This is an optimization exercise on Yosys and OpenROAD, whose aim is small area, a short achievable clock period and few clock cycles per item, not a production implementation. At most, simulation tests tie the RTL to the original design; equivalence was not proved. The series may have gaps, and a smaller design here may also do less where the tests do not look. For runs 2 to 9, only the layout was checked, not whether the RTL still works.

run_1/pinout.png
Scale bar: 20 um. Pins as bars across the die edge, other pins in grey.
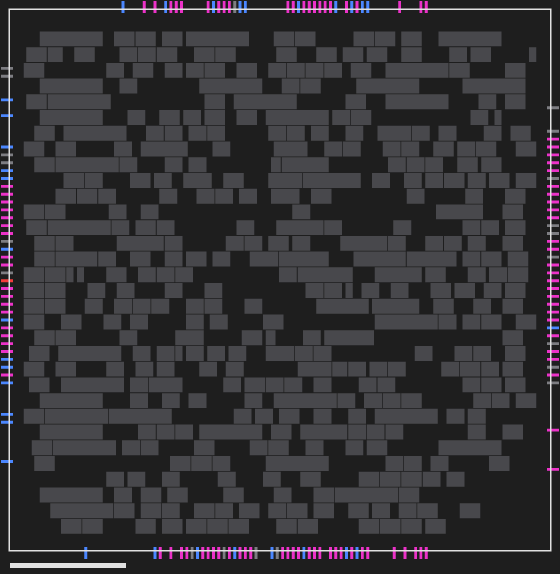
run_1/closeup.png
Scale bar: 10 um. Region (50, 50) to (90, 90) um. Cells in grey, sequential cells in the stronger grey; small squares are vias.
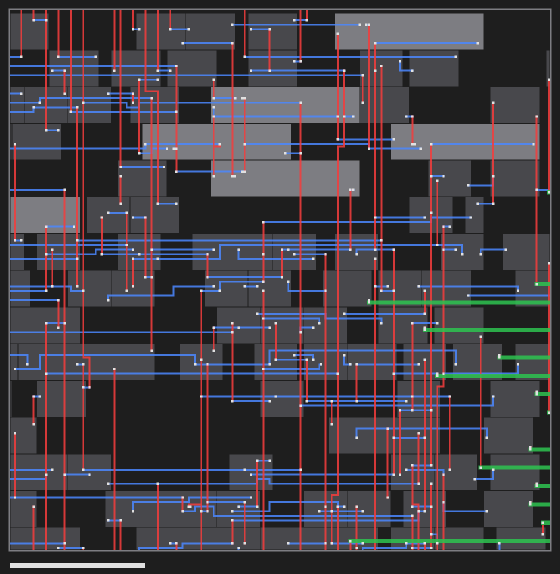
run_1/floorplan.png
Pins as bars on the die edge. Tap cells in grey.
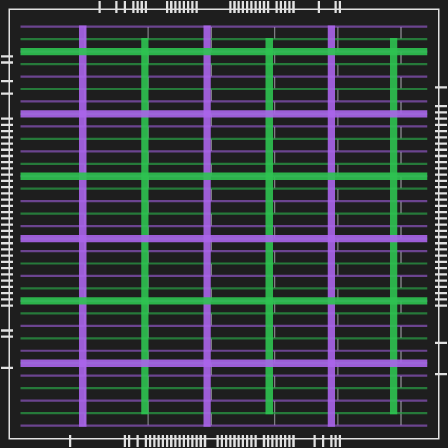
File: flow/config.mk
export PLATFORM = sky130hd
export DESIGN_NAME = dcs_tx
export DESIGN_NICKNAME = dcs_tx
export VERILOG_FILES = /design/flow/design.v
export SDC_FILE = /design/flow/constraint.sdc
export NUM_CORES = 4
export LEC_CHECK = 0
export CAP_MARGIN = 20
export CORE_MARGIN = 2
export CORE_UTILIZATION = 40
export PLACE_DENSITY = 0.6
export SLEW_MARGIN = 20
File: flow/constraint.sdc
create_clock -name core_clock -period 5.0 [get_ports {clk}]
set_input_delay 1.0000 -clock core_clock [delete_from_list [all_inputs] [get_ports {clk}]]
set_output_delay 1.0000 -clock core_clock [all_outputs]
set_load 0.01 [all_outputs]
File: flow/design.v
module dcs_tx (
  input         clk,
  input         rst,
  input         start,
  input  [31:0] msg,
  output        ready,
  output        done,
  output [15:0] crc,
  output [95:0] frame
);
  reg [31:0] data;
  reg        done_r;
  always @(posedge clk)
    begin
      if (start)
        data <= msg;
      if (rst)
        done_r <= 1'b0;
      else if (start)
        done_r <= 1'b1;
    end
  function [15:0] crc16(input [31:0] m);
    reg [15:0] r;
    reg        fb;
    integer    k;
    begin
      r = 16'hFFFF;
      for (k = 31; k >= 0; k = k - 1)
        begin
          fb = r[15] ^ m[k];
          r  = {r[14:0], 1'b0} ^ (fb ? 16'h8005 : 16'h0000);
        end
      crc16 = r;
    end
  endfunction
  function [95:0] conv(input [47:0] s);
    reg [95:0] f;
    integer    n;
    reg        x0, x1, x2, x3;
    begin
      for (n = 0; n < 48; n = n + 1)
        begin
          x0 = s[47-n];
          x1 = (n >= 1) ? s[48-n] : 1'b0;
          x2 = (n >= 2) ? s[49-n] : 1'b0;
          x3 = (n >= 3) ? s[50-n] : 1'b0;
          f[2*(47-n)+1] = x0 ^ x2 ^ x3;
          f[2*(47-n)]   = x0 ^ x1 ^ x2 ^ x3;
        end
      conv = f;
    end
  endfunction
  function [95:0] ilv(input [95:0] f);
    reg [95:0] o;
    integer    g, j;
    begin
      for (g = 0; g < 3; g = g + 1)
        for (j = 0; j < 4; j = j + 1)
          o[32*g+8*j +: 8] = {f[32*g+24+2*j +: 2], f[32*g+16+2*j +: 2],
                              f[32*g+8+2*j +: 2],  f[32*g+2*j +: 2]};
      ilv = o;
    end
  endfunction
  wire [15:0] c = crc16(data);
  assign crc   = c;
  assign frame = ilv(conv({data, c}));
  assign ready = 1'b1;
  assign done  = done_r;
endmodule
File: flow/run.sh
#!/bin/bash
# synth_recipe.tcl (not shown) runs the flow's synth.tcl, then flattens the netlist and writes it again
# the make line also repeats each setting of config.mk as NAME=value (left out here)
make -C /OpenROAD-flow-scripts/flow DESIGN_CONFIG=/design/flow/config.mk WORK_HOME=/design/flow/orfs CLKGATE_MAP_FILE= SYNTH_SCRIPT=/design/flow/synth_recipe.tcl finish
==> qor.csv, run 1 <==
stage;metric;value;unit
timing;FMAX;0.2269;GHz
placed_design;PortBufs;147;
layout;post-layout instance count excluding filler cells;499;
routing;Post-DRT Antenna Nets;0;
routing;drt first pass iters;4;
routing;drt initial violations;55;
grt;GR Util met3;4.432;%
placed_design;final RePlAce weighted congestion;0.8150;
placed_design;post-detail-place hpwl;6856;um
floorplan;Die Y;93.40;um
synthesis;Area contributors post-synth;xnor2_1, edfxtp_1, xor2_1;
layout;sequential cell area share;20.69;%
clock_tree;clock-pin transition on the worst setup and hold timing paths;0.07;ns
routing;top layer in use;met4;
grt;met1 Resource Use GR;26.36;%
critical_path;Required @ worst endpoint;4.00;ns
worst_hold_path;Min-Delay Endpoint;done_r;
clock_tree;cts bufs inserted;5;
layout;dominant kind of cell;multi-input gates;
layout;Seq cells;33;
timing;Hold WS;0.4868;ns
worst_hold_path;hold path cells;2;
layout;Final Util;61.35;%
routing;total length of routed met3 wires;565;um
grt;grt ovf;0;
placed_design;post-place setup slack;0.8978;ns
synthesis;synth unique cells;18;
critical_path;Setup CP Type;reg -> out;
run_status;run status;no timing/DRC/antenna violations;
placed_design;placed cell count;491;
timing;Max Slew Vio Count;0;
critical_path;setup slack on the worst flop-to-flop path;4.44;ns
critical_path;worst-path fanout max;5;
routing;met1 WL;3817;um
layout;area grow syn2layout;48.30;%
clock_tree;PostCTS Resize Cnt;0;
clock_tree;H-tree depth;2;
synthesis;average cell area after synthesis;11.84;um2
synthesis;top-area cell type share of the netlist area;34.79;%
critical_path;crit end category;primary output;
layout;Clock-cell share;1.742;%
clock_tree;CTS tree;yes;
grt;GRT Util Overall;19.36;%
grt;gr busiest metal;met2;
clock_tree;Hold-fix buffers, CTS;0;
grt;initial antenna violation count;0;
floorplan;die area;8724;um2
layout;clkbuf count;6;
timing;RSZ-0062 raised after global routing;no;
grt;largest net degree at the start of global routing;34;
layout;post-route cell area;4741;um2
timing;Slew HR;51.97;%
layout;# fillers;650;
timing;post-layout minimum cycle time;4.408;ns
grt;first-pass GRT wire length;12610;um
floorplan;row cnt;32;
timing;slew at the pin with the worst max-slew slack;0.7153;ns
timing;final setup violation count;0;
timing;Worst Skew;0;ns
routing;vias;2193;
floorplan;Top Ports;149;
routing;vias per cell;4.395;
layout;layout cells sized above 1;5.038;%
layout;multi-input gate count;205;
floorplan;Die X;93.40;um
routing;routed length on met2;3951;um
timing;Final Hold Viols;0;
critical_path;Worst Path Arrival;3.41;ns
synthesis;syn nets;305;
floorplan;Core ar.;7727;um2
layout;fraction of area in multi-input gates;43.36;%
critical_path;CP Launch Type;flip-flop;
critical_path;reg2reg path depth;2;
routing;Routed WL;8427;um
clock_tree;Clk Latency, worst-skew pair;0.28;ns
layout;Inverters;2;
clock_tree;Post-CTS Setup Inserts;0;
synthesis;Synth warnings;1;
timing;crit share post-route;88.16;%
grt;vias in the first global route;2198;
synthesis;sequential area share after synthesis;30.68;%
worst_hold_path;hold_sp;done_r;
layout;Signal buf overhead;31.35;%
routing;DRC viols;0;
critical_path;worst r2r src;done_r;
placed_design;Area after DPL;4658;um2
flow_run;max cap viols;0;
clock_tree;clock root buffer;clkbuf_8;
synthesis;Synth area leader;xnor2_1;
synthesis;Synth Register Bits;33;
timing;Final WS setup;0.5922;ns
layout;Non-clk bufs;149;
layout;Final nets;431;
synthesis;Mapped Cells;270;
floorplan;Starting Density;41.37;%
grt;M2 GR Usage;31.47;%
floorplan;Tapcell Cnt;102;
worst_hold_path;Hold WC Path Type;reg -> reg;
synthesis;Netlist Area Pre-Place;3197;um2
critical_path;end of the worst register-to-register path;done_r;
layout;Storage cell area;980.9;um2
routing;per-cell routed wire length;16.89;um
clock_tree;CTS sink count;33;
clock_tree;CTS Buffer Depth;2;
layout;area of the multi-input gates;2056;um2
timing;TNS Setup;0;ns
layout;Inserted Diodes;0;
Testbench counts for the RTL of run 1, summed over its fixed seeds: cycles 512, items 512.
-- pinout.png (at the start) --
- msg: blue (pins 32; direction input; edge 13 west, 10 north, 8 south, 1 east)
- rst: red (pins 1; direction input; edge west)
- frame: magenta (pins 96; direction output; edge 30 south, 26 east, 22 north, 18 west)
- all pins by edge: 42 south, 38 west, 36 east, 33 north

-- closeup.png (at the start) --
- M1: blue
- M3: green
- M2: red
- most frequent: clkdlybuf4s50_1 (32), xnor2_1 (25), xor2_1 (11)
- netlist names of flops here include: data (5)
- cells with their middle in the window: 83
- sequential cells in the window: 5

-- floorplan.png (at the start) --
- VDD: green
- VSS: purple
- met5 straps: 6
- signal pins: 149
- tap cells: 102
- met1 rails: 33
- met4 straps: 6

run 1: cells by family (layout without fill, tap and decap cells):
| family | Yosys count | after routing | share of synthesized area, % |
|---|---|---|---|
| XOR/XNOR | 202 | 202 | 63.95 |
| flip-flops | 33 | 33 | 30.68 |
| buffers and inverters | 32 | 159 | 5.010 |
| AND/OR/NAND/NOR | 2 | 2 | 0.2349 |
| other | 1 | 1 | 0.1173 |
run 1: sequential cells by signal (all words and copies together) (netlist names):
name,count
done_r,1
data,32
run 1: worst max-delay path by stage:
stage	from	to	slack [ns]	cells past startpoint
6_report	data[25]	frame[14]	0.59	6
5_1_grt	data[25]	frame[31]	0.39	6
4_1_cts	data[22]	frame[15]	0.58	6
3_5_place_dp	data[25]	frame[15]	0.90	6
3_3_place_gp	data[31]	crc[15]	0.97	6
2_1_floorplan	data[31]	crc[15]	1.53	6
run 1: synthesized netlist by cell type:
| cell | n |
|---|---|
| dfxtp_1 | 1 |
| xor3_1 | 1 |
| xor2_4 | 1 |
| xnor3_4 | 1 |
| buf_4 | 6 |
| xnor3_2 | 2 |
| clkbuf_1 | 10 |
| inv_1 | 2 |
| xor2_2 | 4 |
| xnor2_1 | 127 |
| xor3_2 | 2 |
| xor2_1 | 54 |
| nor2_1 | 2 |
| edfxtp_1 | 32 |
| conb_1 | 1 |
| xnor2_2 | 1 |
| xnor3_1 | 9 |
| buf_2 | 14 |
run 1: worst max-delay path: stages (launching register included):
cell and delay [ns]:
edfxtp_1 0.53, xnor2_1 0.44, xnor3_1 0.50, xor2_1 0.36, xnor3_4 0.56, xor2_1 0.18, clkdlybuf4s50_1 0.55
run 1: layout by cell type, fill, tap and decap left out, types with 2 or more instances in the layout:
| cell | n |
|---|---|
| nor2_1 | 2 |
| xnor3_2 | 2 |
| clkinv_2 | 2 |
| xnor2_1 | 127 |
| clkdlybuf4s50_1 | 147 |
| buf_4 | 2 |
| edfxtp_1 | 32 |
| xor2_2 | 4 |
| xor3_2 | 2 |
| xor2_1 | 54 |
| inv_1 | 2 |
| xnor3_1 | 9 |
| clkbuf_8 | 5 |
==> inputs of run 2 (changes only) <==
--- a/flow/design.v
+++ b/flow/design.v
@@ -9,11 +9,15 @@
   output [95:0] frame
 );
   reg [31:0] data;
+  reg [15:0] crc_r;
   reg        done_r;
   always @(posedge clk)
     begin
       if (start)
-        data <= msg;
+        begin
+          data  <= msg;
+          crc_r <= crc16(msg);
+        end
       if (rst)
         done_r <= 1'b0;
       else if (start)
@@ -61,9 +65,8 @@
       ilv = o;
     end
   endfunction
-  wire [15:0] c = crc16(data);
-  assign crc   = c;
-  assign frame = ilv(conv({data, c}));
+  assign crc   = crc_r;
+  assign frame = ilv(conv({data, crc_r}));
   assign ready = 1'b1;
   assign done  = done_r;
 endmodule
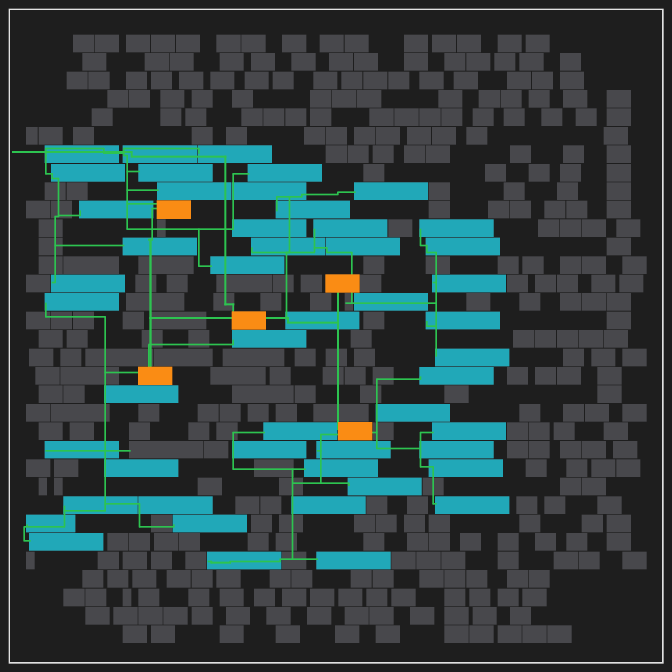
run_2/clock_wires.png
- clock-net drivers: orange (count 5)
- flip-flops: cyan (count 49)
- clock wires: green (length 579 um)
- routed clock nets: 6

==> qor.csv, run 2 <==
stage;metric;value;unit;change
run_status;run status;no timing/DRC/antenna violations;;
layout;Final nets;434;;+0.70%
synthesis;Synth Register Bits;49;;+48%
floorplan;Starting Density;41.25;%;-0.12 points
routing;drt first pass iters;4;;unchanged
floorplan;row cnt;33;;+3.1%
critical_path;worst-path fanout max;4;;-1
timing;Final WS setup;1.960;ns;+1.368 ns
floorplan;Core ar.;8217;um2;+6.3%
layout;Largest register FFs;32;;unchanged
clock_tree;Post-CTS Setup Inserts;0;;unchanged
layout;post-layout instance count excluding filler cells;505;;+1.2%
layout;area of the multi-input gates;1894;um2;-7.9%
layout;area grow syn2layout;49.39;%;
synthesis;synth unique cells;14;;-4
clock_tree;PostCTS Resize Cnt;0;;unchanged
routing;Routed WL;7689;um;-8.8%
critical_path;crit-path cells;clkdlybuf4s50_1 > xor3_2 > xnor3_1 > xnor3_2 > xor3_1;;
placed_design;Area after DPL;4957;um2;+6.4%
layout;Top reg by flops;data;;
layout;layout cells sized above 1;3.250;%;-1.8 points
timing;slew at the pin with the worst max-slew slack;1.078;ns;+0.3632 ns
clock_tree;H-tree depth;2;;unchanged
synthesis;syn nets;284;;-6.9%
synthesis;average cell area after synthesis;13.61;um2;+15%
grt;GRT Util Overall;16.59;%;-2.8 points
grt;vias in the first global route;2169;;-1.3%
timing;RSZ-0062 raised after global routing;no;;
grt;grt ovf;0;;unchanged
clock_tree;CTS sink count;49;;+48%
routing;vias;2201;;+0.36%
synthesis;count leader, synth;xnor2_1;;
clock_tree;clock-pin transition on the worst setup and hold timing paths;0.09;ns;+0.02 ns
clock_tree;CTS tree;yes;;
timing;Hold WS;0.4885;ns;+0.001759 ns
critical_path;Worst Path Arrival;3.09;ns;-0.32 ns
routing;DRC viols;0;;unchanged
clock_tree;clock root buffer;clkbuf_8;;
critical_path;Setup CP Type;in -> reg;;
grt;initial antenna violation count;0;;unchanged
layout;post-route cell area;5064;um2;+6.8%
floorplan;Die X;96.05;um;+2.8%
timing;FMAX;0.3290;GHz;+45%
placed_design;post-place setup slack;1.644;ns;+0.7462 ns
timing;Final Hold Viols;0;;unchanged
timing;post-layout minimum cycle time;3.040;ns;-1.368 ns
layout;Inserted Diodes;0;;unchanged
routing;vias per cell;4.358;;-0.83%
placed_design;placed cell count;497;;+1.2%
timing;final setup violation count;0;;unchanged
critical_path;crit end category;flip-flop;;
clock_tree;cts bufs inserted;5;;unchanged
layout;commonest non-fill, non-tap cells in the layout;clkdlybuf4s50_1, xnor2_1, xor2_1;;
synthesis;Synth area leader;edfxtp_1;;
critical_path;Required @ worst endpoint;5.05;ns;+1.05 ns
layout;Final Util;61.63;%;+0.28 points
clock_tree;CTS Buffer Depth;2;;unchanged
routing;drt initial violations;66;;+20%
synthesis;top_reg_cell synth;edfxtp_1;;
layout;# fillers;695;;+6.9%
placed_design;final RePlAce weighted congestion;0.7353;;-9.8%
grt;first-pass GRT wire length;11450;um;-9.1%
floorplan;Top Ports;149;;unchanged
worst_hold_path;hold path cells;2;;unchanged
synthesis;Commonest cells post-synth;xnor2_1, xor2_1, edfxtp_1;;
placed_design;post-detail-place hpwl;6374;um;-7.0%
timing;TNS Setup;0;ns;unchanged
worst_hold_path;Hold WC Path Type;reg -> reg;;
timing;Worst Skew;0;ns;unchanged
timing;Max Slew Vio Count;0;;unchanged
synthesis;Mapped Cells;249;;-7.8%
synthesis;Area contributors post-synth;edfxtp_1, xnor2_1, xor2_1;;
critical_path;reg2reg path depth;2;;unchanged
critical_path;Crit path largest cell delay;0.56;ns;about the same
routing;Post-DRT Antenna Nets;0;;unchanged
floorplan;Die Y;96.05;um;+2.8%
synthesis;Async SR Flop Fraction;0;%;unchanged
placed_design;PortBufs;147;;unchanged
synthesis;Post-synth EDFFs;48;;+50%
clock_tree;Hold-fix buffers, CTS;0;;unchanged
clock_tree;Clk Latency, worst-skew pair;0.30;ns;+0.02 ns
grt;largest net degree at the start of global routing;50;;+47%
critical_path;CP Launch Type;input port;;
critical_path;critical path's slowest cell;clkdlybuf4s50_1;;
floorplan;die area;9226;um2;+5.8%
flow_run;max cap viols;0;;unchanged
timing;crit share post-route;60.80;%;-27 points
synthesis;sequential area share after synthesis;43.12;%;+12 points
synthesis;Synth warnings;1;;unchanged
layout;commonest non-fill, non-tap cell in the layout;clkdlybuf4s50_1;;
synthesis;Netlist Area Pre-Place;3390;um2;+6.0%
layout;largest registers;data: 32 flops, crc_r: 16 flops, done_r: 1 flops;;
layout;Storage cell area;1461;um2;+49%
timing;Slew HR;28.10;%;-24 points
synthesis;top-area cell type share of the netlist area;42.52;%;+7.7 points
routing;per-cell routed wire length;15.23;um;-9.8%
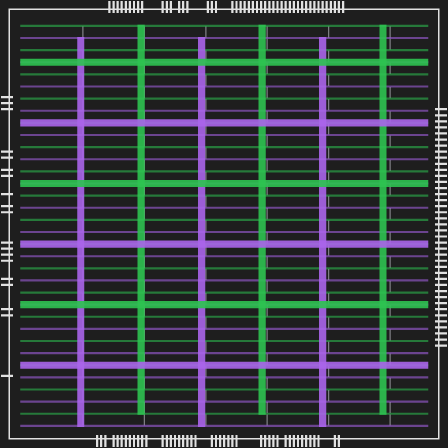
run_2/floorplan.png
Pins as bars on the die edge. Tap cells in grey.
- VSS: purple
- VDD: green
- met1 rails: 34
- met5 straps: 6
- signal pins: 149
- tap cells: 105
- met4 straps: 6

## run 2: critical path, delay by kind of cell
family                    cells  cell delay (ns)
xor gates and xnor gates      4             1.54
buffers and inverters         1             0.56
## run 2: cell type report
type	instances	share of cell area [%]
multi-input cells	195	37.41
repair buffers	147	28.96
flip-flops and latches	49	28.86
well taps	105	2.595
clock buffers	6	1.433
clock inverters	2	0.6672
inverters	1	0.07413
## run 2: worst paths after layout
path | startpoint | to | slack (ns)
setup reg to reg | done_r | done_r | 4.43
setup / recovery | msg[19] | crc_r[0] | 1.96
hold / removal | done_r | done_r | 0.49
hold reg to reg | done_r | done_r | 0.49
## run 2: cell families after synthesis
kind of cell,synth area share [%]
DFF,43.12
xor gates and xnor gates,55.56
buffers and inverters,0.9966
other,0.1106
and+or+nand+nor,0.2216
## run 2: routing by layer
layer  global-route usage, %  share of wire (%)  vias up
met1                   22.50                 46     1020
met4                   3.571               0.82        0
met2                   28.36                 49       66
met3                   2.271                4.2        8
li1                        -                  -     1107
met5                       0                  0        -
==> inputs of run 3 (changes only) <==
==> flow/flow/run.sh (new file) <==
#!/bin/bash
# Standard layout, but with the port buffers made from sky130_fd_sc_hd__buf_1
# instead of the buffer buffer_ports picks on its own.
set -euo pipefail
export BUFFER_PORTS_ARGS="-buffer_cell sky130_fd_sc_hd__buf_1"
bash standard.sh > standard.log 2>&1
==> flow/standard.sh (new file) <==
#!/bin/bash
# synth_recipe.tcl (not shown) runs the flow's synth.tcl, then flattens the netlist and writes it again
# the make line also repeats each setting of config.mk as NAME=value (left out here)
make -C /OpenROAD-flow-scripts/flow DESIGN_CONFIG=/design/flow/config.mk WORK_HOME=/design/flow/orfs CLKGATE_MAP_FILE= SYNTH_SCRIPT=/design/flow/synth_recipe.tcl "${@:-finish}"
removed: flow/run.sh
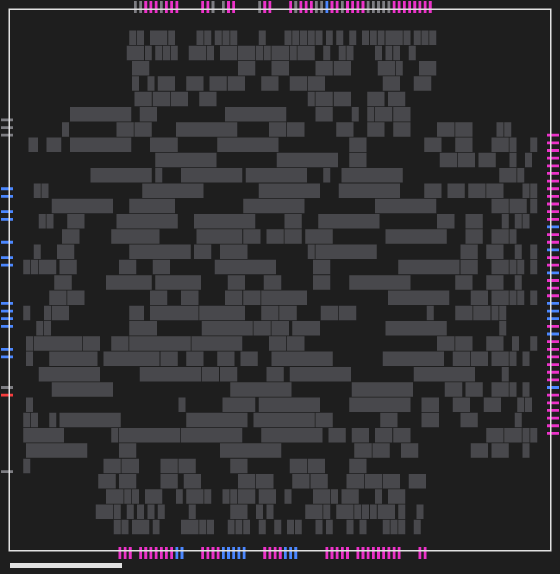
run_3/pinout.png
Scale bar: 20 um. Pins as bars across the die edge, other pins in grey.
PortBufs: 147
Die X: 96.05 um
Die Y: 96.05 um

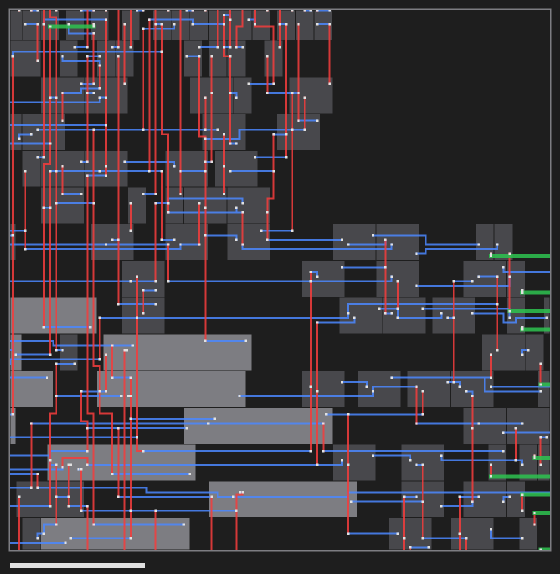
run_3/closeup.png
Scale bar: 10 um. Region (52, 52) to (92, 92) um. Cells in grey, sequential cells in the stronger grey; small squares are vias.
- M2: red
- M1: blue
- M3: green
- netlist names of flops here include: crc_r (4), data (3)
- most frequent: buf_1 (36), xnor2_1 (27), xor2_1 (15)
- cells with their middle in the window: 87
- sequential cells in the window: 7

==> qor.csv, run 3 <==
stage;metric;value;unit;change
synthesis;Commonest cells post-synth;xnor2_1, xor2_1, edfxtp_1;;
clock_tree;CTS Buffer Depth;2;;unchanged
worst_hold_path;hold path cells;2;;unchanged
synthesis;Synth warnings;1;;unchanged
clock_tree;CTS sink count;49;;unchanged
critical_path;setup slack on the worst flop-to-flop path;4.44;ns;about the same
floorplan;Core ar.;8217;um2;unchanged
synthesis;top_reg_cell synth;edfxtp_1;;
clock_tree;clock-pin transition on the worst setup and hold timing paths;0.09;ns;about the same
timing;Worst Skew;0;ns;unchanged
placed_design;final RePlAce weighted congestion;0.7737;;+5.2%
grt;largest net degree at the start of global routing;50;;unchanged
routing;vias;2235;;+1.5%
synthesis;Netlist Area Pre-Place;3390;um2;unchanged
placed_design;post-detail-place hpwl;5932;um;-6.9%
timing;post-layout minimum cycle time;2.692;ns;-0.3480 ns
synthesis;sequential area share after synthesis;43.12;%;unchanged
timing;crit share post-route;53.84;%;-7.0 points
layout;post-layout instance count excluding filler cells;506;;+0.20%
worst_hold_path;Hold WC Path Type;reg -> reg;;
worst_hold_path;Min-Delay Endpoint;done_r;;
critical_path;Setup CP Type;in -> reg;;
critical_path;end of the worst register-to-register path;done_r;;
placed_design;Area after DPL;4051;um2;-18%
synthesis;syn nets;284;;unchanged
synthesis;Area contributors post-synth;edfxtp_1, xnor2_1, xor2_1;;
timing;final setup violation count;0;;unchanged
layout;layout cells sized above 1;3.491;%;+0.24 points
synthesis;average cell area after synthesis;13.61;um2;unchanged
routing;Routed WL;7083;um;-7.9%
synthesis;Synth Register Bits;49;;unchanged
critical_path;crit end category;flip-flop;;
routing;vias per cell;4.417;;+1.3%
critical_path;crit-path cells;buf_1 > xor3_2 > xnor3_1 > xnor3_2 > xor3_1;;
timing;FMAX;0.3715;GHz;+13%
timing;TNS Setup;0;ns;unchanged
clock_tree;Hold-fix buffers, CTS;0;;unchanged
timing;Final WS setup;2.308;ns;+0.3480 ns
synthesis;Mapped Cells;249;;unchanged
clock_tree;H-tree depth;2;;unchanged
layout;post-route cell area;4135;um2;-18%
clock_tree;CTS tree;yes;;
floorplan;row cnt;33;;unchanged
synthesis;top-area cell type share of the netlist area;42.52;%;unchanged
clock_tree;cts bufs inserted;5;;unchanged
critical_path;Worst Path Arrival;2.74;ns;-0.35 ns
routing;per-cell routed wire length;14.00;um;-8.1%
layout;commonest non-fill, non-tap cells in the layout;buf_1, xnor2_1, xor2_1;;
clock_tree;clock root buffer;clkbuf_8;;
floorplan;Top Ports;149;;unchanged
critical_path;Required @ worst endpoint;5.05;ns;about the same
synthesis;Async SR Flop Fraction;0;%;unchanged
grt;initial antenna violation count;0;;unchanged
grt;vias in the first global route;1990;;-8.3%
layout;Largest register FFs;32;;unchanged
critical_path;Crit path largest cell delay;0.51;ns;-0.05 ns
timing;Max Slew Vio Count;0;;unchanged
layout;Top reg by flops;data;;
timing;Hold WS;0.4788;ns;-0.009700 ns
layout;largest registers;data: 32 flops, crc_r: 16 flops, done_r: 1 flops;;
layout;commonest non-fill, non-tap cell in the layout;buf_1;;
critical_path;critical path's slowest cell;xor3_2;;
synthesis;count leader, synth;xnor2_1;;
routing;Post-DRT Antenna Nets;0;;unchanged
clock_tree;Post-CTS Setup Inserts;0;;unchanged
flow_run;max cap viols;0;;unchanged
synthesis;Synth area leader;edfxtp_1;;
synthesis;Post-synth EDFFs;48;;unchanged
run_status;run status;no timing/DRC/antenna violations;;
worst_hold_path;hold_sp;done_r;;
routing;DRC viols;0;;unchanged
layout;Final nets;435;;+0.23%
grt;grt ovf;0;;unchanged
layout;Final Util;50.33;%;-11 points
placed_design;post-place setup slack;1.980;ns;+0.3359 ns
clock_tree;PostCTS Resize Cnt;0;;unchanged
floorplan;Starting Density;41.25;%;unchanged
critical_path;worst r2r src;done_r;;
grt;first-pass GRT wire length;10580;um;-7.6%
synthesis;synth unique cells;14;;unchanged
grt;GRT Util Overall;15.43;%;-1.2 points
floorplan;die area;9226;um2;unchanged
routing;drt initial violations;62;;-6.1%
timing;Slew HR;58.81;%;+31 points
critical_path;CP Launch Type;input port;;
placed_design;placed cell count;498;;+0.20%
critical_path;worst-path fanout max;4;;unchanged
clock_tree;Clk Latency, worst-skew pair;0.29;ns;about the same
routing;drt first pass iters;4;;unchanged
critical_path;reg2reg path depth;2;;unchanged
layout;Inserted Diodes;0;;unchanged
layout;area grow syn2layout;22.00;%;
timing;slew at the pin with the worst max-slew slack;0.6178;ns;-0.4607 ns
timing;RSZ-0062 raised after global routing;no;;
timing;Final Hold Viols;0;;unchanged
==> run 3: cell type report <==
cell class	instances	area (um2)
Multi-Input combinational cell	195	1894
Tap cell	105	131.4
Sequential cell	49	1461
Clock buffer	7	76.32
Inverter	1	3.754
Clock inverter	1	7.507
Timing Repair Buffer	148	560.5
Fill cell	773	4081
==> run 3: cell families after synthesis <==
family / count (synthesis) / share of synthesized area (%)
xor+xnor: 192 / 55.56
simple gates: 2 / 0.2216
buf+inv: 5 / 0.9966
other cells: 1 / 0.1106
flops: 49 / 43.12
==> run 3: worst max-delay path by stage <==
| stage | startpoint | cells past startpoint | slack [ns] | endpoint |
|---|---|---|---|---|
| final | msg[19] | 5 | 2.31 | crc_r[0] |
| after global routing | crc_r[13] | 4 | 2.24 | frame[20] |
| after CTS | msg[19] | 5 | 2.32 | crc_r[15] |
| after detailed placement | msg[19] | 5 | 1.98 | crc_r[0] |
| after global placement | msg[19] | 5 | 2.04 | crc_r[0] |
| after floorplan | msg[30] | 4 | 2.31 | crc_r[0] |
==> run 3: critical path, delay by kind of cell <==
| kind | cells | cell delay (ns) |
|---|---|---|
| buffers and inverters | 1 | 0.20 |
| XOR/XNOR | 4 | 1.53 |
==> run 3: per-layer routing <==
metal | global-route usage, % | wire length (um)
met5 | 0 | 0
met4 | 4.048 | 57
met3 | 2.193 | 382
met2 | 25.58 | 3603
met1 | 21.23 | 3039
==> inputs of run 4 (changes only) <==
--- a/flow/config.mk
+++ b/flow/config.mk
@@ -5,6 +5,7 @@
 export SDC_FILE = /design/flow/constraint.sdc
 export NUM_CORES = 4
 export LEC_CHECK = 0
+export ABC_AREA = 1
 export CAP_MARGIN = 20
 export CORE_MARGIN = 2
 export CORE_UTILIZATION = 40
==> qor.csv, run 4 <==
stage;metric;value;unit;change
run_status;run status;no timing/DRC/antenna violations;;
timing;TNS Setup;0;ns;unchanged
timing;RSZ-0062 raised after global routing;no;;
timing;Final Hold Viols;0;;unchanged
worst_hold_path;Hold WC Path Type;reg -> reg;;
timing;FMAX;0.2523;GHz;-32%
layout;Inserted Diodes;0;;unchanged
critical_path;WP buf/inv;2;;+1
routing;Post-DRT Antenna Nets;0;;unchanged
clock_tree;cts bufs inserted;5;;unchanged
synthesis;synth unique cells;19;;+5
flow_run;max cap viols;0;;unchanged
grt;first-pass GRT wire length;12850;um;+21%
critical_path;Setup CP Type;in -> reg;;
timing;Slew HR;57.20;%;-1.6 points
synthesis;top_reg_cell synth;edfxtp_1;;
routing;drt first pass iters;4;;unchanged
floorplan;die area;10550;um2;+14%
critical_path;worst-path fanout max;5;;+1
layout;layout cells sized above 1;7.260;%;+3.8 points
floorplan;Starting Density;40.64;%;-0.62 points
routing;vias per cell;4.474;;+1.3%
routing;DRC viols;0;;unchanged
routing;drt initial violations;101;;+63%
routing;routed length on met2;4068;um;+13%
synthesis;sequential area share after synthesis;37.48;%;-5.6 points
layout;# fillers;966;;+25%
layout;commonest non-fill, non-tap cells in the layout;buf_1, xnor2_1, xor2_1;;
synthesis;Post-synth EDFFs;48;;unchanged
worst_hold_path;hold_sp;done_r;;
critical_path;crit end category;flip-flop;;
layout;Top reg by flops;data;;
critical_path;worst setup path startpoint;msg[29];;
clock_tree;H-tree depth;2;;unchanged
placed_design;post-detail-place hpwl;7248;um;+22%
grt;initial antenna violation count;0;;unchanged
clock_tree;PostCTS Resize Cnt;0;;unchanged
critical_path;critical path's slowest cell;xor2_1;;
floorplan;Core ar.;9594;um2;+17%
grt;vias in the first global route;2635;;+32%
clock_tree;Clk Latency, worst-skew pair;0.30;ns;about the same
layout;area grow syn2layout;19.93;%;
timing;crit share post-route;79.28;%;+25 points
grt;GRT Util Overall;15.91;%;+0.48 points
routing;total length of routed met3 wires;438;um;+15%
layout;Final nets;585;;+34%
grt;largest net degree at the start of global routing;50;;unchanged
placed_design;PortBufs;147;;unchanged
floorplan;row cnt;36;;+9.1%
floorplan;Die Y;102.7;um;+6.9%
timing;Max Slew Vio Count;0;;unchanged
synthesis;syn nets;435;;+53%
synthesis;Commonest cells post-synth;xnor2_1, xor2_1, nand2_1;;
routing;met1 WL;4002;um;+32%
synthesis;average cell area after synthesis;9.747;um2;-28%
synthesis;Netlist Area Pre-Place;3899;um2;+15%
clock_tree;Hold-fix buffers, CTS;0;;unchanged
critical_path;setup slack on the worst flop-to-flop path;4.44;ns;about the same
timing;Worst Skew;0;ns;unchanged
critical_path;Crit path largest cell delay;0.33;ns;-0.18 ns
critical_path;CP Launch Type;input port;;
synthesis;Synth warnings;1;;unchanged
layout;largest registers;data: 32 flops, crc_r: 16 flops, done_r: 1 flops;;
routing;top layer in use;met4;;
floorplan;Die X;102.7;um;+6.9%
synthesis;top-area cell type share of the netlist area;36.97;%;-5.6 points
timing;slew at the pin with the worst max-slew slack;0.6420;ns;+0.02419 ns
clock_tree;clock-pin transition on the worst setup and hold timing paths;0.09;ns;about the same
[run 4: changes by cell type in the layout (fill, tap and decap cells not counted), moves of 3 or more]
cell     previous run  this run
nand2_4             0         3
xnor2_1           121       105
nand3_1             0        25
inv_1               1        31
nand2_1             0        74
xnor3_1             6         0
xor2_1             57        75
nand3_2             0         9
nand2_2             0        10
inv_2               0         5
[run 4: per-layer routing]
metal	GRT usage, %	vias to the layer above
met2	26.80	85
met4	4.718	0
met3	2.169	10
met5	0	-
met1	21.40	1420
li1	-	1545
[run 4: area by class of cell]
| cell class | instances | area share [%] |
|---|---|---|
| multi-input cells | 310 | 48.51 |
| flip-flops and latches | 49 | 31.26 |
| well taps | 133 | 3.559 |
| repair buffers | 148 | 11.99 |
| inverters | 36 | 2.890 |
| clock buffers | 7 | 1.632 |
| clock inverters | 1 | 0.1606 |
[run 4: worst register-to-register path, stage by stage, from the launching register on]
cell and delay (ns):
dfxtp_1 0.32, nor2_1 0.10, nor2_1 0.05
[run 4: path summary, 6_finish.rpt]
check                    to  cells after the start
setup / recovery  crc_r[15]                     27
hold / removal       done_r                      2
setup reg to reg     done_r                      2
hold reg to reg      done_r                      2
[run 4: logic make-up after synthesis]
group,after synthesis,synth area share [%]
flops,49,37.48
xor+xnor,183,41.69
other cells,1,0.09618
buf+inv,41,4.332
simple gates,126,16.40
[run 4: through the flow]
stage | instance area (um2) | util [%] | hold WS (ns) | cells
after floorplan | 3899 | - | 0.5028 | 400
after global placement | 4592 | 47.86 | 0.4615 | 676
after detailed placement | 4592 | 47.86 | 0.4660 | 676
after CTS | 4676 | 48.74 | 0.4880 | 684
after global routing | 4676 | 48.74 | 0.5029 | 684
final | 4676 | 48.74 | 0.4855 | 684
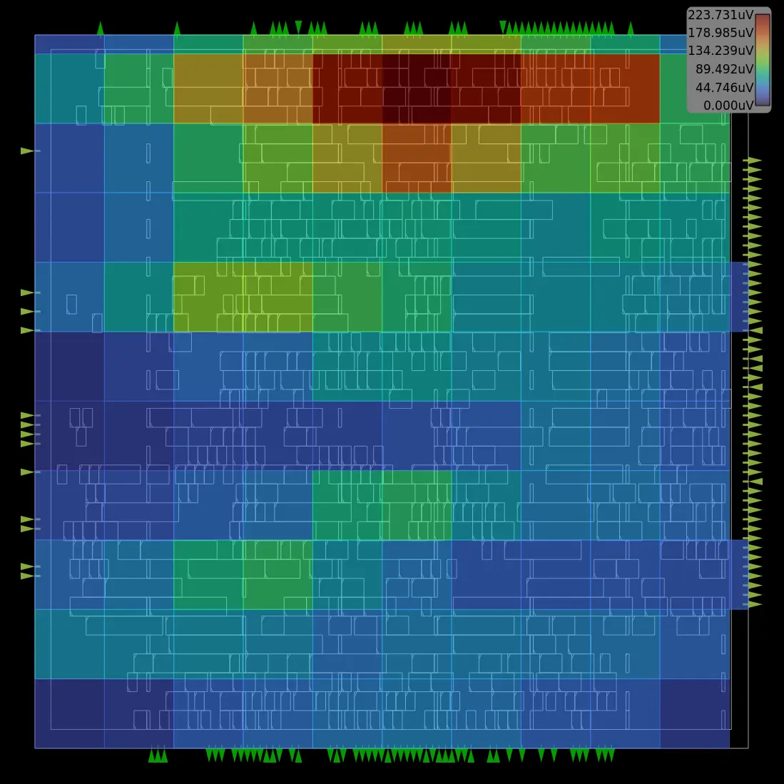
run_4/ir_map.png

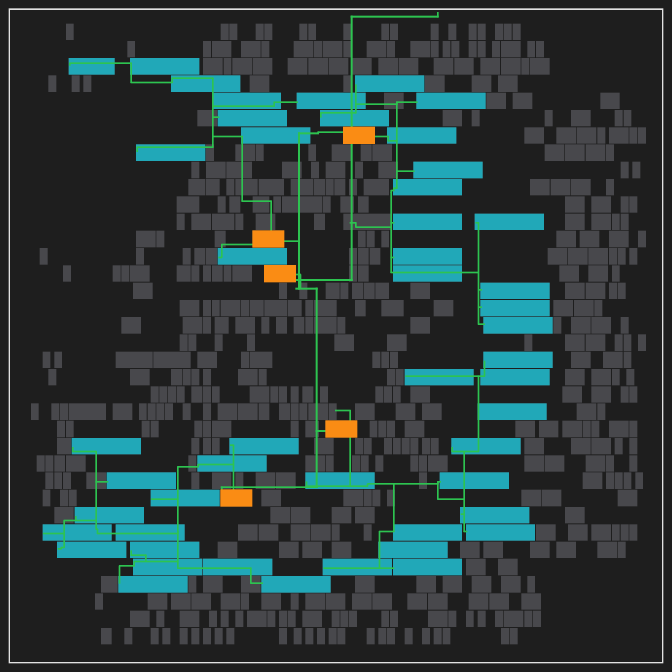
run_4/clock_wires.png
- clock-net drivers: orange (count 5)
- flip-flops: cyan (count 49)
- clock wires: green (length 599 um)
- routed clock nets: 6

run_4/closeup.png
Scale bar: 10 um. Region (57, 57) to (97, 97) um. Cells in grey, sequential cells in the stronger grey; small squares are vias.
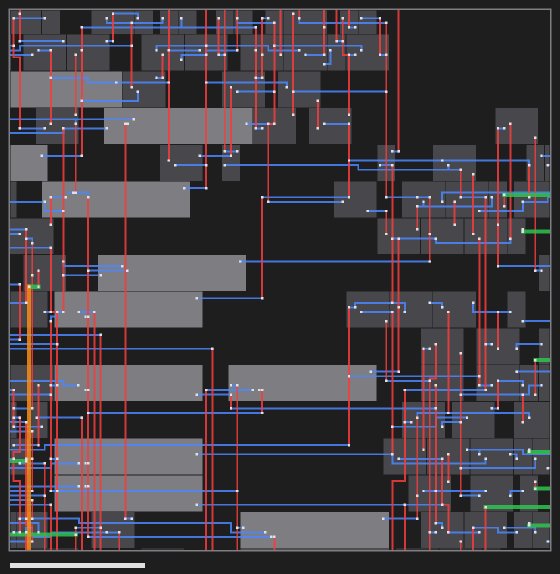

==> inputs of run 5 (changes only) <==
--- a/flow/config.mk
+++ b/flow/config.mk
@@ -5,9 +5,9 @@
 export SDC_FILE = /design/flow/constraint.sdc
 export NUM_CORES = 4
 export LEC_CHECK = 0
-export ABC_AREA = 1
 export CAP_MARGIN = 20
 export CORE_MARGIN = 2
 export CORE_UTILIZATION = 40
 export PLACE_DENSITY = 0.6
+export SETUP_SLACK_MARGIN = 2.6
 export SLEW_MARGIN = 20
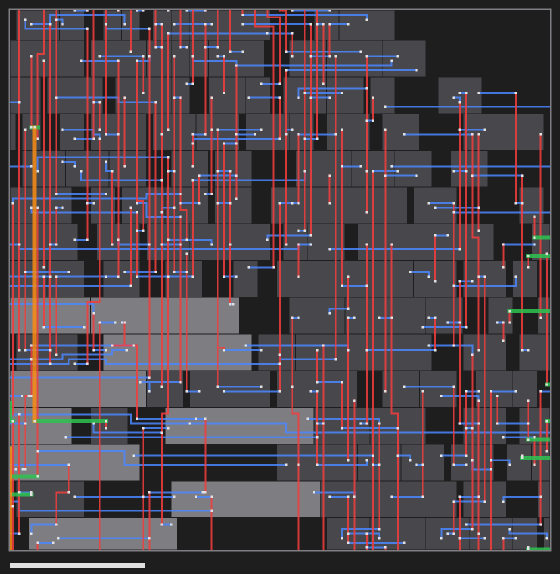
run_5/closeup.png
Scale bar: 10 um. Region (52, 52) to (92, 92) um. Cells in grey, sequential cells in the stronger grey; small squares are vias.

==> qor.csv, run 5 <==
stage;metric;value;unit;change
synthesis;syn nets;284;;-35%
grt;grt ovf;0;;
worst_hold_path;Hold WC Path Type;reg -> reg;;
routing;vias;2663;;
critical_path;crit end category;primary output;;
grt;largest net degree at the start of global routing;50;;unchanged
clock_tree;CTS sink count;49;;
clock_tree;CTS Buffer Depth;2;;
synthesis;top_reg_cell synth;edfxtp_1;;
floorplan;Top Ports;149;;
layout;Final nets;523;;-11%
timing;slew at the pin with the worst max-slew slack;0.6273;ns;-0.01469 ns
critical_path;Setup CP Type;reg -> out;;
layout;commonest non-fill, non-tap cell in the layout;buf_2;;
routing;Post-DRT Antenna Nets;0;;unchanged
floorplan;Die Y;96.05;um;-6.5%
layout;Top reg by flops;data;;
placed_design;post-detail-place hpwl;5999;um;-17%
critical_path;Worst Path Arrival;1.62;ns;
critical_path;Crit path largest cell delay;0.53;ns;+0.20 ns
critical_path;WP buf/inv;1;;-1
synthesis;Commonest cells post-synth;xnor2_1, xor2_1, edfxtp_1;;
floorplan;row cnt;33;;-8.3%
layout;largest registers;data: 32 flops, crc_r: 16 flops, done_r: 1 flops;;
placed_design;post-place setup slack;2.087;ns;
timing;Slew HR;58.18;%;+0.98 points
floorplan;Starting Density;41.25;%;+0.62 points
critical_path;crit-path cells;xnor2_2 > xnor2_2 > xor2_1 > buf_2;;
synthesis;count leader, synth;xnor2_1;;
critical_path;crit-path most repeated cell;xnor2_2;;
synthesis;sequential area share after synthesis;43.12;%;+5.6 points
synthesis;average cell area after synthesis;13.61;um2;+40%
routing;vias per cell;4.491;;+0.38%
clock_tree;H-tree depth;2;;unchanged
layout;Inserted Diodes;0;;unchanged
routing;per-cell routed wire length;15.22;um;
critical_path;critical path's slowest cell;edfxtp_1;;
grt;first-pass GRT wire length;12340;um;-4.0%
synthesis;Synth warnings;1;;unchanged
layout;layout cells sized above 1;54.30;%;+47 points
floorplan;Core ar.;8217;um2;-14%
timing;FMAX;0.3824;GHz;+52%
clock_tree;CTS tree;yes;;
timing;Final Hold Viols;0;;unchanged
grt;vias in the first global route;2556;;-3.0%
synthesis;Post-synth EDFFs;48;;unchanged
clock_tree;Hold-fix buffers, CTS;0;;unchanged
clock_tree;cts bufs inserted;5;;unchanged
layout;area grow syn2layout;71.47;%;
placed_design;final RePlAce weighted congestion;0.7899;;
layout;Largest register FFs;32;;
synthesis;Mapped Cells;249;;
timing;Max Slew Vio Count;0;;unchanged
layout;# fillers;588;;-39%
synthesis;Synth area leader;edfxtp_1;;
synthesis;Netlist Area Pre-Place;3390;um2;-13%
run_status;run status;no timing/DRC/antenna violations;;
critical_path;worst-path fanout max;4;;-1
timing;crit share post-route;52.31;%;-27 points
synthesis;synth unique cells;14;;-5
critical_path;critical path's top delay family;XOR/XNOR gates;;
synthesis;top-area cell type share of the netlist area;42.52;%;+5.6 points
critical_path;CP Launch Type;flip-flop;;
clock_tree;clock root buffer;clkbuf_8;;
timing;final setup violation count;0;;
routing;DRC viols;0;;unchanged
layout;commonest non-fill, non-tap cells in the layout;buf_2, buf_4, xnor2_1;;
timing;Final WS setup;2.385;ns;
floorplan;Die X;96.05;um;-6.5%
routing;Routed WL;9024;um;
timing;RSZ-0062 raised after global routing;yes;;
routing;drt initial violations;139;;+38%
clock_tree;Clk Latency, worst-skew pair;0.30;ns;about the same
synthesis;Async SR Flop Fraction;0;%;
grt;initial antenna violation count;0;;unchanged
timing;TNS Setup;0;ns;unchanged
floorplan;die area;9226;um2;-13%
grt;GRT Util Overall;18.21;%;+2.3 points
clock_tree;clock-pin transition on the worst setup and hold timing paths;0.09;ns;about the same
synthesis;Synth Register Bits;49;;
routing;drt first pass iters;4;;unchanged
flow_run;max cap viols;0;;unchanged
critical_path;Required @ worst endpoint;4.00;ns;
synthesis;Area contributors post-synth;edfxtp_1, xnor2_1, xor2_1;;
timing;Worst Skew;0;ns;unchanged
placed_design;PortBufs;147;;unchanged
critical_path;setup slack on the worst flop-to-flop path;4.45;ns;about the same
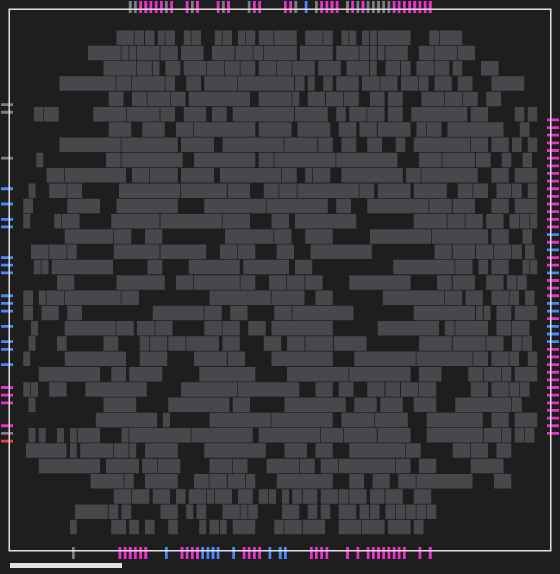
run_5/pinout.png
Scale bar: 20 um. Pins as bars across the die edge, other pins in grey.
- rst: red (pins 1; direction input; edge west)
- frame: magenta (pins 96; direction output; edge 34 east, 30 south, 28 north, 4 west)
- msg: blue (pins 32; direction input; edge 14 west, 9 south, 8 east, 1 north)
- all pins by edge: 44 north, 42 east, 40 south, 23 west

run 5: changes by cell type after synthesis, sizes merged:
| cell | before | now |
|---|---|---|
| clkbuf | 1 | 0 |
| xor2 | 77 | 58 |
| xor3 | 0 | 4 |
| nand2 | 87 | 0 |
| inv | 36 | 1 |
| nand3b | 1 | 0 |
| nand3 | 36 | 0 |
| xnor2 | 106 | 122 |
| xnor3 | 0 | 8 |
run 5: per-stage QoR:
stage	std cells	hold WS (ns)	instance area [um2]	util, %
2_1_floorplan	249	0.5028	3397	-
3_3_place_gp	498	0.4517	4059	49.40
3_5_place_dp	498	0.4593	4059	49.40
4_1_cts	582	0.4790	5167	62.89
5_1_grt	593	0.4992	5812	70.73
6_report	593	0.4737	5812	70.73
run 5: repair_timing:
item | in CTS | in global routing
resized for setup | 117 | 134
pin swaps | 67 | 63
buffers inserted | 77 | 11
setup endpoints to repair | 79 | 92
run 5: cells by family (layout without fill, tap and decap cells):
logic type	after synthesis	after routing	synth area share (%)
xor gates and xnor gates	192	192	55.56
DFF	49	49	43.12
buffers and inverters	5	244	0.9966
and+or+nand+nor	2	2	0.2216
other	1	1	0.1106
run 5: metal layers:
| metal | GRT usage, % | vias to the layer above | share of wire, % |
|---|---|---|---|
| met5 | 0 | - | 0 |
| met4 | 4.881 | 0 | 1.2 |
| met3 | 2.349 | 11 | 4.7 |
| met2 | 34.32 | 92 | 56 |
| met1 | 21.60 | 1275 | 38 |
| li1 | - | 1285 | - |
run 5: cell type report:
cell class	count	area, um2	area share [%]
Clock inverter	2	35.03	0.6028
Sequential cell	49	1461	25.15
Timing Repair Buffer	236	1554	26.74
Tap cell	105	131.4	2.260
Multi-Input combinational cell	195	2557	44.00
Clock buffer	5	68.82	1.184
Inverter	1	3.754	0.06459
run 5: final timing paths:
kind                                  end  depth (start not counted)  startpoint
worst max-delay path            frame[20]                          4   crc_r[13]
worst min register to register     done_r                          2      done_r
worst max register to register     done_r                          2      done_r
worst min-delay path               done_r                          2      done_r
==> inputs of run 6 (changes only) <==
--- a/flow/config.mk
+++ b/flow/config.mk
@@ -5,9 +5,9 @@
 export SDC_FILE = /design/flow/constraint.sdc
 export NUM_CORES = 4
 export LEC_CHECK = 0
+export ABC_CLOCK_PERIOD_IN_PS = 1000
 export CAP_MARGIN = 20
 export CORE_MARGIN = 2
 export CORE_UTILIZATION = 40
 export PLACE_DENSITY = 0.6
-export SETUP_SLACK_MARGIN = 2.6
 export SLEW_MARGIN = 20
==> qor.csv, run 6 <==
stage;metric;value;unit;change
run_status;run status;no timing/DRC/antenna violations;;
floorplan;Core ar.;8217;um2;unchanged
routing;Routed WL;7083;um;-22%
layout;area grow syn2layout;22.00;%;
clock_tree;CTS Buffer Depth;2;;unchanged
clock_tree;Post-CTS Setup Inserts;0;;-100%
grt;gr busiest metal;met2;;
placed_design;post-detail-place hpwl;5932;um;-1.1%
routing;drt first pass iters;4;;unchanged
clock_tree;H-tree depth;2;;unchanged
layout;layout cells sized above 1;3.491;%;-51 points
timing;TNS Setup;0;ns;unchanged
timing;RSZ-0062 raised after global routing;no;;
critical_path;Required @ worst endpoint;5.05;ns;+1.05 ns
critical_path;worst r2r src;done_r;;
grt;vias in the first global route;1990;;-22%
timing;slew at the pin with the worst max-slew slack;0.6178;ns;-0.009497 ns
routing;vias;2235;;-16%
routing;drt initial violations;62;;-55%
critical_path;crit end category;flip-flop;;
synthesis;Synth Register Bits;49;;unchanged
synthesis;sequential area share after synthesis;43.12;%;unchanged
synthesis;Area contributors post-synth;edfxtp_1, xnor2_1, xor2_1;;
layout;# fillers;773;;+31%
synthesis;Mapped Cells;249;;unchanged
timing;post-layout minimum cycle time;2.692;ns;
floorplan;die area;9226;um2;unchanged
layout;Top reg by flops;data;;
grt;initial antenna violation count;0;;unchanged
critical_path;CP endpoint;crc_r[0];;
placed_design;PortBufs;147;;unchanged
worst_hold_path;hold path cells;2;;unchanged
timing;FMAX;0.3715;GHz;-2.8%
routing;DRC viols;0;;unchanged
synthesis;Commonest cells post-synth;xnor2_1, xor2_1, edfxtp_1;;
layout;Largest register FFs;32;;unchanged
grt;first-pass GRT wire length;10580;um;-14%
clock_tree;Hold-fix buffers, CTS;0;;unchanged
critical_path;reg2reg path depth;2;;unchanged
critical_path;WP depth;5;;+1
critical_path;end of the worst register-to-register path;done_r;;
clock_tree;cts bufs inserted;5;;unchanged
grt;met1 Resource Use GR;21.23;%;-0.37 points
critical_path;Crit path largest cell delay;0.51;ns;-0.02 ns
clock_tree;PostCTS Resize Cnt;0;;-100%
synthesis;Synth area leader;edfxtp_1;;
critical_path;critical path's top delay family;XOR/XNOR gates;;
floorplan;Die Y;96.05;um;unchanged
floorplan;Starting Density;41.25;%;unchanged
clock_tree;clock root buffer;clkbuf_8;;
critical_path;worst setup path startpoint;msg[19];;
critical_path;WP buf/inv;1;;unchanged
routing;Post-DRT Antenna Nets;0;;unchanged
synthesis;average cell area after synthesis;13.61;um2;unchanged
floorplan;row cnt;33;;unchanged
worst_hold_path;Hold WC Path Type;reg -> reg;;
layout;largest registers;data: 32 flops, crc_r: 16 flops, done_r: 1 flops;;
critical_path;critical path's slowest cell;xor3_2;;
clock_tree;clock-pin transition on the worst setup and hold timing paths;0.09;ns;about the same
floorplan;Top Ports;149;;unchanged
grt;grt ovf;0;;unchanged
placed_design;post-place setup slack;1.980;ns;-0.1074 ns
routing;vias per cell;4.417;;-1.6%
synthesis;Netlist Area Pre-Place;3390;um2;unchanged
layout;commonest non-fill, non-tap cells in the layout;buf_1, xnor2_1, xor2_1;;
synthesis;Synth warnings;1;;unchanged
flow_run;max cap viols;0;;unchanged
timing;crit share post-route;53.84;%;+1.5 points
synthesis;top-area cell type share of the netlist area;42.52;%;unchanged
grt;largest net degree at the start of global routing;50;;unchanged
grt;M2 GR Usage;25.58;%;-8.7 points
timing;Slew HR;58.81;%;+0.63 points
timing;Max Slew Vio Count;0;;unchanged
routing;per-cell routed wire length;14.00;um;-8.0%
critical_path;Setup CP Type;in -> reg;;
critical_path;setup slack on the worst flop-to-flop path;4.44;ns;about the same
grt;GRT Util Overall;15.43;%;-2.8 points
synthesis;synth unique cells;14;;unchanged
grt;GR Util met3;2.193;%;-0.16 points
critical_path;crit-path cells;buf_1 > xor3_2 > xnor3_1 > xnor3_2 > xor3_1;;
clock_tree;Clk Latency, worst-skew pair;0.29;ns;about the same
critical_path;Worst Path Arrival;2.74;ns;+1.12 ns
layout;Final nets;435;;-17%
synthesis;Post-synth EDFFs;48;;unchanged
layout;Inserted Diodes;0;;unchanged
timing;Final Hold Viols;0;;unchanged
timing;Hold WS;0.4788;ns;+0.005146 ns
critical_path;CP Launch Type;input port;;
floorplan;Die X;96.05;um;unchanged
layout;Storage cell area;1461;um2;unchanged
synthesis;syn nets;284;;unchanged
synthesis;count leader, synth;xnor2_1;;
synthesis;top_reg_cell synth;edfxtp_1;;
clock_tree;CTS tree;yes;;
timing;Final WS setup;2.308;ns;-0.07652 ns
layout;area of the multi-input gates;1894;um2;-26%
synthesis;Async SR Flop Fraction;0;%;unchanged
timing;final setup violation count;0;;unchanged
clock_tree;CTS sink count;49;;unchanged
layout;commonest non-fill, non-tap cell in the layout;buf_1;;
critical_path;worst-path fanout max;4;;unchanged
placed_design;final RePlAce weighted congestion;0.7737;;-2.1%
timing;Worst Skew;0;ns;unchanged
[run 6: changes by cell type in the layout (fill, tap and decap cells not counted), moves of 2 or more]
cell,change
xnor2_4,-18
xnor2_1,+60
xnor2_2,-42
buf_4,-64
clkbuf_1,+2
buf_6,-43
buf_1,+99
buf_2,-76
clkbuf_2,-4
[run 6: area by class of cell]
class | count | share of cell area, %
clock buffer | 7 | 1.846
clock inverter | 1 | 0.1815
timing repair buffer | 148 | 13.56
inverter | 1 | 0.09077
multi-input combinational | 195 | 45.81
sequential | 49 | 35.34
tap | 105 | 3.177
[run 6: metrics by stage]
step | utilization (%) | cells | instance area [um2]
global placement | 49.31 | 498 | 4051
global route | 50.33 | 506 | 4135
CTS | 50.33 | 506 | 4135
floorplan | - | 249 | 3390
finish | 50.33 | 506 | 4135
detailed placement | 49.31 | 498 | 4051
[run 6: cells by family (layout without fill, tap and decap cells)]
group	count (synthesis)	after routing	synth area share, %
xor gates and xnor gates	192	192	55.56
DFF	49	49	43.12
buffers and inverters	5	157	0.9966
and+or+nand+nor	2	2	0.2216
other	1	1	0.1106
[run 6: how the worst min path moves through the flow]
stage,end,from
after CTS,done_r,done_r
after detailed placement,done_r,done_r
after global placement,done_r,done_r
final,done_r,done_r
after global routing,done_r,done_r
after floorplan,done_r,done_r
[run 6: worst register-to-register path, cell delays in order, from the launching register on]
cell and delay [ns]:
dfxtp_1 0.32, nor2_1 0.10, nor2_1 0.05
[run 6: routing by layer]
metal,share of wire [%],wire (um),vias up
li1,-,-,1102
met1,43,3039,1053
met2,51,3603,73
met3,5.4,382,7
met4,0.80,57,0
met5,0,0,-
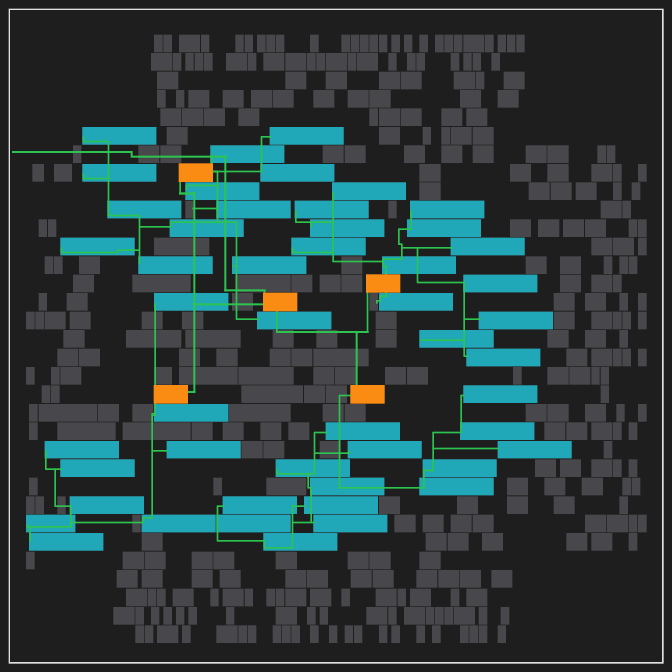
run_6/clock_wires.png
- clock wires: green (length 546 um)
- flip-flops: cyan (count 49)
- clock-net drivers: orange (count 5)
- routed clock nets: 6

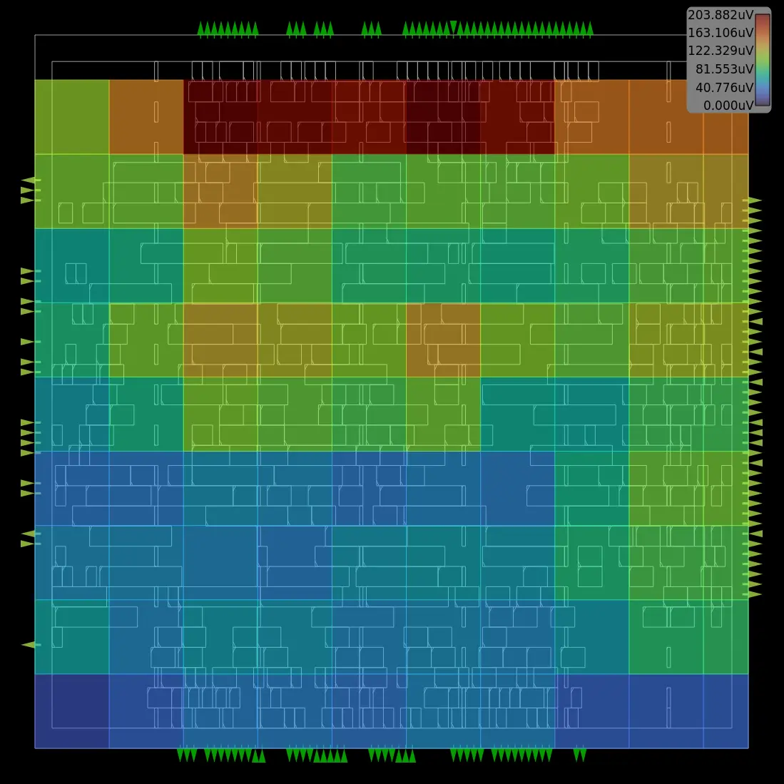
run_6/ir_map.png

==> inputs of run 7 (changes only) <==
--- a/flow/config.mk
+++ b/flow/config.mk
@@ -5,7 +5,7 @@
 export SDC_FILE = /design/flow/constraint.sdc
 export NUM_CORES = 4
 export LEC_CHECK = 0
-export ABC_CLOCK_PERIOD_IN_PS = 1000
+export ABC_CLOCK_PERIOD_IN_PS = 2500
 export CAP_MARGIN = 20
 export CORE_MARGIN = 2
 export CORE_UTILIZATION = 40
==> qor.csv, run 7 <==
stage;metric;value;unit;change
run_status;run status;no timing/DRC/antenna violations;;
synthesis;Async SR Flop Fraction;0;%;unchanged
clock_tree;Hold-fix buffers, CTS;0;;unchanged
synthesis;synth unique cells;14;;unchanged
critical_path;WP buf/inv;1;;unchanged
layout;largest registers;data: 32 flops, crc_r: 16 flops, done_r: 1 flops;;
placed_design;PortBufs;147;;unchanged
critical_path;worst r2r src;done_r;;
critical_path;Worst Path Arrival;2.74;ns;about the same
critical_path;crit-path cells;buf_1 > xor3_2 > xnor3_1 > xnor3_2 > xor3_1;;
synthesis;Post-Synth Adder-Cell Area;0;%;unchanged
worst_hold_path;Hold WC Path Type;reg -> reg;;
layout;layout cells sized above 1;3.491;%;unchanged
floorplan;row cnt;33;;unchanged
timing;Worst Skew;0;ns;unchanged
routing;drt initial violations;62;;unchanged
synthesis;Synth warnings;1;;unchanged
synthesis;Synth Area in XOR/XNOR;55.56;%;unchanged
clock_tree;CTS sink count;49;;unchanged
routing;Post-DRT Antenna Nets;0;;unchanged
critical_path;Setup CP Type;in -> reg;;
floorplan;Top Ports;149;;unchanged
layout;commonest non-fill, non-tap cells in the layout;buf_1, xnor2_1, xor2_1;;
synthesis;average cell area after synthesis;13.61;um2;unchanged
synthesis;count leader, synth;xnor2_1;;
grt;vias in the first global route;1990;;unchanged
critical_path;Crit path largest cell delay;0.51;ns;about the same
timing;TNS Setup;0;ns;unchanged
placed_design;final RePlAce weighted congestion;0.7737;;unchanged
layout;Largest register FFs;32;;unchanged
critical_path;crit end category;flip-flop;;
worst_hold_path;hold path cells;2;;unchanged
synthesis;post-synthesis mux area share;0;%;unchanged
clock_tree;H-tree depth;2;;unchanged
layout;area of the multi-input gates;1894;um2;unchanged
critical_path;worst-path fanout max;4;;unchanged
timing;Final WS setup;2.308;ns;unchanged
routing;Routed WL;7083;um;unchanged
clock_tree;clock root buffer;clkbuf_8;;
timing;post-layout minimum cycle time;2.692;ns;unchanged
timing;final setup violation count;0;;unchanged
layout;commonest non-fill, non-tap cell in the layout;buf_1;;
grt;largest net degree at the start of global routing;50;;unchanged
clock_tree;Post-CTS Setup Inserts;0;;unchanged
timing;Max Slew Vio Count;0;;unchanged
timing;FMAX;0.3715;GHz;unchanged
synthesis;Synth Register Bits;49;;unchanged
routing;per-cell routed wire length;14.00;um;unchanged
grt;initial antenna violation count;0;;unchanged
synthesis;top_reg_cell synth;edfxtp_1;;
synthesis;sequential area share after synthesis;43.12;%;unchanged
grt;grt ovf;0;;unchanged
synthesis;top-area cell type share of the netlist area;42.52;%;unchanged
critical_path;critical path's top delay family;XOR/XNOR gates;;
layout;area grow syn2layout;22.00;%;unchanged
clock_tree;CTS tree;yes;;
critical_path;reg2reg path depth;2;;unchanged
floorplan;die area;9226;um2;unchanged
grt;first-pass GRT wire length;10580;um;unchanged
timing;crit share post-route;53.84;%;unchanged
critical_path;Required @ worst endpoint;5.05;ns;about the same
synthesis;Area contributors post-synth;edfxtp_1, xnor2_1, xor2_1;;
synthesis;syn nets;284;;unchanged
placed_design;post-place setup slack;1.980;ns;unchanged
synthesis;Post-Synth Simple-Gate Area;0.2215;%;unchanged
[run 7: cell counts after synthesis]
Identical to the previous run, type by type.
[run 7: stage by stage]
stage / instances / util, % / hold slack (ns) / instance area [um2]
2_1_floorplan: 249 / - / 0.5028 / 3390
3_3_place_gp: 498 / 49.31 / 0.4521 / 4051
3_5_place_dp: 498 / 49.31 / 0.4681 / 4051
4_1_cts: 506 / 50.33 / 0.4880 / 4135
5_1_grt: 506 / 50.33 / 0.5326 / 4135
6_report: 506 / 50.33 / 0.4788 / 4135
[run 7: cell type report]
class | instances | share of cell area (%)
inverters | 1 | 0.09077
flip-flops and latches | 49 | 35.34
clock inverters | 1 | 0.1815
repair buffers | 148 | 13.56
clock buffers | 7 | 1.846
well taps | 105 | 3.177
multi-input cells | 195 | 45.81
[run 7: layer usage]
metal / track usage, % / share of wire [%]
met2: 25.58 / 51
met1: 21.23 / 43
met5: 0 / 0
met4: 4.048 / 0.80
met3: 2.193 / 5.4
[run 7: kinds of logic (layout without fill, tap and decap cells)]
| kind of cell | count (synthesis) | in the layout |
|---|---|---|
| other | 1 | 1 |
| and+or+nand+nor | 2 | 2 |
| buffers and inverters | 5 | 157 |
| xor gates and xnor gates | 192 | 192 |
| DFF | 49 | 49 |
[run 7: tightest hold or removal path: cells and delay by family (launching register included)]
kind	cells	cell delay [ns]
flops	1	0.33
simple gates	2	0.11
[run 7: worst max path at each step]
stage,cells after the start,end,startpoint
CTS,5,crc_r[15],msg[19]
global placement,5,crc_r[0],msg[19]
finish,5,crc_r[0],msg[19]
detailed placement,5,crc_r[0],msg[19]
global route,4,frame[20],crc_r[13]
floorplan,4,crc_r[0],msg[30]
==> inputs of run 8 (changes only) <==
--- a/flow/design.v
+++ b/flow/design.v
@@ -24,32 +24,43 @@
         done_r <= 1'b1;
     end
   function [15:0] crc16(input [31:0] m);
-    reg [15:0] r;
-    reg        fb;
-    integer    k;
     begin
-      r = 16'hFFFF;
-      for (k = 31; k >= 0; k = k - 1)
-        begin
-          fb = r[15] ^ m[k];
-          r  = {r[14:0], 1'b0} ^ (fb ? 16'h8005 : 16'h0000);
-        end
-      crc16 = r;
+      crc16[ 0] = ^(m & 32'hcfffbfff);
+      crc16[ 1] = ^(m & 32'h9fff7ffe);
+      crc16[ 2] = ^(m & 32'hf0014003) ^ 1;
+      crc16[ 3] = ^(m & 32'he0028006);
+      crc16[ 4] = ^(m & 32'hc005000c);
+      crc16[ 5] = ^(m & 32'h800a0018) ^ 1;
+      crc16[ 6] = ^(m & 32'h00140030);
+      crc16[ 7] = ^(m & 32'h00280060);
+      crc16[ 8] = ^(m & 32'h005000c0);
+      crc16[ 9] = ^(m & 32'h00a00180);
+      crc16[10] = ^(m & 32'h01400300);
+      crc16[11] = ^(m & 32'h02800600);
+      crc16[12] = ^(m & 32'h05000c00);
+      crc16[13] = ^(m & 32'h0a001800);
+      crc16[14] = ^(m & 32'h14003000);
+      crc16[15] = ^(m & 32'he7ffdfff);
     end
   endfunction
   function [95:0] conv(input [47:0] s);
     reg [95:0] f;
+    reg [47:0] x, b;
     integer    n;
-    reg        x0, x1, x2, x3;
     begin
       for (n = 0; n < 48; n = n + 1)
+        x[n] = s[47-n];
+      b[0] = x[0];
+      for (n = 1; n < 48; n = n + 1)
+        b[n] = x[n] ^ x[n-1];
+      f[95] = x[0];
+      f[94] = x[0];
+      f[93] = x[1];
+      f[92] = b[1];
+      for (n = 2; n < 48; n = n + 1)
         begin
-          x0 = s[47-n];
-          x1 = (n >= 1) ? s[48-n] : 1'b0;
-          x2 = (n >= 2) ? s[49-n] : 1'b0;
-          x3 = (n >= 3) ? s[50-n] : 1'b0;
-          f[2*(47-n)+1] = x0 ^ x2 ^ x3;
-          f[2*(47-n)]   = x0 ^ x1 ^ x2 ^ x3;
+          f[2*(47-n)+1] = x[n] ^ b[n-2];
+          f[2*(47-n)]   = b[n] ^ b[n-2];
         end
       conv = f;
     end
--- a/flow/config.mk
+++ b/flow/config.mk
@@ -5,7 +5,6 @@
 export SDC_FILE = /design/flow/constraint.sdc
 export NUM_CORES = 4
 export LEC_CHECK = 0
-export ABC_CLOCK_PERIOD_IN_PS = 2500
 export CAP_MARGIN = 20
 export CORE_MARGIN = 2
 export CORE_UTILIZATION = 40
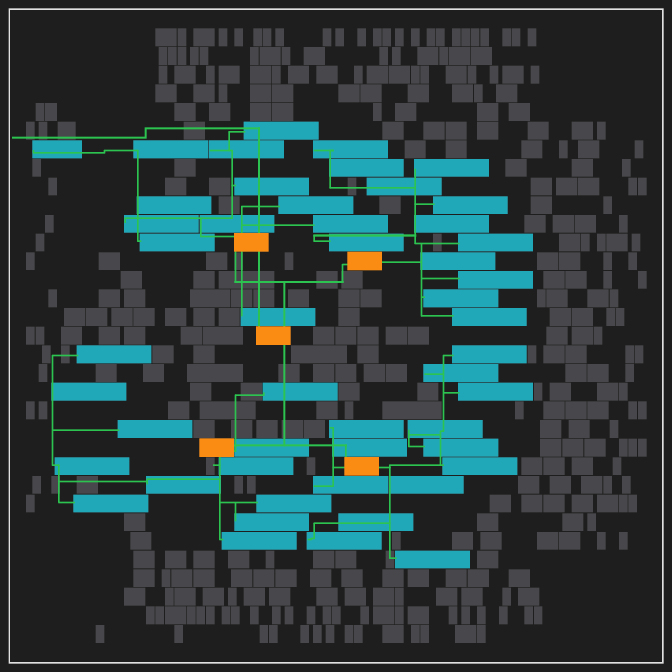
run_8/clock_wires.png
- clock wires: green (length 525 um)
- flip-flops: cyan (count 49)
- clock-net drivers: orange (count 5)
- routed clock nets: 6

==> qor.csv, run 8 <==
stage;metric;value;unit;change
timing;Worst Skew;0;ns;unchanged
grt;first-pass GRT wire length;10440;um;-1.4%
synthesis;syn nets;290;;+2.1%
synthesis;Post-synth EDFFs;48;;
routing;drt initial violations;74;;+19%
timing;FMAX;0.3791;GHz;+2.1%
synthesis;top_reg_cell synth;edfxtp_1;;
synthesis;Mapped Cells;255;;
critical_path;Worst Path Arrival;1.64;ns;-1.10 ns
clock_tree;Hold-fix buffers, CTS;0;;unchanged
critical_path;CP Launch Type;flip-flop;;
layout;layout cells sized above 1;2.457;%;-1.0 points
critical_path;setup slack on the worst flop-to-flop path;4.43;ns;
critical_path;critical path's top delay family;XOR/XNOR gates;;
critical_path;Required @ worst endpoint;4.00;ns;-1.05 ns
clock_tree;cts bufs inserted;5;;
floorplan;row cnt;33;;unchanged
placed_design;Area after DPL;3983;um2;-1.7%
grt;GRT Util Overall;15.42;%;
synthesis;count leader, synth;xnor2_1;;
flow_run;max cap viols;0;;
timing;TNS Setup;0;ns;unchanged
routing;Post-DRT Antenna Nets;0;;unchanged
routing;vias;2205;;
critical_path;worst-path fanout max;4;;unchanged
layout;area grow syn2layout;22.34;%;
synthesis;synth unique cells;11;;-3
synthesis;sequential area share after synthesis;44.01;%;+0.89 points
clock_tree;CTS tree;yes;;
placed_design;placed cell count;504;;+1.2%
routing;DRC viols;0;;
synthesis;top-area cell type share of the netlist area;43.41;%;+0.88 points
timing;slew at the pin with the worst max-slew slack;0.6238;ns;
layout;Final nets;441;;
floorplan;Starting Density;40.82;%;
routing;vias per cell;4.307;;
grt;grt ovf;0;;unchanged
layout;post-route cell area;4063;um2;-1.8%
layout;post-layout instance count excluding filler cells;512;;+1.2%
timing;RSZ-0062 raised after global routing;no;;
layout;Storage cell area;1461;um2;
timing;Final Hold Viols;0;;
layout;commonest non-fill, non-tap cells in the layout;buf_1, xnor2_1, xor2_1;;
synthesis;Async SR Flop Fraction;0;%;unchanged
timing;Final WS setup;2.362;ns;+0.05413 ns
critical_path;WP buf/inv;1;;unchanged
layout;Final Util;49.95;%;-0.38 points
timing;crit share post-route;52.75;%;-1.1 points
critical_path;crit end category;primary output;;
run_status;run status;no timing/DRC/antenna violations;;
clock_tree;PostCTS Resize Cnt;0;;
floorplan;die area;9047;um2;-1.9%
grt;initial antenna violation count;0;;unchanged
layout;Inserted Diodes;0;;
clock_tree;Post-CTS Setup Inserts;0;;unchanged
timing;post-layout minimum cycle time;2.638;ns;-0.05413 ns
grt;vias in the first global route;2059;;+3.5%
timing;Slew HR;58.41;%;
synthesis;Commonest cells post-synth;xnor2_1, xor2_1, edfxtp_1;;
clock_tree;clock root buffer;clkbuf_8;;
grt;largest net degree at the start of global routing;50;;unchanged
timing;Max Slew Vio Count;0;;unchanged
layout;largest registers;data: 32 flops, crc_r: 16 flops, done_r: 1 flops;;
clock_tree;CTS sink count;49;;unchanged
floorplan;Top Ports;149;;unchanged
synthesis;Synth area leader;edfxtp_1;;
layout;Top reg by flops;data;;
clock_tree;clock-pin transition on the worst setup and hold timing paths;0.08;ns;
placed_design;final RePlAce weighted congestion;0.7915;;+2.3%
routing;per-cell routed wire length;14.07;um;+0.53%
critical_path;critical path's slowest cell;edfxtp_1;;
critical_path;crit-path cells;xnor2_1 > xnor2_1 > xor2_1 > buf_1;;
placed_design;post-place setup slack;2.180;ns;+0.2006 ns
critical_path;crit-path most repeated cell;xnor2_1;;
critical_path;Setup CP Type;reg -> out;;
synthesis;Synth warnings;1;;unchanged
timing;Hold WS;0.4947;ns;+0.01587 ns
placed_design;post-detail-place hpwl;6046;um;
clock_tree;Clk Latency, worst-skew pair;0.29;ns;
routing;drt first pass iters;4;;
synthesis;Area contributors post-synth;edfxtp_1, xnor2_1, xor2_1;;
synthesis;Netlist Area Pre-Place;3321;um2;
clock_tree;CTS Buffer Depth;2;;
layout;area of the multi-input gates;1822;um2;-3.8%
layout;Largest register FFs;32;;unchanged
clock_tree;H-tree depth;2;;unchanged
routing;Routed WL;7205;um;+1.7%
timing;final setup violation count;0;;unchanged
critical_path;Crit path largest cell delay;0.51;ns;about the same
worst_hold_path;Hold WC Path Type;reg -> reg;;
floorplan;Core ar.;8134;um2;
synthesis;Synth Register Bits;49;;unchanged
layout;commonest non-fill, non-tap cell in the layout;buf_1;;
layout;# fillers;785;;
synthesis;average cell area after synthesis;13.02;um2;-4.3%
placed_design;PortBufs;147;;unchanged
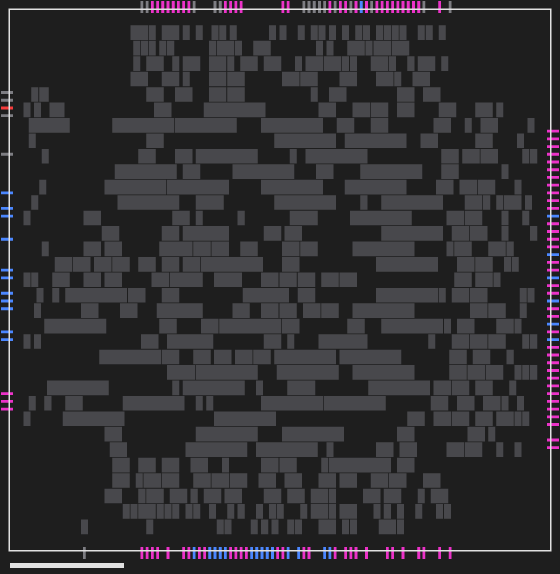
run_8/pinout.png
Scale bar: 20 um. Pins as bars across the die edge, other pins in grey.
Die X: 95.12 um
Die Y: 95.12 um

## run 8: path summary, 6_finish.rpt
path,start,end,cells past startpoint
worst max-delay path,crc_r[15],frame[6],4
worst min-delay path,done_r,done_r,2
worst max register to register,done_r,done_r,2
worst min register to register,done_r,done_r,2
## run 8: cell families (layout without fill, tap and decap cells)
group,Yosys count,in the layout,share of synthesized area (%)
other,1,1,0.1129
AND/OR/NAND/NOR,2,2,0.2262
buffers and inverters,6,158,1.130
XOR/XNOR,197,197,54.52
flip-flops,49,49,44.01
## run 8: cell type report
| class | instances | share of cell area (%) |
|---|---|---|
| sequential | 49 | 35.97 |
| tap | 105 | 3.234 |
| inverter | 2 | 0.1848 |
| clock buffer | 8 | 1.971 |
| multi-input combinational | 200 | 44.84 |
| timing repair buffer | 148 | 13.80 |
## run 8: per-layer routing
layer | vias up | GRT usage (%) | wire length (um) | part of all wire [%]
met3 | 9 | 2.846 | 411 | 5.7
met2 | 76 | 26.12 | 3512 | 49
li1 | 1118 | - | - | -
met1 | 1002 | 20.28 | 3172 | 44
met5 | - | 0 | 0 | 0
met4 | 0 | 4.227 | 108 | 1.5
## run 8: worst min-delay path, cell delays in order (launching register included)
cell and delay [ns]:
dfxtp_1 0.34, nor2_1 0.05, nor2_1 0.07
run_8/floorplan.png
Pins as bars on the die edge. Tap cells in grey.
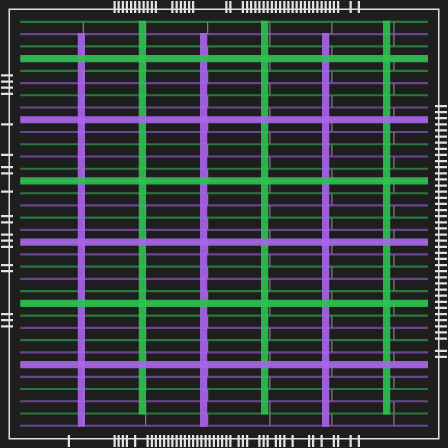

--- run 9 (changed files replaced; the others as in run 8) ---
==> flow/design.v <==
module dcs_tx_xor2 (input a, input b, output y);
  assign y = a ^ b;
endmodule
module dcs_tx_mux2 (input s, input a1, input a0, output y);
  assign y = s ? a1 : a0;
endmodule
module dcs_tx_xnor2 (input a, input b, output y);
  assign y = ~(a ^ b);
endmodule
module dcs_tx (
  input         clk,
  input         rst,
  input         start,
  input  [31:0] msg,
  output        ready,
  output        done,
  output [15:0] crc,
  output [95:0] frame
);
  reg [31:0] data;
  reg [15:0] crc_r;
  reg        done_r;
  wire [31:0] data_d;
  wire [15:0] crc_in;
  genvar i;
  generate
    for (i = 0; i < 32; i = i + 1) begin : hold
      dcs_tx_mux2 m (.s(start), .a1(msg[i]), .a0(data[i]), .y(data_d[i]));
    end
  endgenerate
  always @(posedge clk)
    begin
      data  <= data_d;
      crc_r <= crc_in;
      if (rst)
        done_r <= 1'b0;
      else if (start)
        done_r <= 1'b1;
    end
  wire [64:0] t;
  dcs_tx_xor2 ct0 (.a(data_d[3]), .b(data_d[31]), .y(t[0]));
  dcs_tx_xor2 ct1 (.a(data_d[16]), .b(data_d[30]), .y(t[1]));
  dcs_tx_xor2 ct2 (.a(data_d[4]), .b(data_d[17]), .y(t[2]));
  dcs_tx_xor2 ct3 (.a(data_d[8]), .b(data_d[24]), .y(t[3]));
  dcs_tx_xor2 ct4 (.a(data_d[10]), .b(data_d[23]), .y(t[4]));
  dcs_tx_xor2 ct5 (.a(data_d[19]), .b(data_d[21]), .y(t[5]));
  dcs_tx_xor2 ct6 (.a(data_d[20]), .b(data_d[22]), .y(t[6]));
  dcs_tx_xor2 ct7 (.a(data_d[5]), .b(data_d[18]), .y(t[7]));
  dcs_tx_xor2 ct8 (.a(data_d[6]), .b(data_d[7]), .y(t[8]));
  dcs_tx_xor2 ct9 (.a(data_d[1]), .b(data_d[2]), .y(t[9]));
  dcs_tx_xor2 ct10 (.a(data_d[11]), .b(data_d[12]), .y(t[10]));
  dcs_tx_xor2 ct11 (.a(data_d[9]), .b(data_d[25]), .y(t[11]));
  dcs_tx_xor2 ct12 (.a(t[4]), .b(t[11]), .y(t[12]));
  dcs_tx_xor2 ct13 (.a(t[0]), .b(t[2]), .y(t[13]));
  dcs_tx_xor2 ct14 (.a(t[6]), .b(t[8]), .y(t[14]));
  dcs_tx_xor2 ct15 (.a(data_d[13]), .b(data_d[26]), .y(t[15]));
  dcs_tx_xor2 ct16 (.a(t[5]), .b(t[7]), .y(t[16]));
  dcs_tx_xor2 ct17 (.a(data_d[27]), .b(t[10]), .y(t[17]));
  dcs_tx_xor2 ct18 (.a(data_d[15]), .b(t[9]), .y(t[18]));
  dcs_tx_xor2 ct19 (.a(data_d[0]), .b(t[1]), .y(t[19]));
  dcs_tx_xor2 ct20 (.a(t[12]), .b(t[13]), .y(t[20]));
  dcs_tx_xor2 ct21 (.a(t[14]), .b(t[16]), .y(t[21]));
  dcs_tx_xor2 ct22 (.a(t[20]), .b(t[21]), .y(t[22]));
  dcs_tx_xor2 ct23 (.a(data_d[14]), .b(data_d[28]), .y(t[23]));
  dcs_tx_xor2 ct24 (.a(data_d[29]), .b(data_d[31]), .y(t[24]));
  dcs_tx_xor2 ct25 (.a(t[3]), .b(t[15]), .y(t[25]));
  dcs_tx_xor2 ct26 (.a(t[18]), .b(t[19]), .y(t[26]));
  dcs_tx_xor2 ct27 (.a(t[17]), .b(t[25]), .y(t[27]));
  dcs_tx_xor2 ct28 (.a(data_d[5]), .b(data_d[6]), .y(t[28]));
  dcs_tx_xor2 ct29 (.a(data_d[8]), .b(data_d[21]), .y(t[29]));
  dcs_tx_xor2 ct30 (.a(data_d[26]), .b(data_d[29]), .y(t[30]));
  dcs_tx_xor2 ct31 (.a(data_d[24]), .b(data_d[26]), .y(t[31]));
  dcs_tx_xor2 ct32 (.a(data_d[9]), .b(data_d[22]), .y(t[32]));
  dcs_tx_xor2 ct33 (.a(data_d[4]), .b(data_d[20]), .y(t[33]));
  dcs_tx_xor2 ct34 (.a(data_d[12]), .b(data_d[28]), .y(t[34]));
  dcs_tx_xor2 ct35 (.a(data_d[2]), .b(data_d[18]), .y(t[35]));
  dcs_tx_xor2 ct36 (.a(data_d[7]), .b(data_d[23]), .y(t[36]));
  dcs_tx_xor2 ct37 (.a(data_d[17]), .b(data_d[30]), .y(t[37]));
  dcs_tx_xor2 ct38 (.a(data_d[10]), .b(data_d[11]), .y(t[38]));
  dcs_tx_xor2 ct39 (.a(data_d[1]), .b(t[23]), .y(t[39]));
  dcs_tx_xor2 ct40 (.a(t[10]), .b(t[30]), .y(t[40]));
  dcs_tx_xor2 ct41 (.a(t[5]), .b(t[28]), .y(t[41]));
  dcs_tx_xor2 ct42 (.a(t[0]), .b(t[1]), .y(t[42]));
  dcs_tx_xor2 ct43 (.a(data_d[14]), .b(t[3]), .y(t[43]));
  dcs_tx_xor2 ct44 (.a(t[24]), .b(t[37]), .y(t[44]));
  dcs_tx_xor2 ct45 (.a(t[15]), .b(t[34]), .y(t[45]));
  dcs_tx_xor2 ct46 (.a(t[9]), .b(t[23]), .y(t[46]));
  dcs_tx_xor2 ct47 (.a(t[29]), .b(t[36]), .y(t[47]));
  dcs_tx_xor2 ct48 (.a(t[3]), .b(t[32]), .y(t[48]));
  dcs_tx_xor2 ct49 (.a(t[31]), .b(t[38]), .y(t[49]));
  dcs_tx_xor2 ct50 (.a(t[7]), .b(t[33]), .y(t[50]));
  dcs_tx_xor2 ct51 (.a(t[24]), .b(t[39]), .y(t[51]));
  dcs_tx_xor2 ct52 (.a(t[18]), .b(t[44]), .y(t[52]));
  dcs_tx_xor2 ct53 (.a(t[35]), .b(t[42]), .y(t[53]));
  dcs_tx_xor2 ct54 (.a(t[40]), .b(t[43]), .y(t[54]));
  dcs_tx_xor2 ct55 (.a(data_d[19]), .b(t[13]), .y(t[55]));
  dcs_tx_xor2 ct56 (.a(data_d[16]), .b(t[46]), .y(t[56]));
  dcs_tx_xor2 ct57 (.a(data_d[25]), .b(t[17]), .y(t[57]));
  dcs_tx_xor2 ct58 (.a(t[26]), .b(t[27]), .y(t[58]));
  dcs_tx_xor2 ct59 (.a(t[19]), .b(t[51]), .y(t[59]));
  dcs_tx_xor2 ct60 (.a(t[26]), .b(t[54]), .y(t[60]));
  dcs_tx_xor2 ct61 (.a(t[27]), .b(t[56]), .y(t[61]));
  dcs_tx_xor2 ct62 (.a(t[22]), .b(t[58]), .y(t[62]));
  dcs_tx_xor2 ct63 (.a(t[22]), .b(t[61]), .y(t[63]));
  dcs_tx_xor2 ct64 (.a(t[22]), .b(t[60]), .y(t[64]));
  assign crc_in[0] = t[62];
  assign crc_in[1] = t[63];
  dcs_tx_xnor2 cn2 (.a(t[19]), .b(t[51]), .y(crc_in[2]));
  assign crc_in[3] = t[52];
  assign crc_in[4] = t[53];
  dcs_tx_xnor2 cn5 (.a(data_d[19]), .b(t[13]), .y(crc_in[5]));
  assign crc_in[6] = t[50];
  assign crc_in[7] = t[41];
  assign crc_in[8] = t[14];
  assign crc_in[9] = t[47];
  assign crc_in[10] = t[48];
  assign crc_in[11] = t[12];
  assign crc_in[12] = t[49];
  assign crc_in[13] = t[57];
  assign crc_in[14] = t[45];
  assign crc_in[15] = t[64];
  wire [47:0] s = {data, crc_r};
  wire [47:0] x, b, p0, p1;
  genvar n;
  generate
    for (n = 0; n < 48; n = n + 1) begin : stream
      assign x[n] = s[47-n];
    end
  endgenerate
  assign b[0]  = x[0];
  assign p0[0] = x[0];
  assign p1[0] = x[0];
  assign p0[1] = b[1];
  assign p1[1] = x[1];
  generate
    for (n = 1; n < 48; n = n + 1) begin : pair
      dcs_tx_xor2 gb (.a(x[n]), .b(x[n-1]), .y(b[n]));
    end
    for (n = 2; n < 48; n = n + 1) begin : enc
      dcs_tx_xor2 g1 (.a(x[n]), .b(b[n-2]), .y(p1[n]));
      dcs_tx_xor2 g0 (.a(b[n]), .b(b[n-2]), .y(p0[n]));
    end
  endgenerate
  wire [95:0] f;
  genvar g, j;
  generate
    for (n = 0; n < 48; n = n + 1) begin : place
      assign f[2*(47-n)+1] = p1[n];
      assign f[2*(47-n)]   = p0[n];
    end
    for (g = 0; g < 3; g = g + 1) begin : grp
      for (j = 0; j < 4; j = j + 1) begin : byt
        assign frame[32*g+8*j +: 8] = {f[32*g+24+2*j +: 2], f[32*g+16+2*j +: 2],
                                       f[32*g+8+2*j +: 2],  f[32*g+2*j +: 2]};
      end
    end
  endgenerate
  assign crc   = crc_r;
  assign ready = 1'b1;
  assign done  = done_r;
endmodule
==> flow/config.mk <==
export PLATFORM = sky130hd
export DESIGN_NAME = dcs_tx
export DESIGN_NICKNAME = dcs_tx
export VERILOG_FILES = /design/flow/design.v
export SDC_FILE = /design/flow/constraint.sdc
export NUM_CORES = 4
export LEC_CHECK = 0
export CAP_MARGIN = 20
export CORE_MARGIN = 2
export CORE_UTILIZATION = 40
export PLACE_DENSITY = 0.6
export SLEW_MARGIN = 20
export SYNTH_HIERARCHICAL = 1
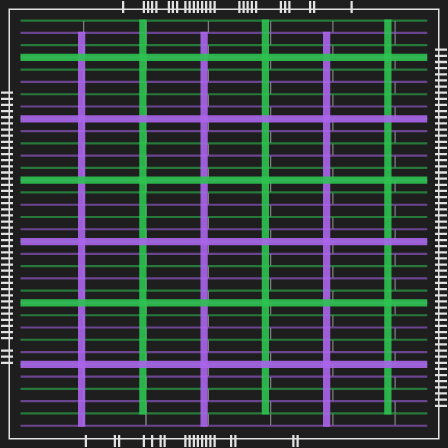
run_9/floorplan.png
Pins as bars on the die edge. Tap cells in grey.
- VSS: purple
- VDD: green
- tap cells: 105
- met1 rails: 34

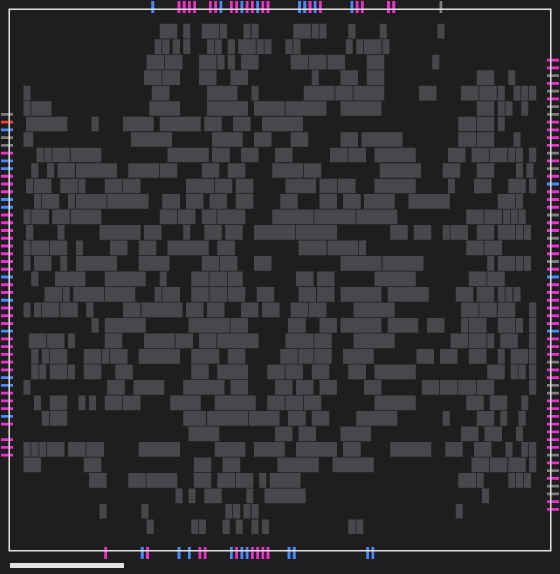
run_9/pinout.png
Scale bar: 20 um. Pins as bars across the die edge, other pins in grey.
Die Y: 94.82 um
Die X: 94.82 um

==> qor.csv, run 9 <==
stage;metric;value;unit;change
timing;Final Hold Viols;0;;unchanged
clock_tree;PostCTS Resize Cnt;0;;unchanged
critical_path;worst setup path startpoint;start;;
layout;layout cells sized above 1;9.481;%;+7.0 points
placed_design;placed cell count;540;;+7.1%
clock_tree;Hold-fix buffers, CTS;0;;unchanged
timing;RSZ-0062 raised after global routing;no;;
worst_hold_path;hold path cells;1;;-1
flow_run;max cap viols;0;;unchanged
synthesis;syn nets;327;;+13%
clock_tree;cts bufs inserted;5;;unchanged
timing;crit share post-route;68.26;%;+16 points
floorplan;Starting Density;40.77;%;-0.055 points
critical_path;crit end category;flip-flop;;
routing;drt initial violations;40;;-46%
floorplan;die area;8991;um2;-0.62%
timing;FMAX;0.2930;GHz;-23%
timing;TNS Setup;0;ns;unchanged
layout;Largest register FFs;32;;unchanged
clock_tree;clock-pin transition on the worst setup and hold timing paths;0.10;ns;+0.02 ns
synthesis;Synth Register Bits;49;;unchanged
layout;post-layout instance count excluding filler cells;548;;+7.0%
timing;Hold WS;0.4917;ns;-0.003012 ns
grt;grt ovf;0;;unchanged
routing;per-cell routed wire length;14.46;um;+2.8%
layout;commonest non-fill, non-tap cells in the layout;xor2_1, buf_1, dfxtp_1;;
synthesis;average cell area after synthesis;11.30;um2;-13%
timing;Worst Skew;0.006682;ns;+0.006682 ns
grt;gr busiest metal;met2;;
layout;area grow syn2layout;22.72;%;
timing;final setup violation count;0;;unchanged
synthesis;Commonest cells post-synth;xor2_1, dfxtp_1, mux2_4;;
layout;commonest non-fill, non-tap cell in the layout;xor2_1;;
routing;Routed WL;7924;um;+10%
routing;Post-DRT Antenna Nets;0;;unchanged
routing;drt first pass iters;4;;unchanged
synthesis;Synth area leader;xor2_1;;
synthesis;Mapped Cells;292;;+15%
layout;Inserted Diodes;0;;unchanged
clock_tree;H-tree depth;2;;unchanged
clock_tree;CTS tree;yes;;
critical_path;reg2reg path depth;6;;+4
grt;first-pass GRT wire length;11850;um;+13%
clock_tree;Clk Latency, worst-skew pair;0.30;ns;about the same
synthesis;synth unique cells;7;;-4
synthesis;Netlist Area Pre-Place;3299;um2;-0.64%
clock_tree;CTS sink count;49;;unchanged
timing;post-layout minimum cycle time;3.413;ns;+0.7752 ns
worst_hold_path;hold_sp;done_r;;
floorplan;Top Ports;149;;unchanged
clock_tree;Post-CTS Setup Inserts;0;;unchanged
grt;GRT Util Overall;17.05;%;+1.6 points
routing;vias;2413;;+9.4%
placed_design;final RePlAce weighted congestion;0.7368;;-6.9%
worst_hold_path;Hold WC Path Type;reg -> reg;;
critical_path;Setup CP Type;in -> reg;;
timing;Slew HR;50.96;%;-7.5 points
layout;largest registers;data: 32 flops, crc_r: 16 flops, done_r: 1 flops;;
floorplan;row cnt;33;;unchanged
run_status;run status;no timing/DRC/antenna violations;;
grt;GR Util met3;4.310;%;+1.5 points
layout;Final nets;477;;+8.2%
routing;DRC viols;0;;unchanged
critical_path;Required @ worst endpoint;5.23;ns;+1.23 ns
layout;Top reg by flops;data;;
synthesis;count leader, synth;xor2_1;;
synthesis;sequential area share after synthesis;29.73;%;-14 points
critical_path;worst-path fanout max;20;;+16
floorplan;Core ar.;8093;um2;-0.51%
placed_design;PortBufs;147;;unchanged
timing;slew at the pin with the worst max-slew slack;0.7357;ns;+0.1119 ns
synthesis;top_reg_cell synth;dfxtp_1;;
synthesis;Area contributors post-synth;xor2_1, dfxtp_1, mux2_4;;
routing;vias per cell;4.403;;+2.2%
critical_path;CP Launch Type;input port;;
synthesis;Post-synth EDFFs;0;;-100%
critical_path;Worst Path Arrival;3.64;ns;+2.00 ns
grt;vias in the first global route;2281;;+11%
clock_tree;CTS Buffer Depth;2;;unchanged
critical_path;worst r2r src;data[31];;
synthesis;Async SR Flop Fraction;0;%;unchanged
clock_tree;clock root buffer;clkbuf_8;;
synthesis;Synth warnings;7;;+6
placed_design;post-detail-place hpwl;6601;um;+9.2%
synthesis;top-area cell type share of the netlist area;53.62;%;+10 points
grt;met1 Resource Use GR;22.73;%;+2.4 points
grt;largest net degree at the start of global routing;21;;-58%
timing;Max Slew Vio Count;0;;unchanged
grt;M2 GR Usage;28.43;%;+2.3 points
grt;initial antenna violation count;0;;unchanged
run 9: cell types whose count changed in the layout (fill, tap and decap cells not counted), moves of 3 or more:
cell      change
xnor2_1     -127
xor2_1      +141
clkbuf_1      -3
dfxtp_1      +48
mux2_4       +32
xnor3_1       -4
edfxtp_1     -48
run 9: cells by family (layout without fill, tap and decap cells):
kind of cell	count (synthesis)	after routing	share of synthesized area (%)
flip-flops	49	49	29.73
buffers and inverters	5	156	1.138
multiplexers	32	32	14.56
XOR/XNOR	204	204	54.15
AO/OA/AOI/OAI	1	1	0.3034
other	1	1	0.1137
run 9: critical path, stage by stage:
cell      delay (ns)
clkbuf_2        0.56
buf_4           0.41
mux2_4          0.36
xor2_1          0.27
xor2_1          0.30
xor2_1          0.20
xor2_1          0.33
xor2_1          0.20
run 9: through the flow:
step                utilization (%)  instance area (um2)  setup WS, ns
floorplan                         -                 3299         2.501
global placement              48.86                 3954         1.406
detailed placement            48.86                 3954         1.259
CTS                           50.03                 4049         1.586
global route                  50.03                 4049         1.457
finish                        50.03                 4049         1.587
run 9: modules after synthesis, one instance, submodules excluded:
module | cell area [um2] | cells
dcs_tx | 1032 | 56
dcs_tx_xnor2 | 8.758 | 1
dcs_tx_mux2 | 15.01 | 1
dcs_tx_xor2 | 8.758 | 1
run 9: cell type report:
class | count | area (um2)
clock buffers | 5 | 68.82
multi-input cells | 238 | 2281
fillers | 790 | 4044
clock inverters | 3 | 26.28
flip-flops and latches | 49 | 980.9
repair buffers | 148 | 560.5
well taps | 105 | 131.4
run 9: worst paths after layout:
| kind | to | slack, ns |
|---|---|---|
| max | crc_r[1] | 1.59 |
| min | done_r | 0.49 |
| min reg2reg | done_r | 0.49 |
| max reg2reg | crc_r[1] | 2.91 |
run 9: metal layers:
metal	routed length, um	part of all wire [%]	vias to the layer above
met1	3695	47	1084
met2	3579	45	116
met4	7	0.088	0
met3	642	8.1	2
met5	0	0	-
li1	-	-	1211
## Run 10: files that changed since run 9, shown whole
==> flow/design.v <==
module dcs_tx_xor2 (input a, input b, output y);
  assign y = a ^ b;
endmodule
module dcs_tx_xnor2 (input a, input b, output y);
  assign y = ~(a ^ b);
endmodule
module dcs_tx (
  input         clk,
  input         rst,
  input         start,
  input  [31:0] msg,
  output        ready,
  output        done,
  output [15:0] crc,
  output [95:0] frame
);
  reg [31:0] data;
  reg [15:0] crc_r;
  reg        done_r;
  wire [15:0] crc_in;
  always @(posedge clk)
    begin
      if (start)
        begin
          data  <= msg;
          crc_r <= crc_in;
        end
      if (rst)
        done_r <= 1'b0;
      else if (start)
        done_r <= 1'b1;
    end
  wire [64:0] t;
  dcs_tx_xor2 ct0 (.a(msg[3]), .b(msg[31]), .y(t[0]));
  dcs_tx_xor2 ct1 (.a(msg[16]), .b(msg[30]), .y(t[1]));
  dcs_tx_xor2 ct2 (.a(msg[4]), .b(msg[17]), .y(t[2]));
  dcs_tx_xor2 ct3 (.a(msg[8]), .b(msg[24]), .y(t[3]));
  dcs_tx_xor2 ct4 (.a(msg[10]), .b(msg[23]), .y(t[4]));
  dcs_tx_xor2 ct5 (.a(msg[19]), .b(msg[21]), .y(t[5]));
  dcs_tx_xor2 ct6 (.a(msg[20]), .b(msg[22]), .y(t[6]));
  dcs_tx_xor2 ct7 (.a(msg[5]), .b(msg[18]), .y(t[7]));
  dcs_tx_xor2 ct8 (.a(msg[6]), .b(msg[7]), .y(t[8]));
  dcs_tx_xor2 ct9 (.a(msg[1]), .b(msg[2]), .y(t[9]));
  dcs_tx_xor2 ct10 (.a(msg[11]), .b(msg[12]), .y(t[10]));
  dcs_tx_xor2 ct11 (.a(msg[9]), .b(msg[25]), .y(t[11]));
  dcs_tx_xor2 ct12 (.a(t[4]), .b(t[11]), .y(t[12]));
  dcs_tx_xor2 ct13 (.a(t[0]), .b(t[2]), .y(t[13]));
  dcs_tx_xor2 ct14 (.a(t[6]), .b(t[8]), .y(t[14]));
  dcs_tx_xor2 ct15 (.a(msg[13]), .b(msg[26]), .y(t[15]));
  dcs_tx_xor2 ct16 (.a(t[5]), .b(t[7]), .y(t[16]));
  dcs_tx_xor2 ct17 (.a(msg[27]), .b(t[10]), .y(t[17]));
  dcs_tx_xor2 ct18 (.a(msg[15]), .b(t[9]), .y(t[18]));
  dcs_tx_xor2 ct19 (.a(msg[0]), .b(t[1]), .y(t[19]));
  dcs_tx_xor2 ct20 (.a(t[12]), .b(t[13]), .y(t[20]));
  dcs_tx_xor2 ct21 (.a(t[14]), .b(t[16]), .y(t[21]));
  dcs_tx_xor2 ct22 (.a(t[20]), .b(t[21]), .y(t[22]));
  dcs_tx_xor2 ct23 (.a(msg[14]), .b(msg[28]), .y(t[23]));
  dcs_tx_xor2 ct24 (.a(msg[29]), .b(msg[31]), .y(t[24]));
  dcs_tx_xor2 ct25 (.a(t[3]), .b(t[15]), .y(t[25]));
  dcs_tx_xor2 ct26 (.a(t[18]), .b(t[19]), .y(t[26]));
  dcs_tx_xor2 ct27 (.a(t[17]), .b(t[25]), .y(t[27]));
  dcs_tx_xor2 ct28 (.a(msg[5]), .b(msg[6]), .y(t[28]));
  dcs_tx_xor2 ct29 (.a(msg[8]), .b(msg[21]), .y(t[29]));
  dcs_tx_xor2 ct30 (.a(msg[26]), .b(msg[29]), .y(t[30]));
  dcs_tx_xor2 ct31 (.a(msg[24]), .b(msg[26]), .y(t[31]));
  dcs_tx_xor2 ct32 (.a(msg[9]), .b(msg[22]), .y(t[32]));
  dcs_tx_xor2 ct33 (.a(msg[4]), .b(msg[20]), .y(t[33]));
  dcs_tx_xor2 ct34 (.a(msg[12]), .b(msg[28]), .y(t[34]));
  dcs_tx_xor2 ct35 (.a(msg[2]), .b(msg[18]), .y(t[35]));
  dcs_tx_xor2 ct36 (.a(msg[7]), .b(msg[23]), .y(t[36]));
  dcs_tx_xor2 ct37 (.a(msg[17]), .b(msg[30]), .y(t[37]));
  dcs_tx_xor2 ct38 (.a(msg[10]), .b(msg[11]), .y(t[38]));
  dcs_tx_xor2 ct39 (.a(msg[1]), .b(t[23]), .y(t[39]));
  dcs_tx_xor2 ct40 (.a(t[10]), .b(t[30]), .y(t[40]));
  dcs_tx_xor2 ct41 (.a(t[5]), .b(t[28]), .y(t[41]));
  dcs_tx_xor2 ct42 (.a(t[0]), .b(t[1]), .y(t[42]));
  dcs_tx_xor2 ct43 (.a(msg[14]), .b(t[3]), .y(t[43]));
  dcs_tx_xor2 ct44 (.a(t[24]), .b(t[37]), .y(t[44]));
  dcs_tx_xor2 ct45 (.a(t[15]), .b(t[34]), .y(t[45]));
  dcs_tx_xor2 ct46 (.a(t[9]), .b(t[23]), .y(t[46]));
  dcs_tx_xor2 ct47 (.a(t[29]), .b(t[36]), .y(t[47]));
  dcs_tx_xor2 ct48 (.a(t[3]), .b(t[32]), .y(t[48]));
  dcs_tx_xor2 ct49 (.a(t[31]), .b(t[38]), .y(t[49]));
  dcs_tx_xor2 ct50 (.a(t[7]), .b(t[33]), .y(t[50]));
  dcs_tx_xor2 ct51 (.a(t[24]), .b(t[39]), .y(t[51]));
  dcs_tx_xor2 ct52 (.a(t[18]), .b(t[44]), .y(t[52]));
  dcs_tx_xor2 ct53 (.a(t[35]), .b(t[42]), .y(t[53]));
  dcs_tx_xor2 ct54 (.a(t[40]), .b(t[43]), .y(t[54]));
  dcs_tx_xor2 ct55 (.a(msg[19]), .b(t[13]), .y(t[55]));
  dcs_tx_xor2 ct56 (.a(msg[16]), .b(t[46]), .y(t[56]));
  dcs_tx_xor2 ct57 (.a(msg[25]), .b(t[17]), .y(t[57]));
  dcs_tx_xor2 ct58 (.a(t[26]), .b(t[27]), .y(t[58]));
  dcs_tx_xor2 ct59 (.a(t[19]), .b(t[51]), .y(t[59]));
  dcs_tx_xor2 ct60 (.a(t[26]), .b(t[54]), .y(t[60]));
  dcs_tx_xor2 ct61 (.a(t[27]), .b(t[56]), .y(t[61]));
  dcs_tx_xor2 ct62 (.a(t[22]), .b(t[58]), .y(t[62]));
  dcs_tx_xor2 ct63 (.a(t[22]), .b(t[61]), .y(t[63]));
  dcs_tx_xor2 ct64 (.a(t[22]), .b(t[60]), .y(t[64]));
  assign crc_in[0] = t[62];
  assign crc_in[1] = t[63];
  dcs_tx_xnor2 cn2 (.a(t[19]), .b(t[51]), .y(crc_in[2]));
  assign crc_in[3] = t[52];
  assign crc_in[4] = t[53];
  dcs_tx_xnor2 cn5 (.a(msg[19]), .b(t[13]), .y(crc_in[5]));
  assign crc_in[6] = t[50];
  assign crc_in[7] = t[41];
  assign crc_in[8] = t[14];
  assign crc_in[9] = t[47];
  assign crc_in[10] = t[48];
  assign crc_in[11] = t[12];
  assign crc_in[12] = t[49];
  assign crc_in[13] = t[57];
  assign crc_in[14] = t[45];
  assign crc_in[15] = t[64];
  wire [47:0] s = {data, crc_r};
  wire [47:0] x, b, p0, p1;
  genvar n;
  generate
    for (n = 0; n < 48; n = n + 1) begin : stream
      assign x[n] = s[47-n];
    end
  endgenerate
  assign b[0]  = x[0];
  assign p0[0] = x[0];
  assign p1[0] = x[0];
  assign p0[1] = b[1];
  assign p1[1] = x[1];
  generate
    for (n = 1; n < 48; n = n + 1) begin : pair
      dcs_tx_xor2 gb (.a(x[n]), .b(x[n-1]), .y(b[n]));
    end
    for (n = 2; n < 48; n = n + 1) begin : enc
      dcs_tx_xor2 g1 (.a(x[n]), .b(b[n-2]), .y(p1[n]));
      dcs_tx_xor2 g0 (.a(b[n]), .b(b[n-2]), .y(p0[n]));
    end
  endgenerate
  wire [95:0] f;
  genvar g, j;
  generate
    for (n = 0; n < 48; n = n + 1) begin : place
      assign f[2*(47-n)+1] = p1[n];
      assign f[2*(47-n)]   = p0[n];
    end
    for (g = 0; g < 3; g = g + 1) begin : grp
      for (j = 0; j < 4; j = j + 1) begin : byt
        assign frame[32*g+8*j +: 8] = {f[32*g+24+2*j +: 2], f[32*g+16+2*j +: 2],
                                       f[32*g+8+2*j +: 2],  f[32*g+2*j +: 2]};
      end
    end
  endgenerate
  assign crc   = crc_r;
  assign ready = 1'b1;
  assign done  = done_r;
endmodule
==> flow/config.mk <==
export PLATFORM = sky130hd
export DESIGN_NAME = dcs_tx
export DESIGN_NICKNAME = dcs_tx
export VERILOG_FILES = /design/flow/design.v
export SDC_FILE = /design/flow/constraint.sdc
export NUM_CORES = 4
export LEC_CHECK = 0
export CAP_MARGIN = 20
export CORE_MARGIN = 2
export CORE_UTILIZATION = 40
export PLACE_DENSITY = 0.6
export SETUP_SLACK_MARGIN = 2.55
export SLEW_MARGIN = 20
export SYNTH_HIERARCHICAL = 1
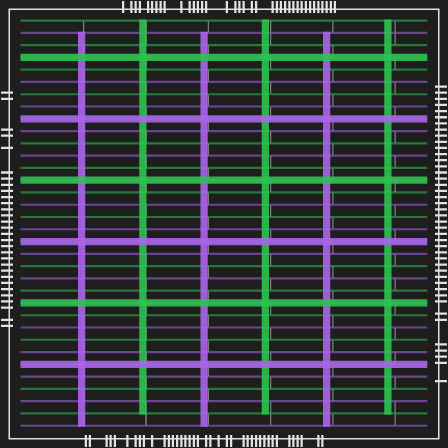
run_10/floorplan.png
Pins as bars on the die edge. Tap cells in grey.
- VDD: green
- VSS: purple
- met5 straps: 6
- rows: 33
- tap cells: 105

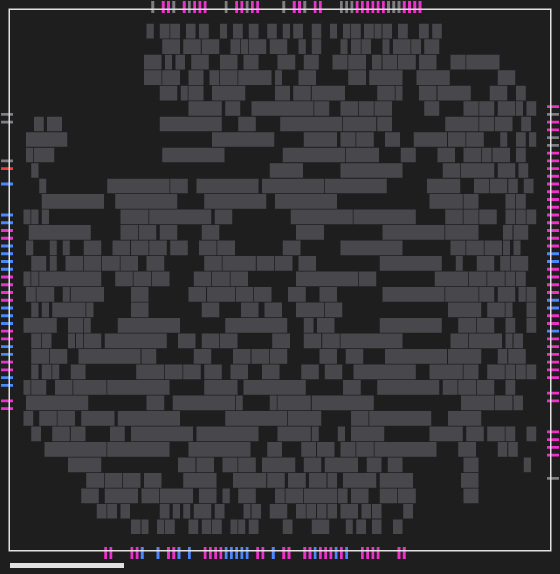
run_10/pinout.png
Scale bar: 20 um. Pins as bars across the die edge, other pins in grey.

==> qor.csv, run 10 <==
stage;metric;value;unit;change
run_status;run status;no timing/DRC/antenna violations;;
layout;Top reg by flops;data;;
floorplan;Die Y;94.82;um;unchanged
routing;drt initial violations;73;;+83%
layout;commonest non-fill, non-tap cells in the layout;xor2_1, buf_2, buf_1;;
floorplan;Die X;94.82;um;unchanged
placed_design;post-detail-place hpwl;5845;um;-11%
clock_tree;cts bufs inserted;5;;unchanged
critical_path;crit end category;primary output;;
grt;initial antenna violation count;0;;unchanged
grt;largest net degree at the start of global routing;50;;+140%
floorplan;Top Ports;149;;unchanged
timing;Worst Skew;0;ns;-0.006682 ns
timing;Slew HR;59.04;%;+8.1 points
clock_tree;clock-pin transition on the worst setup and hold timing paths;0.09;ns;about the same
timing;Final Hold Viols;0;;unchanged
placed_design;PortBufs;147;;unchanged
synthesis;Async SR Flop Fraction;0;%;unchanged
synthesis;top_reg_cell synth;edfxtp_1;;
routing;DRC viols;0;;unchanged
timing;Max Slew Vio Count;0;;unchanged
grt;grt ovf;0;;unchanged
timing;FMAX;0.4005;GHz;+37%
routing;per-cell routed wire length;14.19;um;-1.9%
layout;area grow syn2layout;46.38;%;
routing;vias per cell;4.401;;about the same
clock_tree;H-tree depth;2;;unchanged
synthesis;Synth Register Bits;49;;unchanged
worst_hold_path;Hold WC Path Type;reg -> reg;;
clock_tree;CTS sink count;49;;unchanged
synthesis;Netlist Area Pre-Place;3299;um2;unchanged
floorplan;Core ar.;8093;um2;unchanged
clock_tree;CTS Buffer Depth;2;;unchanged
floorplan;Starting Density;40.77;%;unchanged
routing;Post-DRT Antenna Nets;0;;unchanged
timing;TNS Setup;0;ns;unchanged
routing;drt first pass iters;4;;unchanged
timing;slew at the pin with the worst max-slew slack;0.6145;ns;-0.1212 ns
placed_design;Area after DPL;3954;um2;unchanged
synthesis;Synth area leader;xor2_1;;
synthesis;Post-synth EDFFs;48;;+48
floorplan;row cnt;33;;unchanged
critical_path;Worst Path Arrival;1.50;ns;-2.14 ns
floorplan;die area;8991;um2;unchanged
layout;Inserted Diodes;0;;unchanged
layout;layout cells sized above 1;41.50;%;+32 points
clock_tree;CTS tree;yes;;
synthesis;Area contributors post-synth;xor2_1, edfxtp_1, buf_4;;
timing;RSZ-0062 raised after global routing;yes;;
clock_tree;Clk Latency, worst-skew pair;0.29;ns;about the same
synthesis;top-area cell type share of the netlist area;53.62;%;unchanged
grt;vias in the first global route;2260;;-0.92%
layout;Largest register FFs;32;;unchanged
critical_path;Setup CP Type;reg -> out;;
clock_tree;clock root buffer;clkbuf_8;;
critical_path;CP Launch Type;flip-flop;;
placed_design;final RePlAce weighted congestion;0.7904;;+7.3%
flow_run;max cap viols;0;;unchanged
synthesis;syn nets;295;;-9.8%
timing;Hold WS;0.4825;ns;-0.009206 ns
grt;GRT Util Overall;16.73;%;-0.32 points
grt;first-pass GRT wire length;11210;um;-5.4%
timing;post-layout minimum cycle time;2.497;ns;-0.9160 ns
synthesis;Synth warnings;7;;unchanged
layout;post-route cell area;4830;um2;+19%
layout;largest registers;data: 32 flops, crc_r: 16 flops, done_r: 1 flops;;
layout;Final nets;487;;+2.1%
synthesis;sequential area share after synthesis;44.29;%;+15 points
synthesis;Commonest cells post-synth;xor2_1, edfxtp_1, buf_4;;
critical_path;Required @ worst endpoint;4.00;ns;-1.23 ns
timing;final setup violation count;0;;unchanged
synthesis;average cell area after synthesis;12.69;um2;+12%
timing;crit share post-route;49.94;%;-18 points
synthesis;count leader, synth;xor2_1;;
routing;Routed WL;7918;um;about the same
routing;vias;2456;;+1.8%
critical_path;worst-path fanout max;3;;-85%
layout;Final Util;59.68;%;+9.6 points
layout;commonest non-fill, non-tap cell in the layout;xor2_1;;
synthesis;synth unique cells;7;;unchanged
synthesis;Mapped Cells;260;;-11%
Testbench counts for the RTL of run 10, summed over its fixed seeds: cycles 512, items 512.
[run 10: changes by cell type after synthesis, sizes merged]
cell,previous run,this run
mux2,32,0
edfxtp,0,48
dfxtp,49,1
[run 10: final cells by class]
cell class                 instances  area [um2]
fill                             703        3263
multi-input combinational        206        2161
sequential                        49        1461
timing repair buffer             190       985.9
tap                              105       131.4
clock buffer                       5       68.82
clock inverter                     3       21.27
[run 10: worst max-delay path, cell delays in order, from the launching register on]
cell and delay, ns:
edfxtp_1 0.53, xor2_2 0.31, xor2_1 0.20, buf_2 0.16
[run 10: worst paths after layout]
| path | start | endpoint | slack [ns] | cells after the start |
|---|---|---|---|---|
| setup reg to reg | done_r | done_r | 4.42 | 1 |
| setup / recovery | data[2] | frame[30] | 2.50 | 3 |
| hold reg to reg | done_r | done_r | 0.48 | 1 |
| hold / removal | done_r | done_r | 0.48 | 1 |
[run 10: repair_timing]
action                     4_1_cts  5_1_grt
resized for setup               57      140
gates cloned                     0        0
buffers inserted                20       22
pin swaps                       17      100
hold buffers                     0        0
setup endpoints to repair       91       94
[run 10: per-stage QoR]
step	cells	worst slack, ns
floorplan	260	2.683
global placement	508	2.324
detailed placement	508	2.316
CTS	536	2.491
global route	558	2.441
finish	558	2.503
[run 10: cell families (layout without fill, tap and decap cells)]
| kind of cell | Yosys count | count (layout) | synth area share [%] |
|---|---|---|---|
| other | 1 | 1 | 0.1137 |
| DFF | 49 | 49 | 44.29 |
| xor gates and xnor gates | 204 | 204 | 54.15 |
| buffers and inverters | 5 | 198 | 1.138 |
| AOI/OAI and AO/OA | 1 | 1 | 0.3034 |
[run 10: Yosys stat by module, one instance, submodules excluded]
module        cells  cell area [um2]
dcs_tx           56             1513
dcs_tx_xnor2      1            8.758
dcs_tx_xor2       1            8.758
[run 10: metal layers]
metal / track usage [%] / share of wire [%]
met2: 28.90 / 52
met1: 22.21 / 42
met3: 2.474 / 5.2
met4: 3.986 / 0.67
met5: 0 / 0
==> inputs of run 11 (changes only) <==
--- a/flow/config.mk
+++ b/flow/config.mk
@@ -9,6 +9,5 @@
 export CORE_MARGIN = 2
 export CORE_UTILIZATION = 40
 export PLACE_DENSITY = 0.6
-export SETUP_SLACK_MARGIN = 2.55
 export SLEW_MARGIN = 20
 export SYNTH_HIERARCHICAL = 1
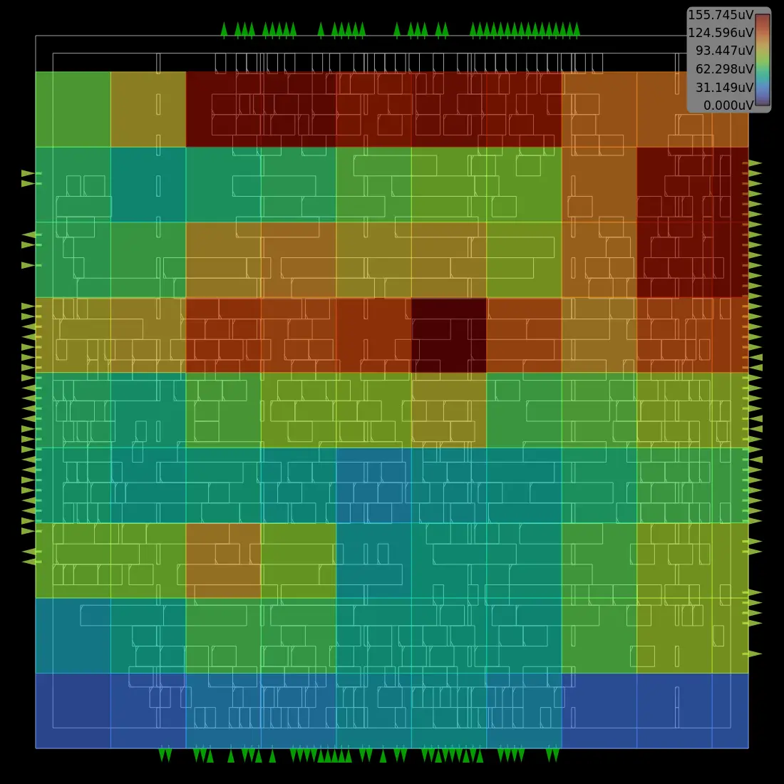
run_11/ir_map.png

==> qor.csv, run 11 <==
stage;metric;value;unit;change
layout;Final nets;445;;-8.6%
floorplan;Die Y;94.82;um;unchanged
critical_path;Setup CP Type;reg -> out;;
clock_tree;PostCTS Resize Cnt;0;;-100%
synthesis;Area contributors post-synth;xor2_1, edfxtp_1, buf_4;;
grt;grt ovf;0;;unchanged
routing;Routed WL;7119;um;-10%
timing;Worst Skew;0;ns;unchanged
synthesis;Commonest cells post-synth;xor2_1, edfxtp_1, buf_4;;
clock_tree;CTS tree;yes;;
routing;vias;2268;;-7.7%
critical_path;CP Launch Type;flip-flop;;
floorplan;Core ar.;8093;um2;unchanged
critical_path;critical path's slowest cell;edfxtp_1;;
synthesis;sequential area share after synthesis;44.29;%;unchanged
placed_design;PortBufs;147;;unchanged
synthesis;Synth area leader;xor2_1;;
placed_design;final RePlAce weighted congestion;0.7904;;unchanged
critical_path;reg2reg path depth;1;;unchanged
critical_path;worst-path fanout max;3;;unchanged
critical_path;critical path's top delay family;XOR/XNOR gates;;
layout;area grow syn2layout;22.56;%;
critical_path;WP buf/inv;1;;unchanged
routing;DRC viols;0;;unchanged
clock_tree;cts bufs inserted;5;;unchanged
grt;first-pass GRT wire length;10410;um;-7.1%
grt;largest net degree at the start of global routing;50;;unchanged
timing;final setup violation count;0;;unchanged
synthesis;Async SR Flop Fraction;0;%;unchanged
floorplan;row cnt;33;;unchanged
clock_tree;clock root buffer;clkbuf_8;;
synthesis;Synth Register Bits;49;;unchanged
clock_tree;Clk Latency, worst-skew pair;0.29;ns;about the same
synthesis;synth unique cells;7;;unchanged
critical_path;Required @ worst endpoint;4.00;ns;about the same
synthesis;Post-synth EDFFs;48;;unchanged
clock_tree;Hold-fix buffers, CTS;0;;unchanged
timing;RSZ-0062 raised after global routing;no;;
synthesis;Mapped Cells;260;;unchanged
timing;slew at the pin with the worst max-slew slack;0.6195;ns;+0.005075 ns
layout;commonest non-fill, non-tap cells in the layout;xor2_1, buf_1, edfxtp_1;;
routing;per-cell routed wire length;13.80;um;-2.8%
synthesis;syn nets;295;;unchanged
layout;Final Util;49.97;%;-9.7 points
floorplan;Die X;94.82;um;unchanged
synthesis;average cell area after synthesis;12.69;um2;unchanged
layout;Inserted Diodes;0;;unchanged
timing;crit share post-route;51.12;%;+1.2 points
timing;Hold WS;0.4825;ns;+0.00005600 ns
synthesis;top-area cell type share of the netlist area;53.62;%;unchanged
worst_hold_path;Hold WC Path Type;reg -> reg;;
synthesis;top_reg_cell synth;edfxtp_1;;
routing;drt first pass iters;4;;unchanged
routing;vias per cell;4.395;;-0.14%
timing;TNS Setup;0;ns;unchanged
grt;initial antenna violation count;0;;unchanged
timing;Final Hold Viols;0;;unchanged
clock_tree;CTS sink count;49;;unchanged
routing;Post-DRT Antenna Nets;0;;unchanged
run_status;run status;no timing/DRC/antenna violations;;
worst_hold_path;hold path cells;1;;unchanged
timing;Slew HR;58.70;%;-0.34 points
critical_path;Crit path largest cell delay;0.51;ns;-0.02 ns
synthesis;count leader, synth;xor2_1;;
flow_run;max cap viols;0;;unchanged
synthesis;Netlist Area Pre-Place;3299;um2;unchanged
floorplan;Top Ports;149;;unchanged
critical_path;crit-path most repeated cell;xor2_1;;
floorplan;die area;8991;um2;unchanged
critical_path;WP depth;3;;unchanged
layout;largest registers;data: 32 flops, crc_r: 16 flops, done_r: 1 flops;;
synthesis;Synth warnings;7;;unchanged
floorplan;Starting Density;40.77;%;unchanged
layout;commonest non-fill, non-tap cell in the layout;xor2_1;;
critical_path;crit end category;primary output;;
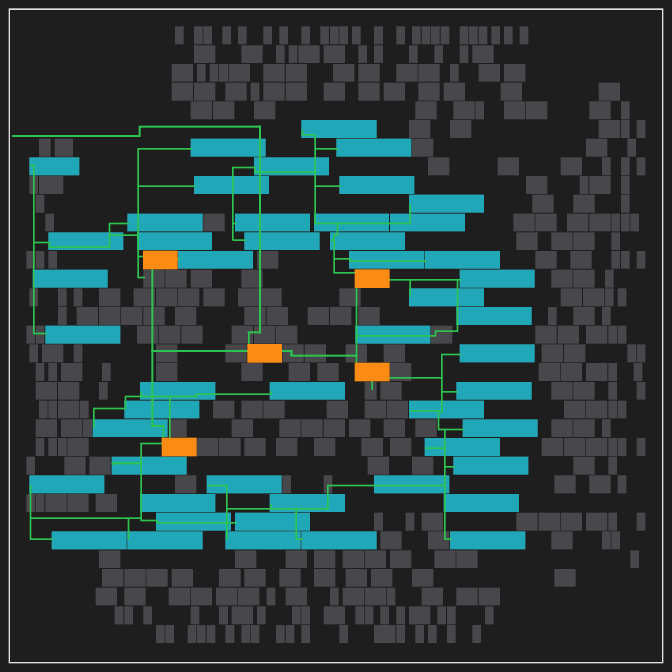
run_11/clock_wires.png
- flip-flops: cyan (count 49)
- clock wires: green (length 582 um)
- clock-net drivers: orange (count 5)
- routed clock nets: 6

==> run 11: cell count changes in the layout (fill, tap and decap cells not counted), sizes merged <==
cell	previous run	this run
buf	183	147
clkbuf	12	6
==> run 11: cell type report <==
class                      instances  area [um2]
fill                             792        4049
clock inverter                     3       21.27
sequential                        49        1461
multi-input combinational        206        1800
clock buffer                       5       68.82
timing repair buffer             148       560.5
tap                              105       131.4
==> run 11: final timing paths <==
kind / start / end / slack (ns)
setup / recovery: data[1] / frame[30] / 2.44
hold / removal: done_r / done_r / 0.48
setup reg to reg: done_r / done_r / 4.42
hold reg to reg: done_r / done_r / 0.48
==> run 11: metrics by stage <==
stage	instance area [um2]	worst slack [ns]	cells
after floorplan	3299	2.683	260
after global placement	3954	2.324	508
after detailed placement	3954	2.316	508
after CTS	4044	2.433	516
after global routing	4044	2.332	516
final	4044	2.444	516
==> run 11: logic make-up (layout without fill, tap and decap cells) <==
kind of cell	count (synthesis)	in the layout	share of synthesized area, %
other	1	1	0.1137
XOR/XNOR	204	204	54.15
AO/OA/AOI/OAI	1	1	0.3034
buffers and inverters	5	156	1.138
flip-flops	49	49	44.29
==> run 11: modules after synthesis (local to each module, per instance) <==
module | area, um2 | cells
dcs_tx_xnor2 | 8.758 | 1
dcs_tx | 1513 | 56
dcs_tx_xor2 | 8.758 | 1
==> run 11: routing by layer <==
metal | wire (um) | track usage (%) | share of wire (%)
met4 | 53 | 3.986 | 0.74
met2 | 3392 | 24.94 | 48
met3 | 404 | 2.474 | 5.7
met5 | 0 | 0 | 0
met1 | 3269 | 21.82 | 46

## Gallery

I/O pins on the die edge.
Scale bar: 20 um. Pins as bars across the die edge, other pins in grey.
Plate I
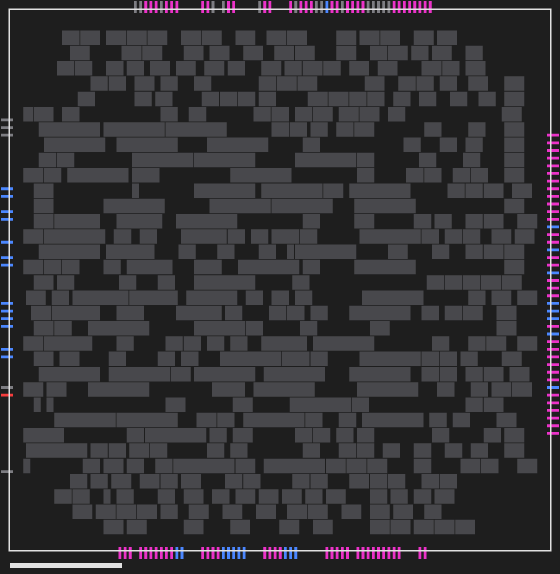
Plate II
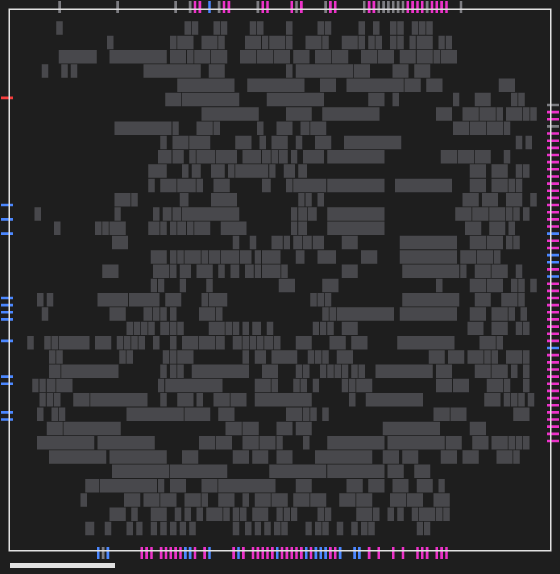
Plate III
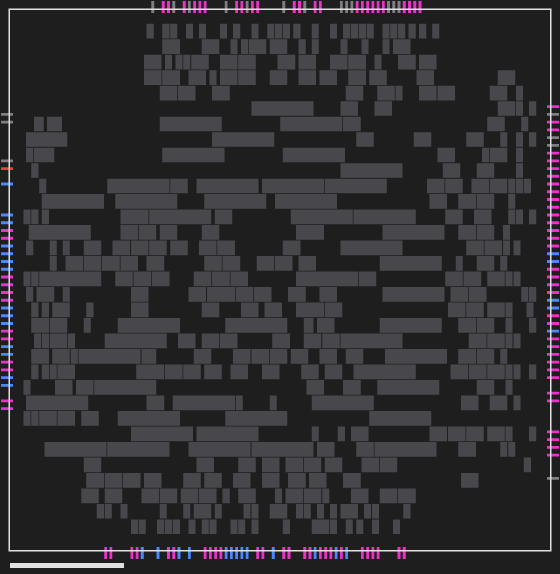
Plate II: run 4
Plate III: run 11
Plate I: run 2


## Gallery

Clock distribution.
picture 1
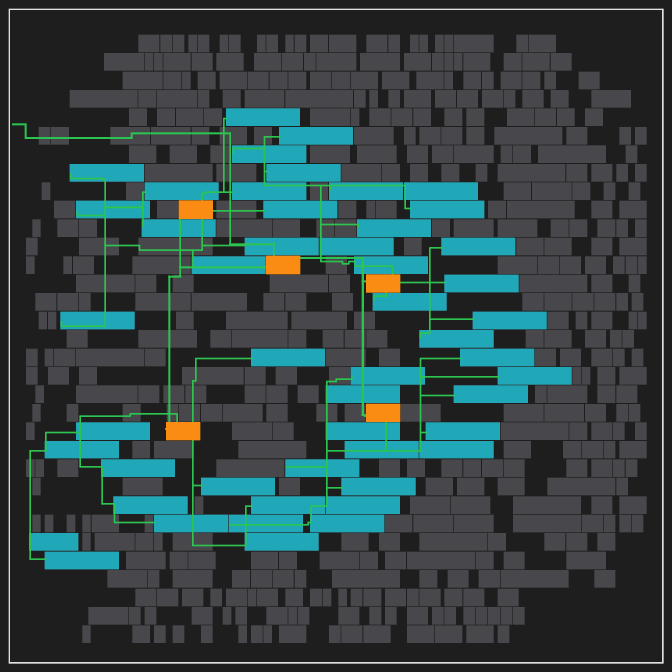
picture 2
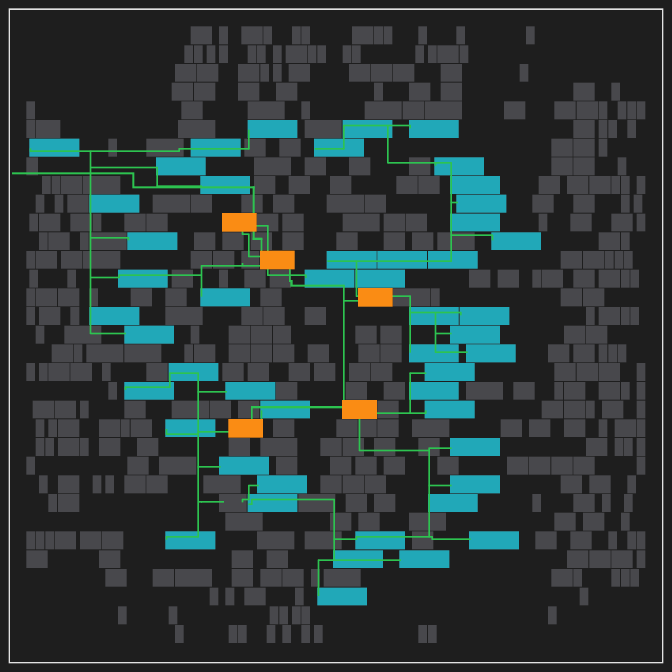
picture 3
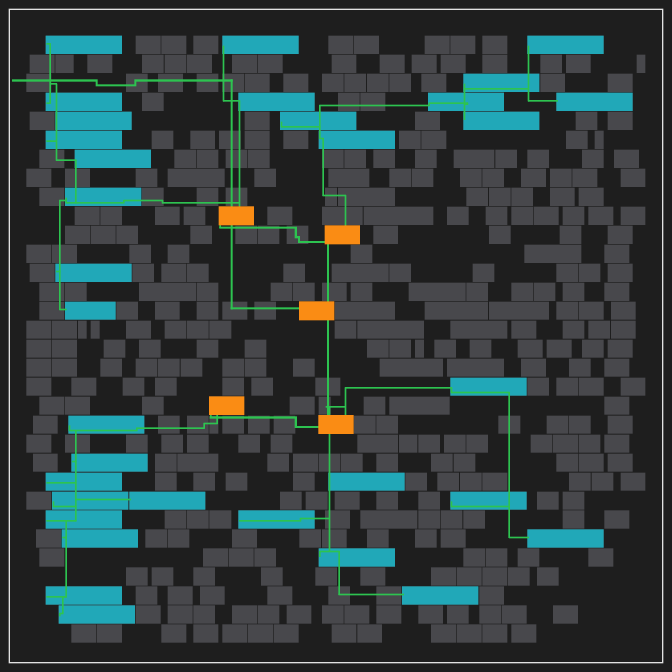
picture 4
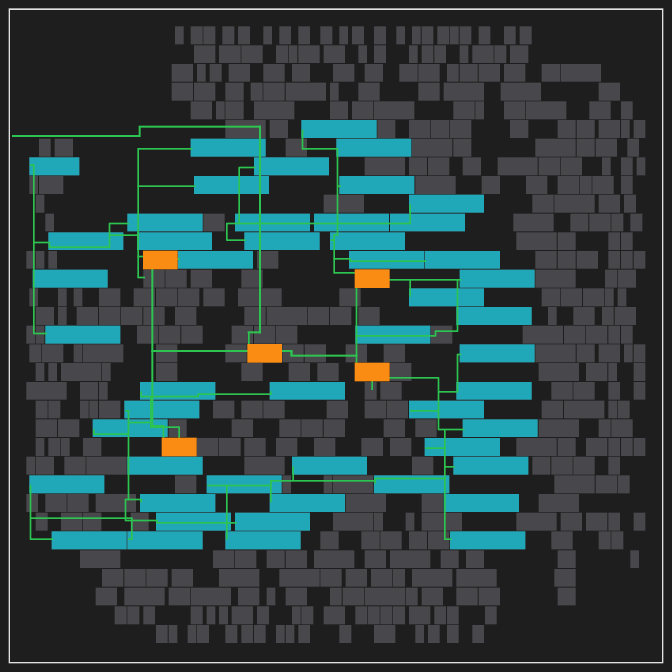
run 5 -> picture 1
run 1 -> picture 3
run 9 -> picture 2
run 10 -> picture 4

==> what the ideal ports hide <==
No port has a modelled driver above. Below, the same layouts with a new extraction and two added sets of constraints. Step 1: set_driving_cell puts a clkbuf_16 on clk and a buf_2 on each other input, an assumption about the parent block. Step 2 moves the port delays by t, midway between the first and last clock arrival at a register: inputs arrive t later, outputs are due t later. That takes back most of the time a late clock gives input paths. a / b / c = no drivers / after step 1 / after step 2; a / b = the first two.
run | t, ns | setup slack, ns | latest minus earliest clock arrival (ns) | worst slew at a driven data input, ns
run 1 | 0.310 | 0.592 / 0.561 / 0.872 | 0.007 / 0.007 | 0.05
run 2 | 0.322 | 1.960 / 1.960 / 1.640 | 0.006 / 0.006 | 0.05
run 3 | 0.322 | 2.308 / 2.310 / 1.988 | 0.009 / 0.009 | 0.04
run 4 | 0.329 | 1.036 / 1.043 / 0.714 | 0.005 / 0.005 | 0.04
run 5 | 0.327 | 2.385 / 2.359 / 2.247 | 0.003 / 0.003 | 0.04
run 6 | 0.322 | 2.308 / 2.310 / 1.988 | 0.009 / 0.009 | 0.04
run 7 | 0.322 | 2.308 / 2.310 / 1.988 | 0.009 / 0.009 | 0.04
run 8 | 0.316 | 2.362 / 2.334 / 2.149 | 0.005 / 0.005 | 0.05
run 9 | 0.323 | 1.587 / 1.592 / 1.269 | 0.012 / 0.012 | 0.05
run 10 | 0.325 | 2.503 / 2.475 / 2.339 | 0.007 / 0.007 | 0.04
run 11 | 0.324 | 2.444 / 2.416 / 2.322 | 0.007 / 0.008 | 0.04
After both steps every run listed still meets setup and hold. The setup slack of run 4, which loses most, moves by +0.007 ns with the drivers and by -0.322 ns with both steps.
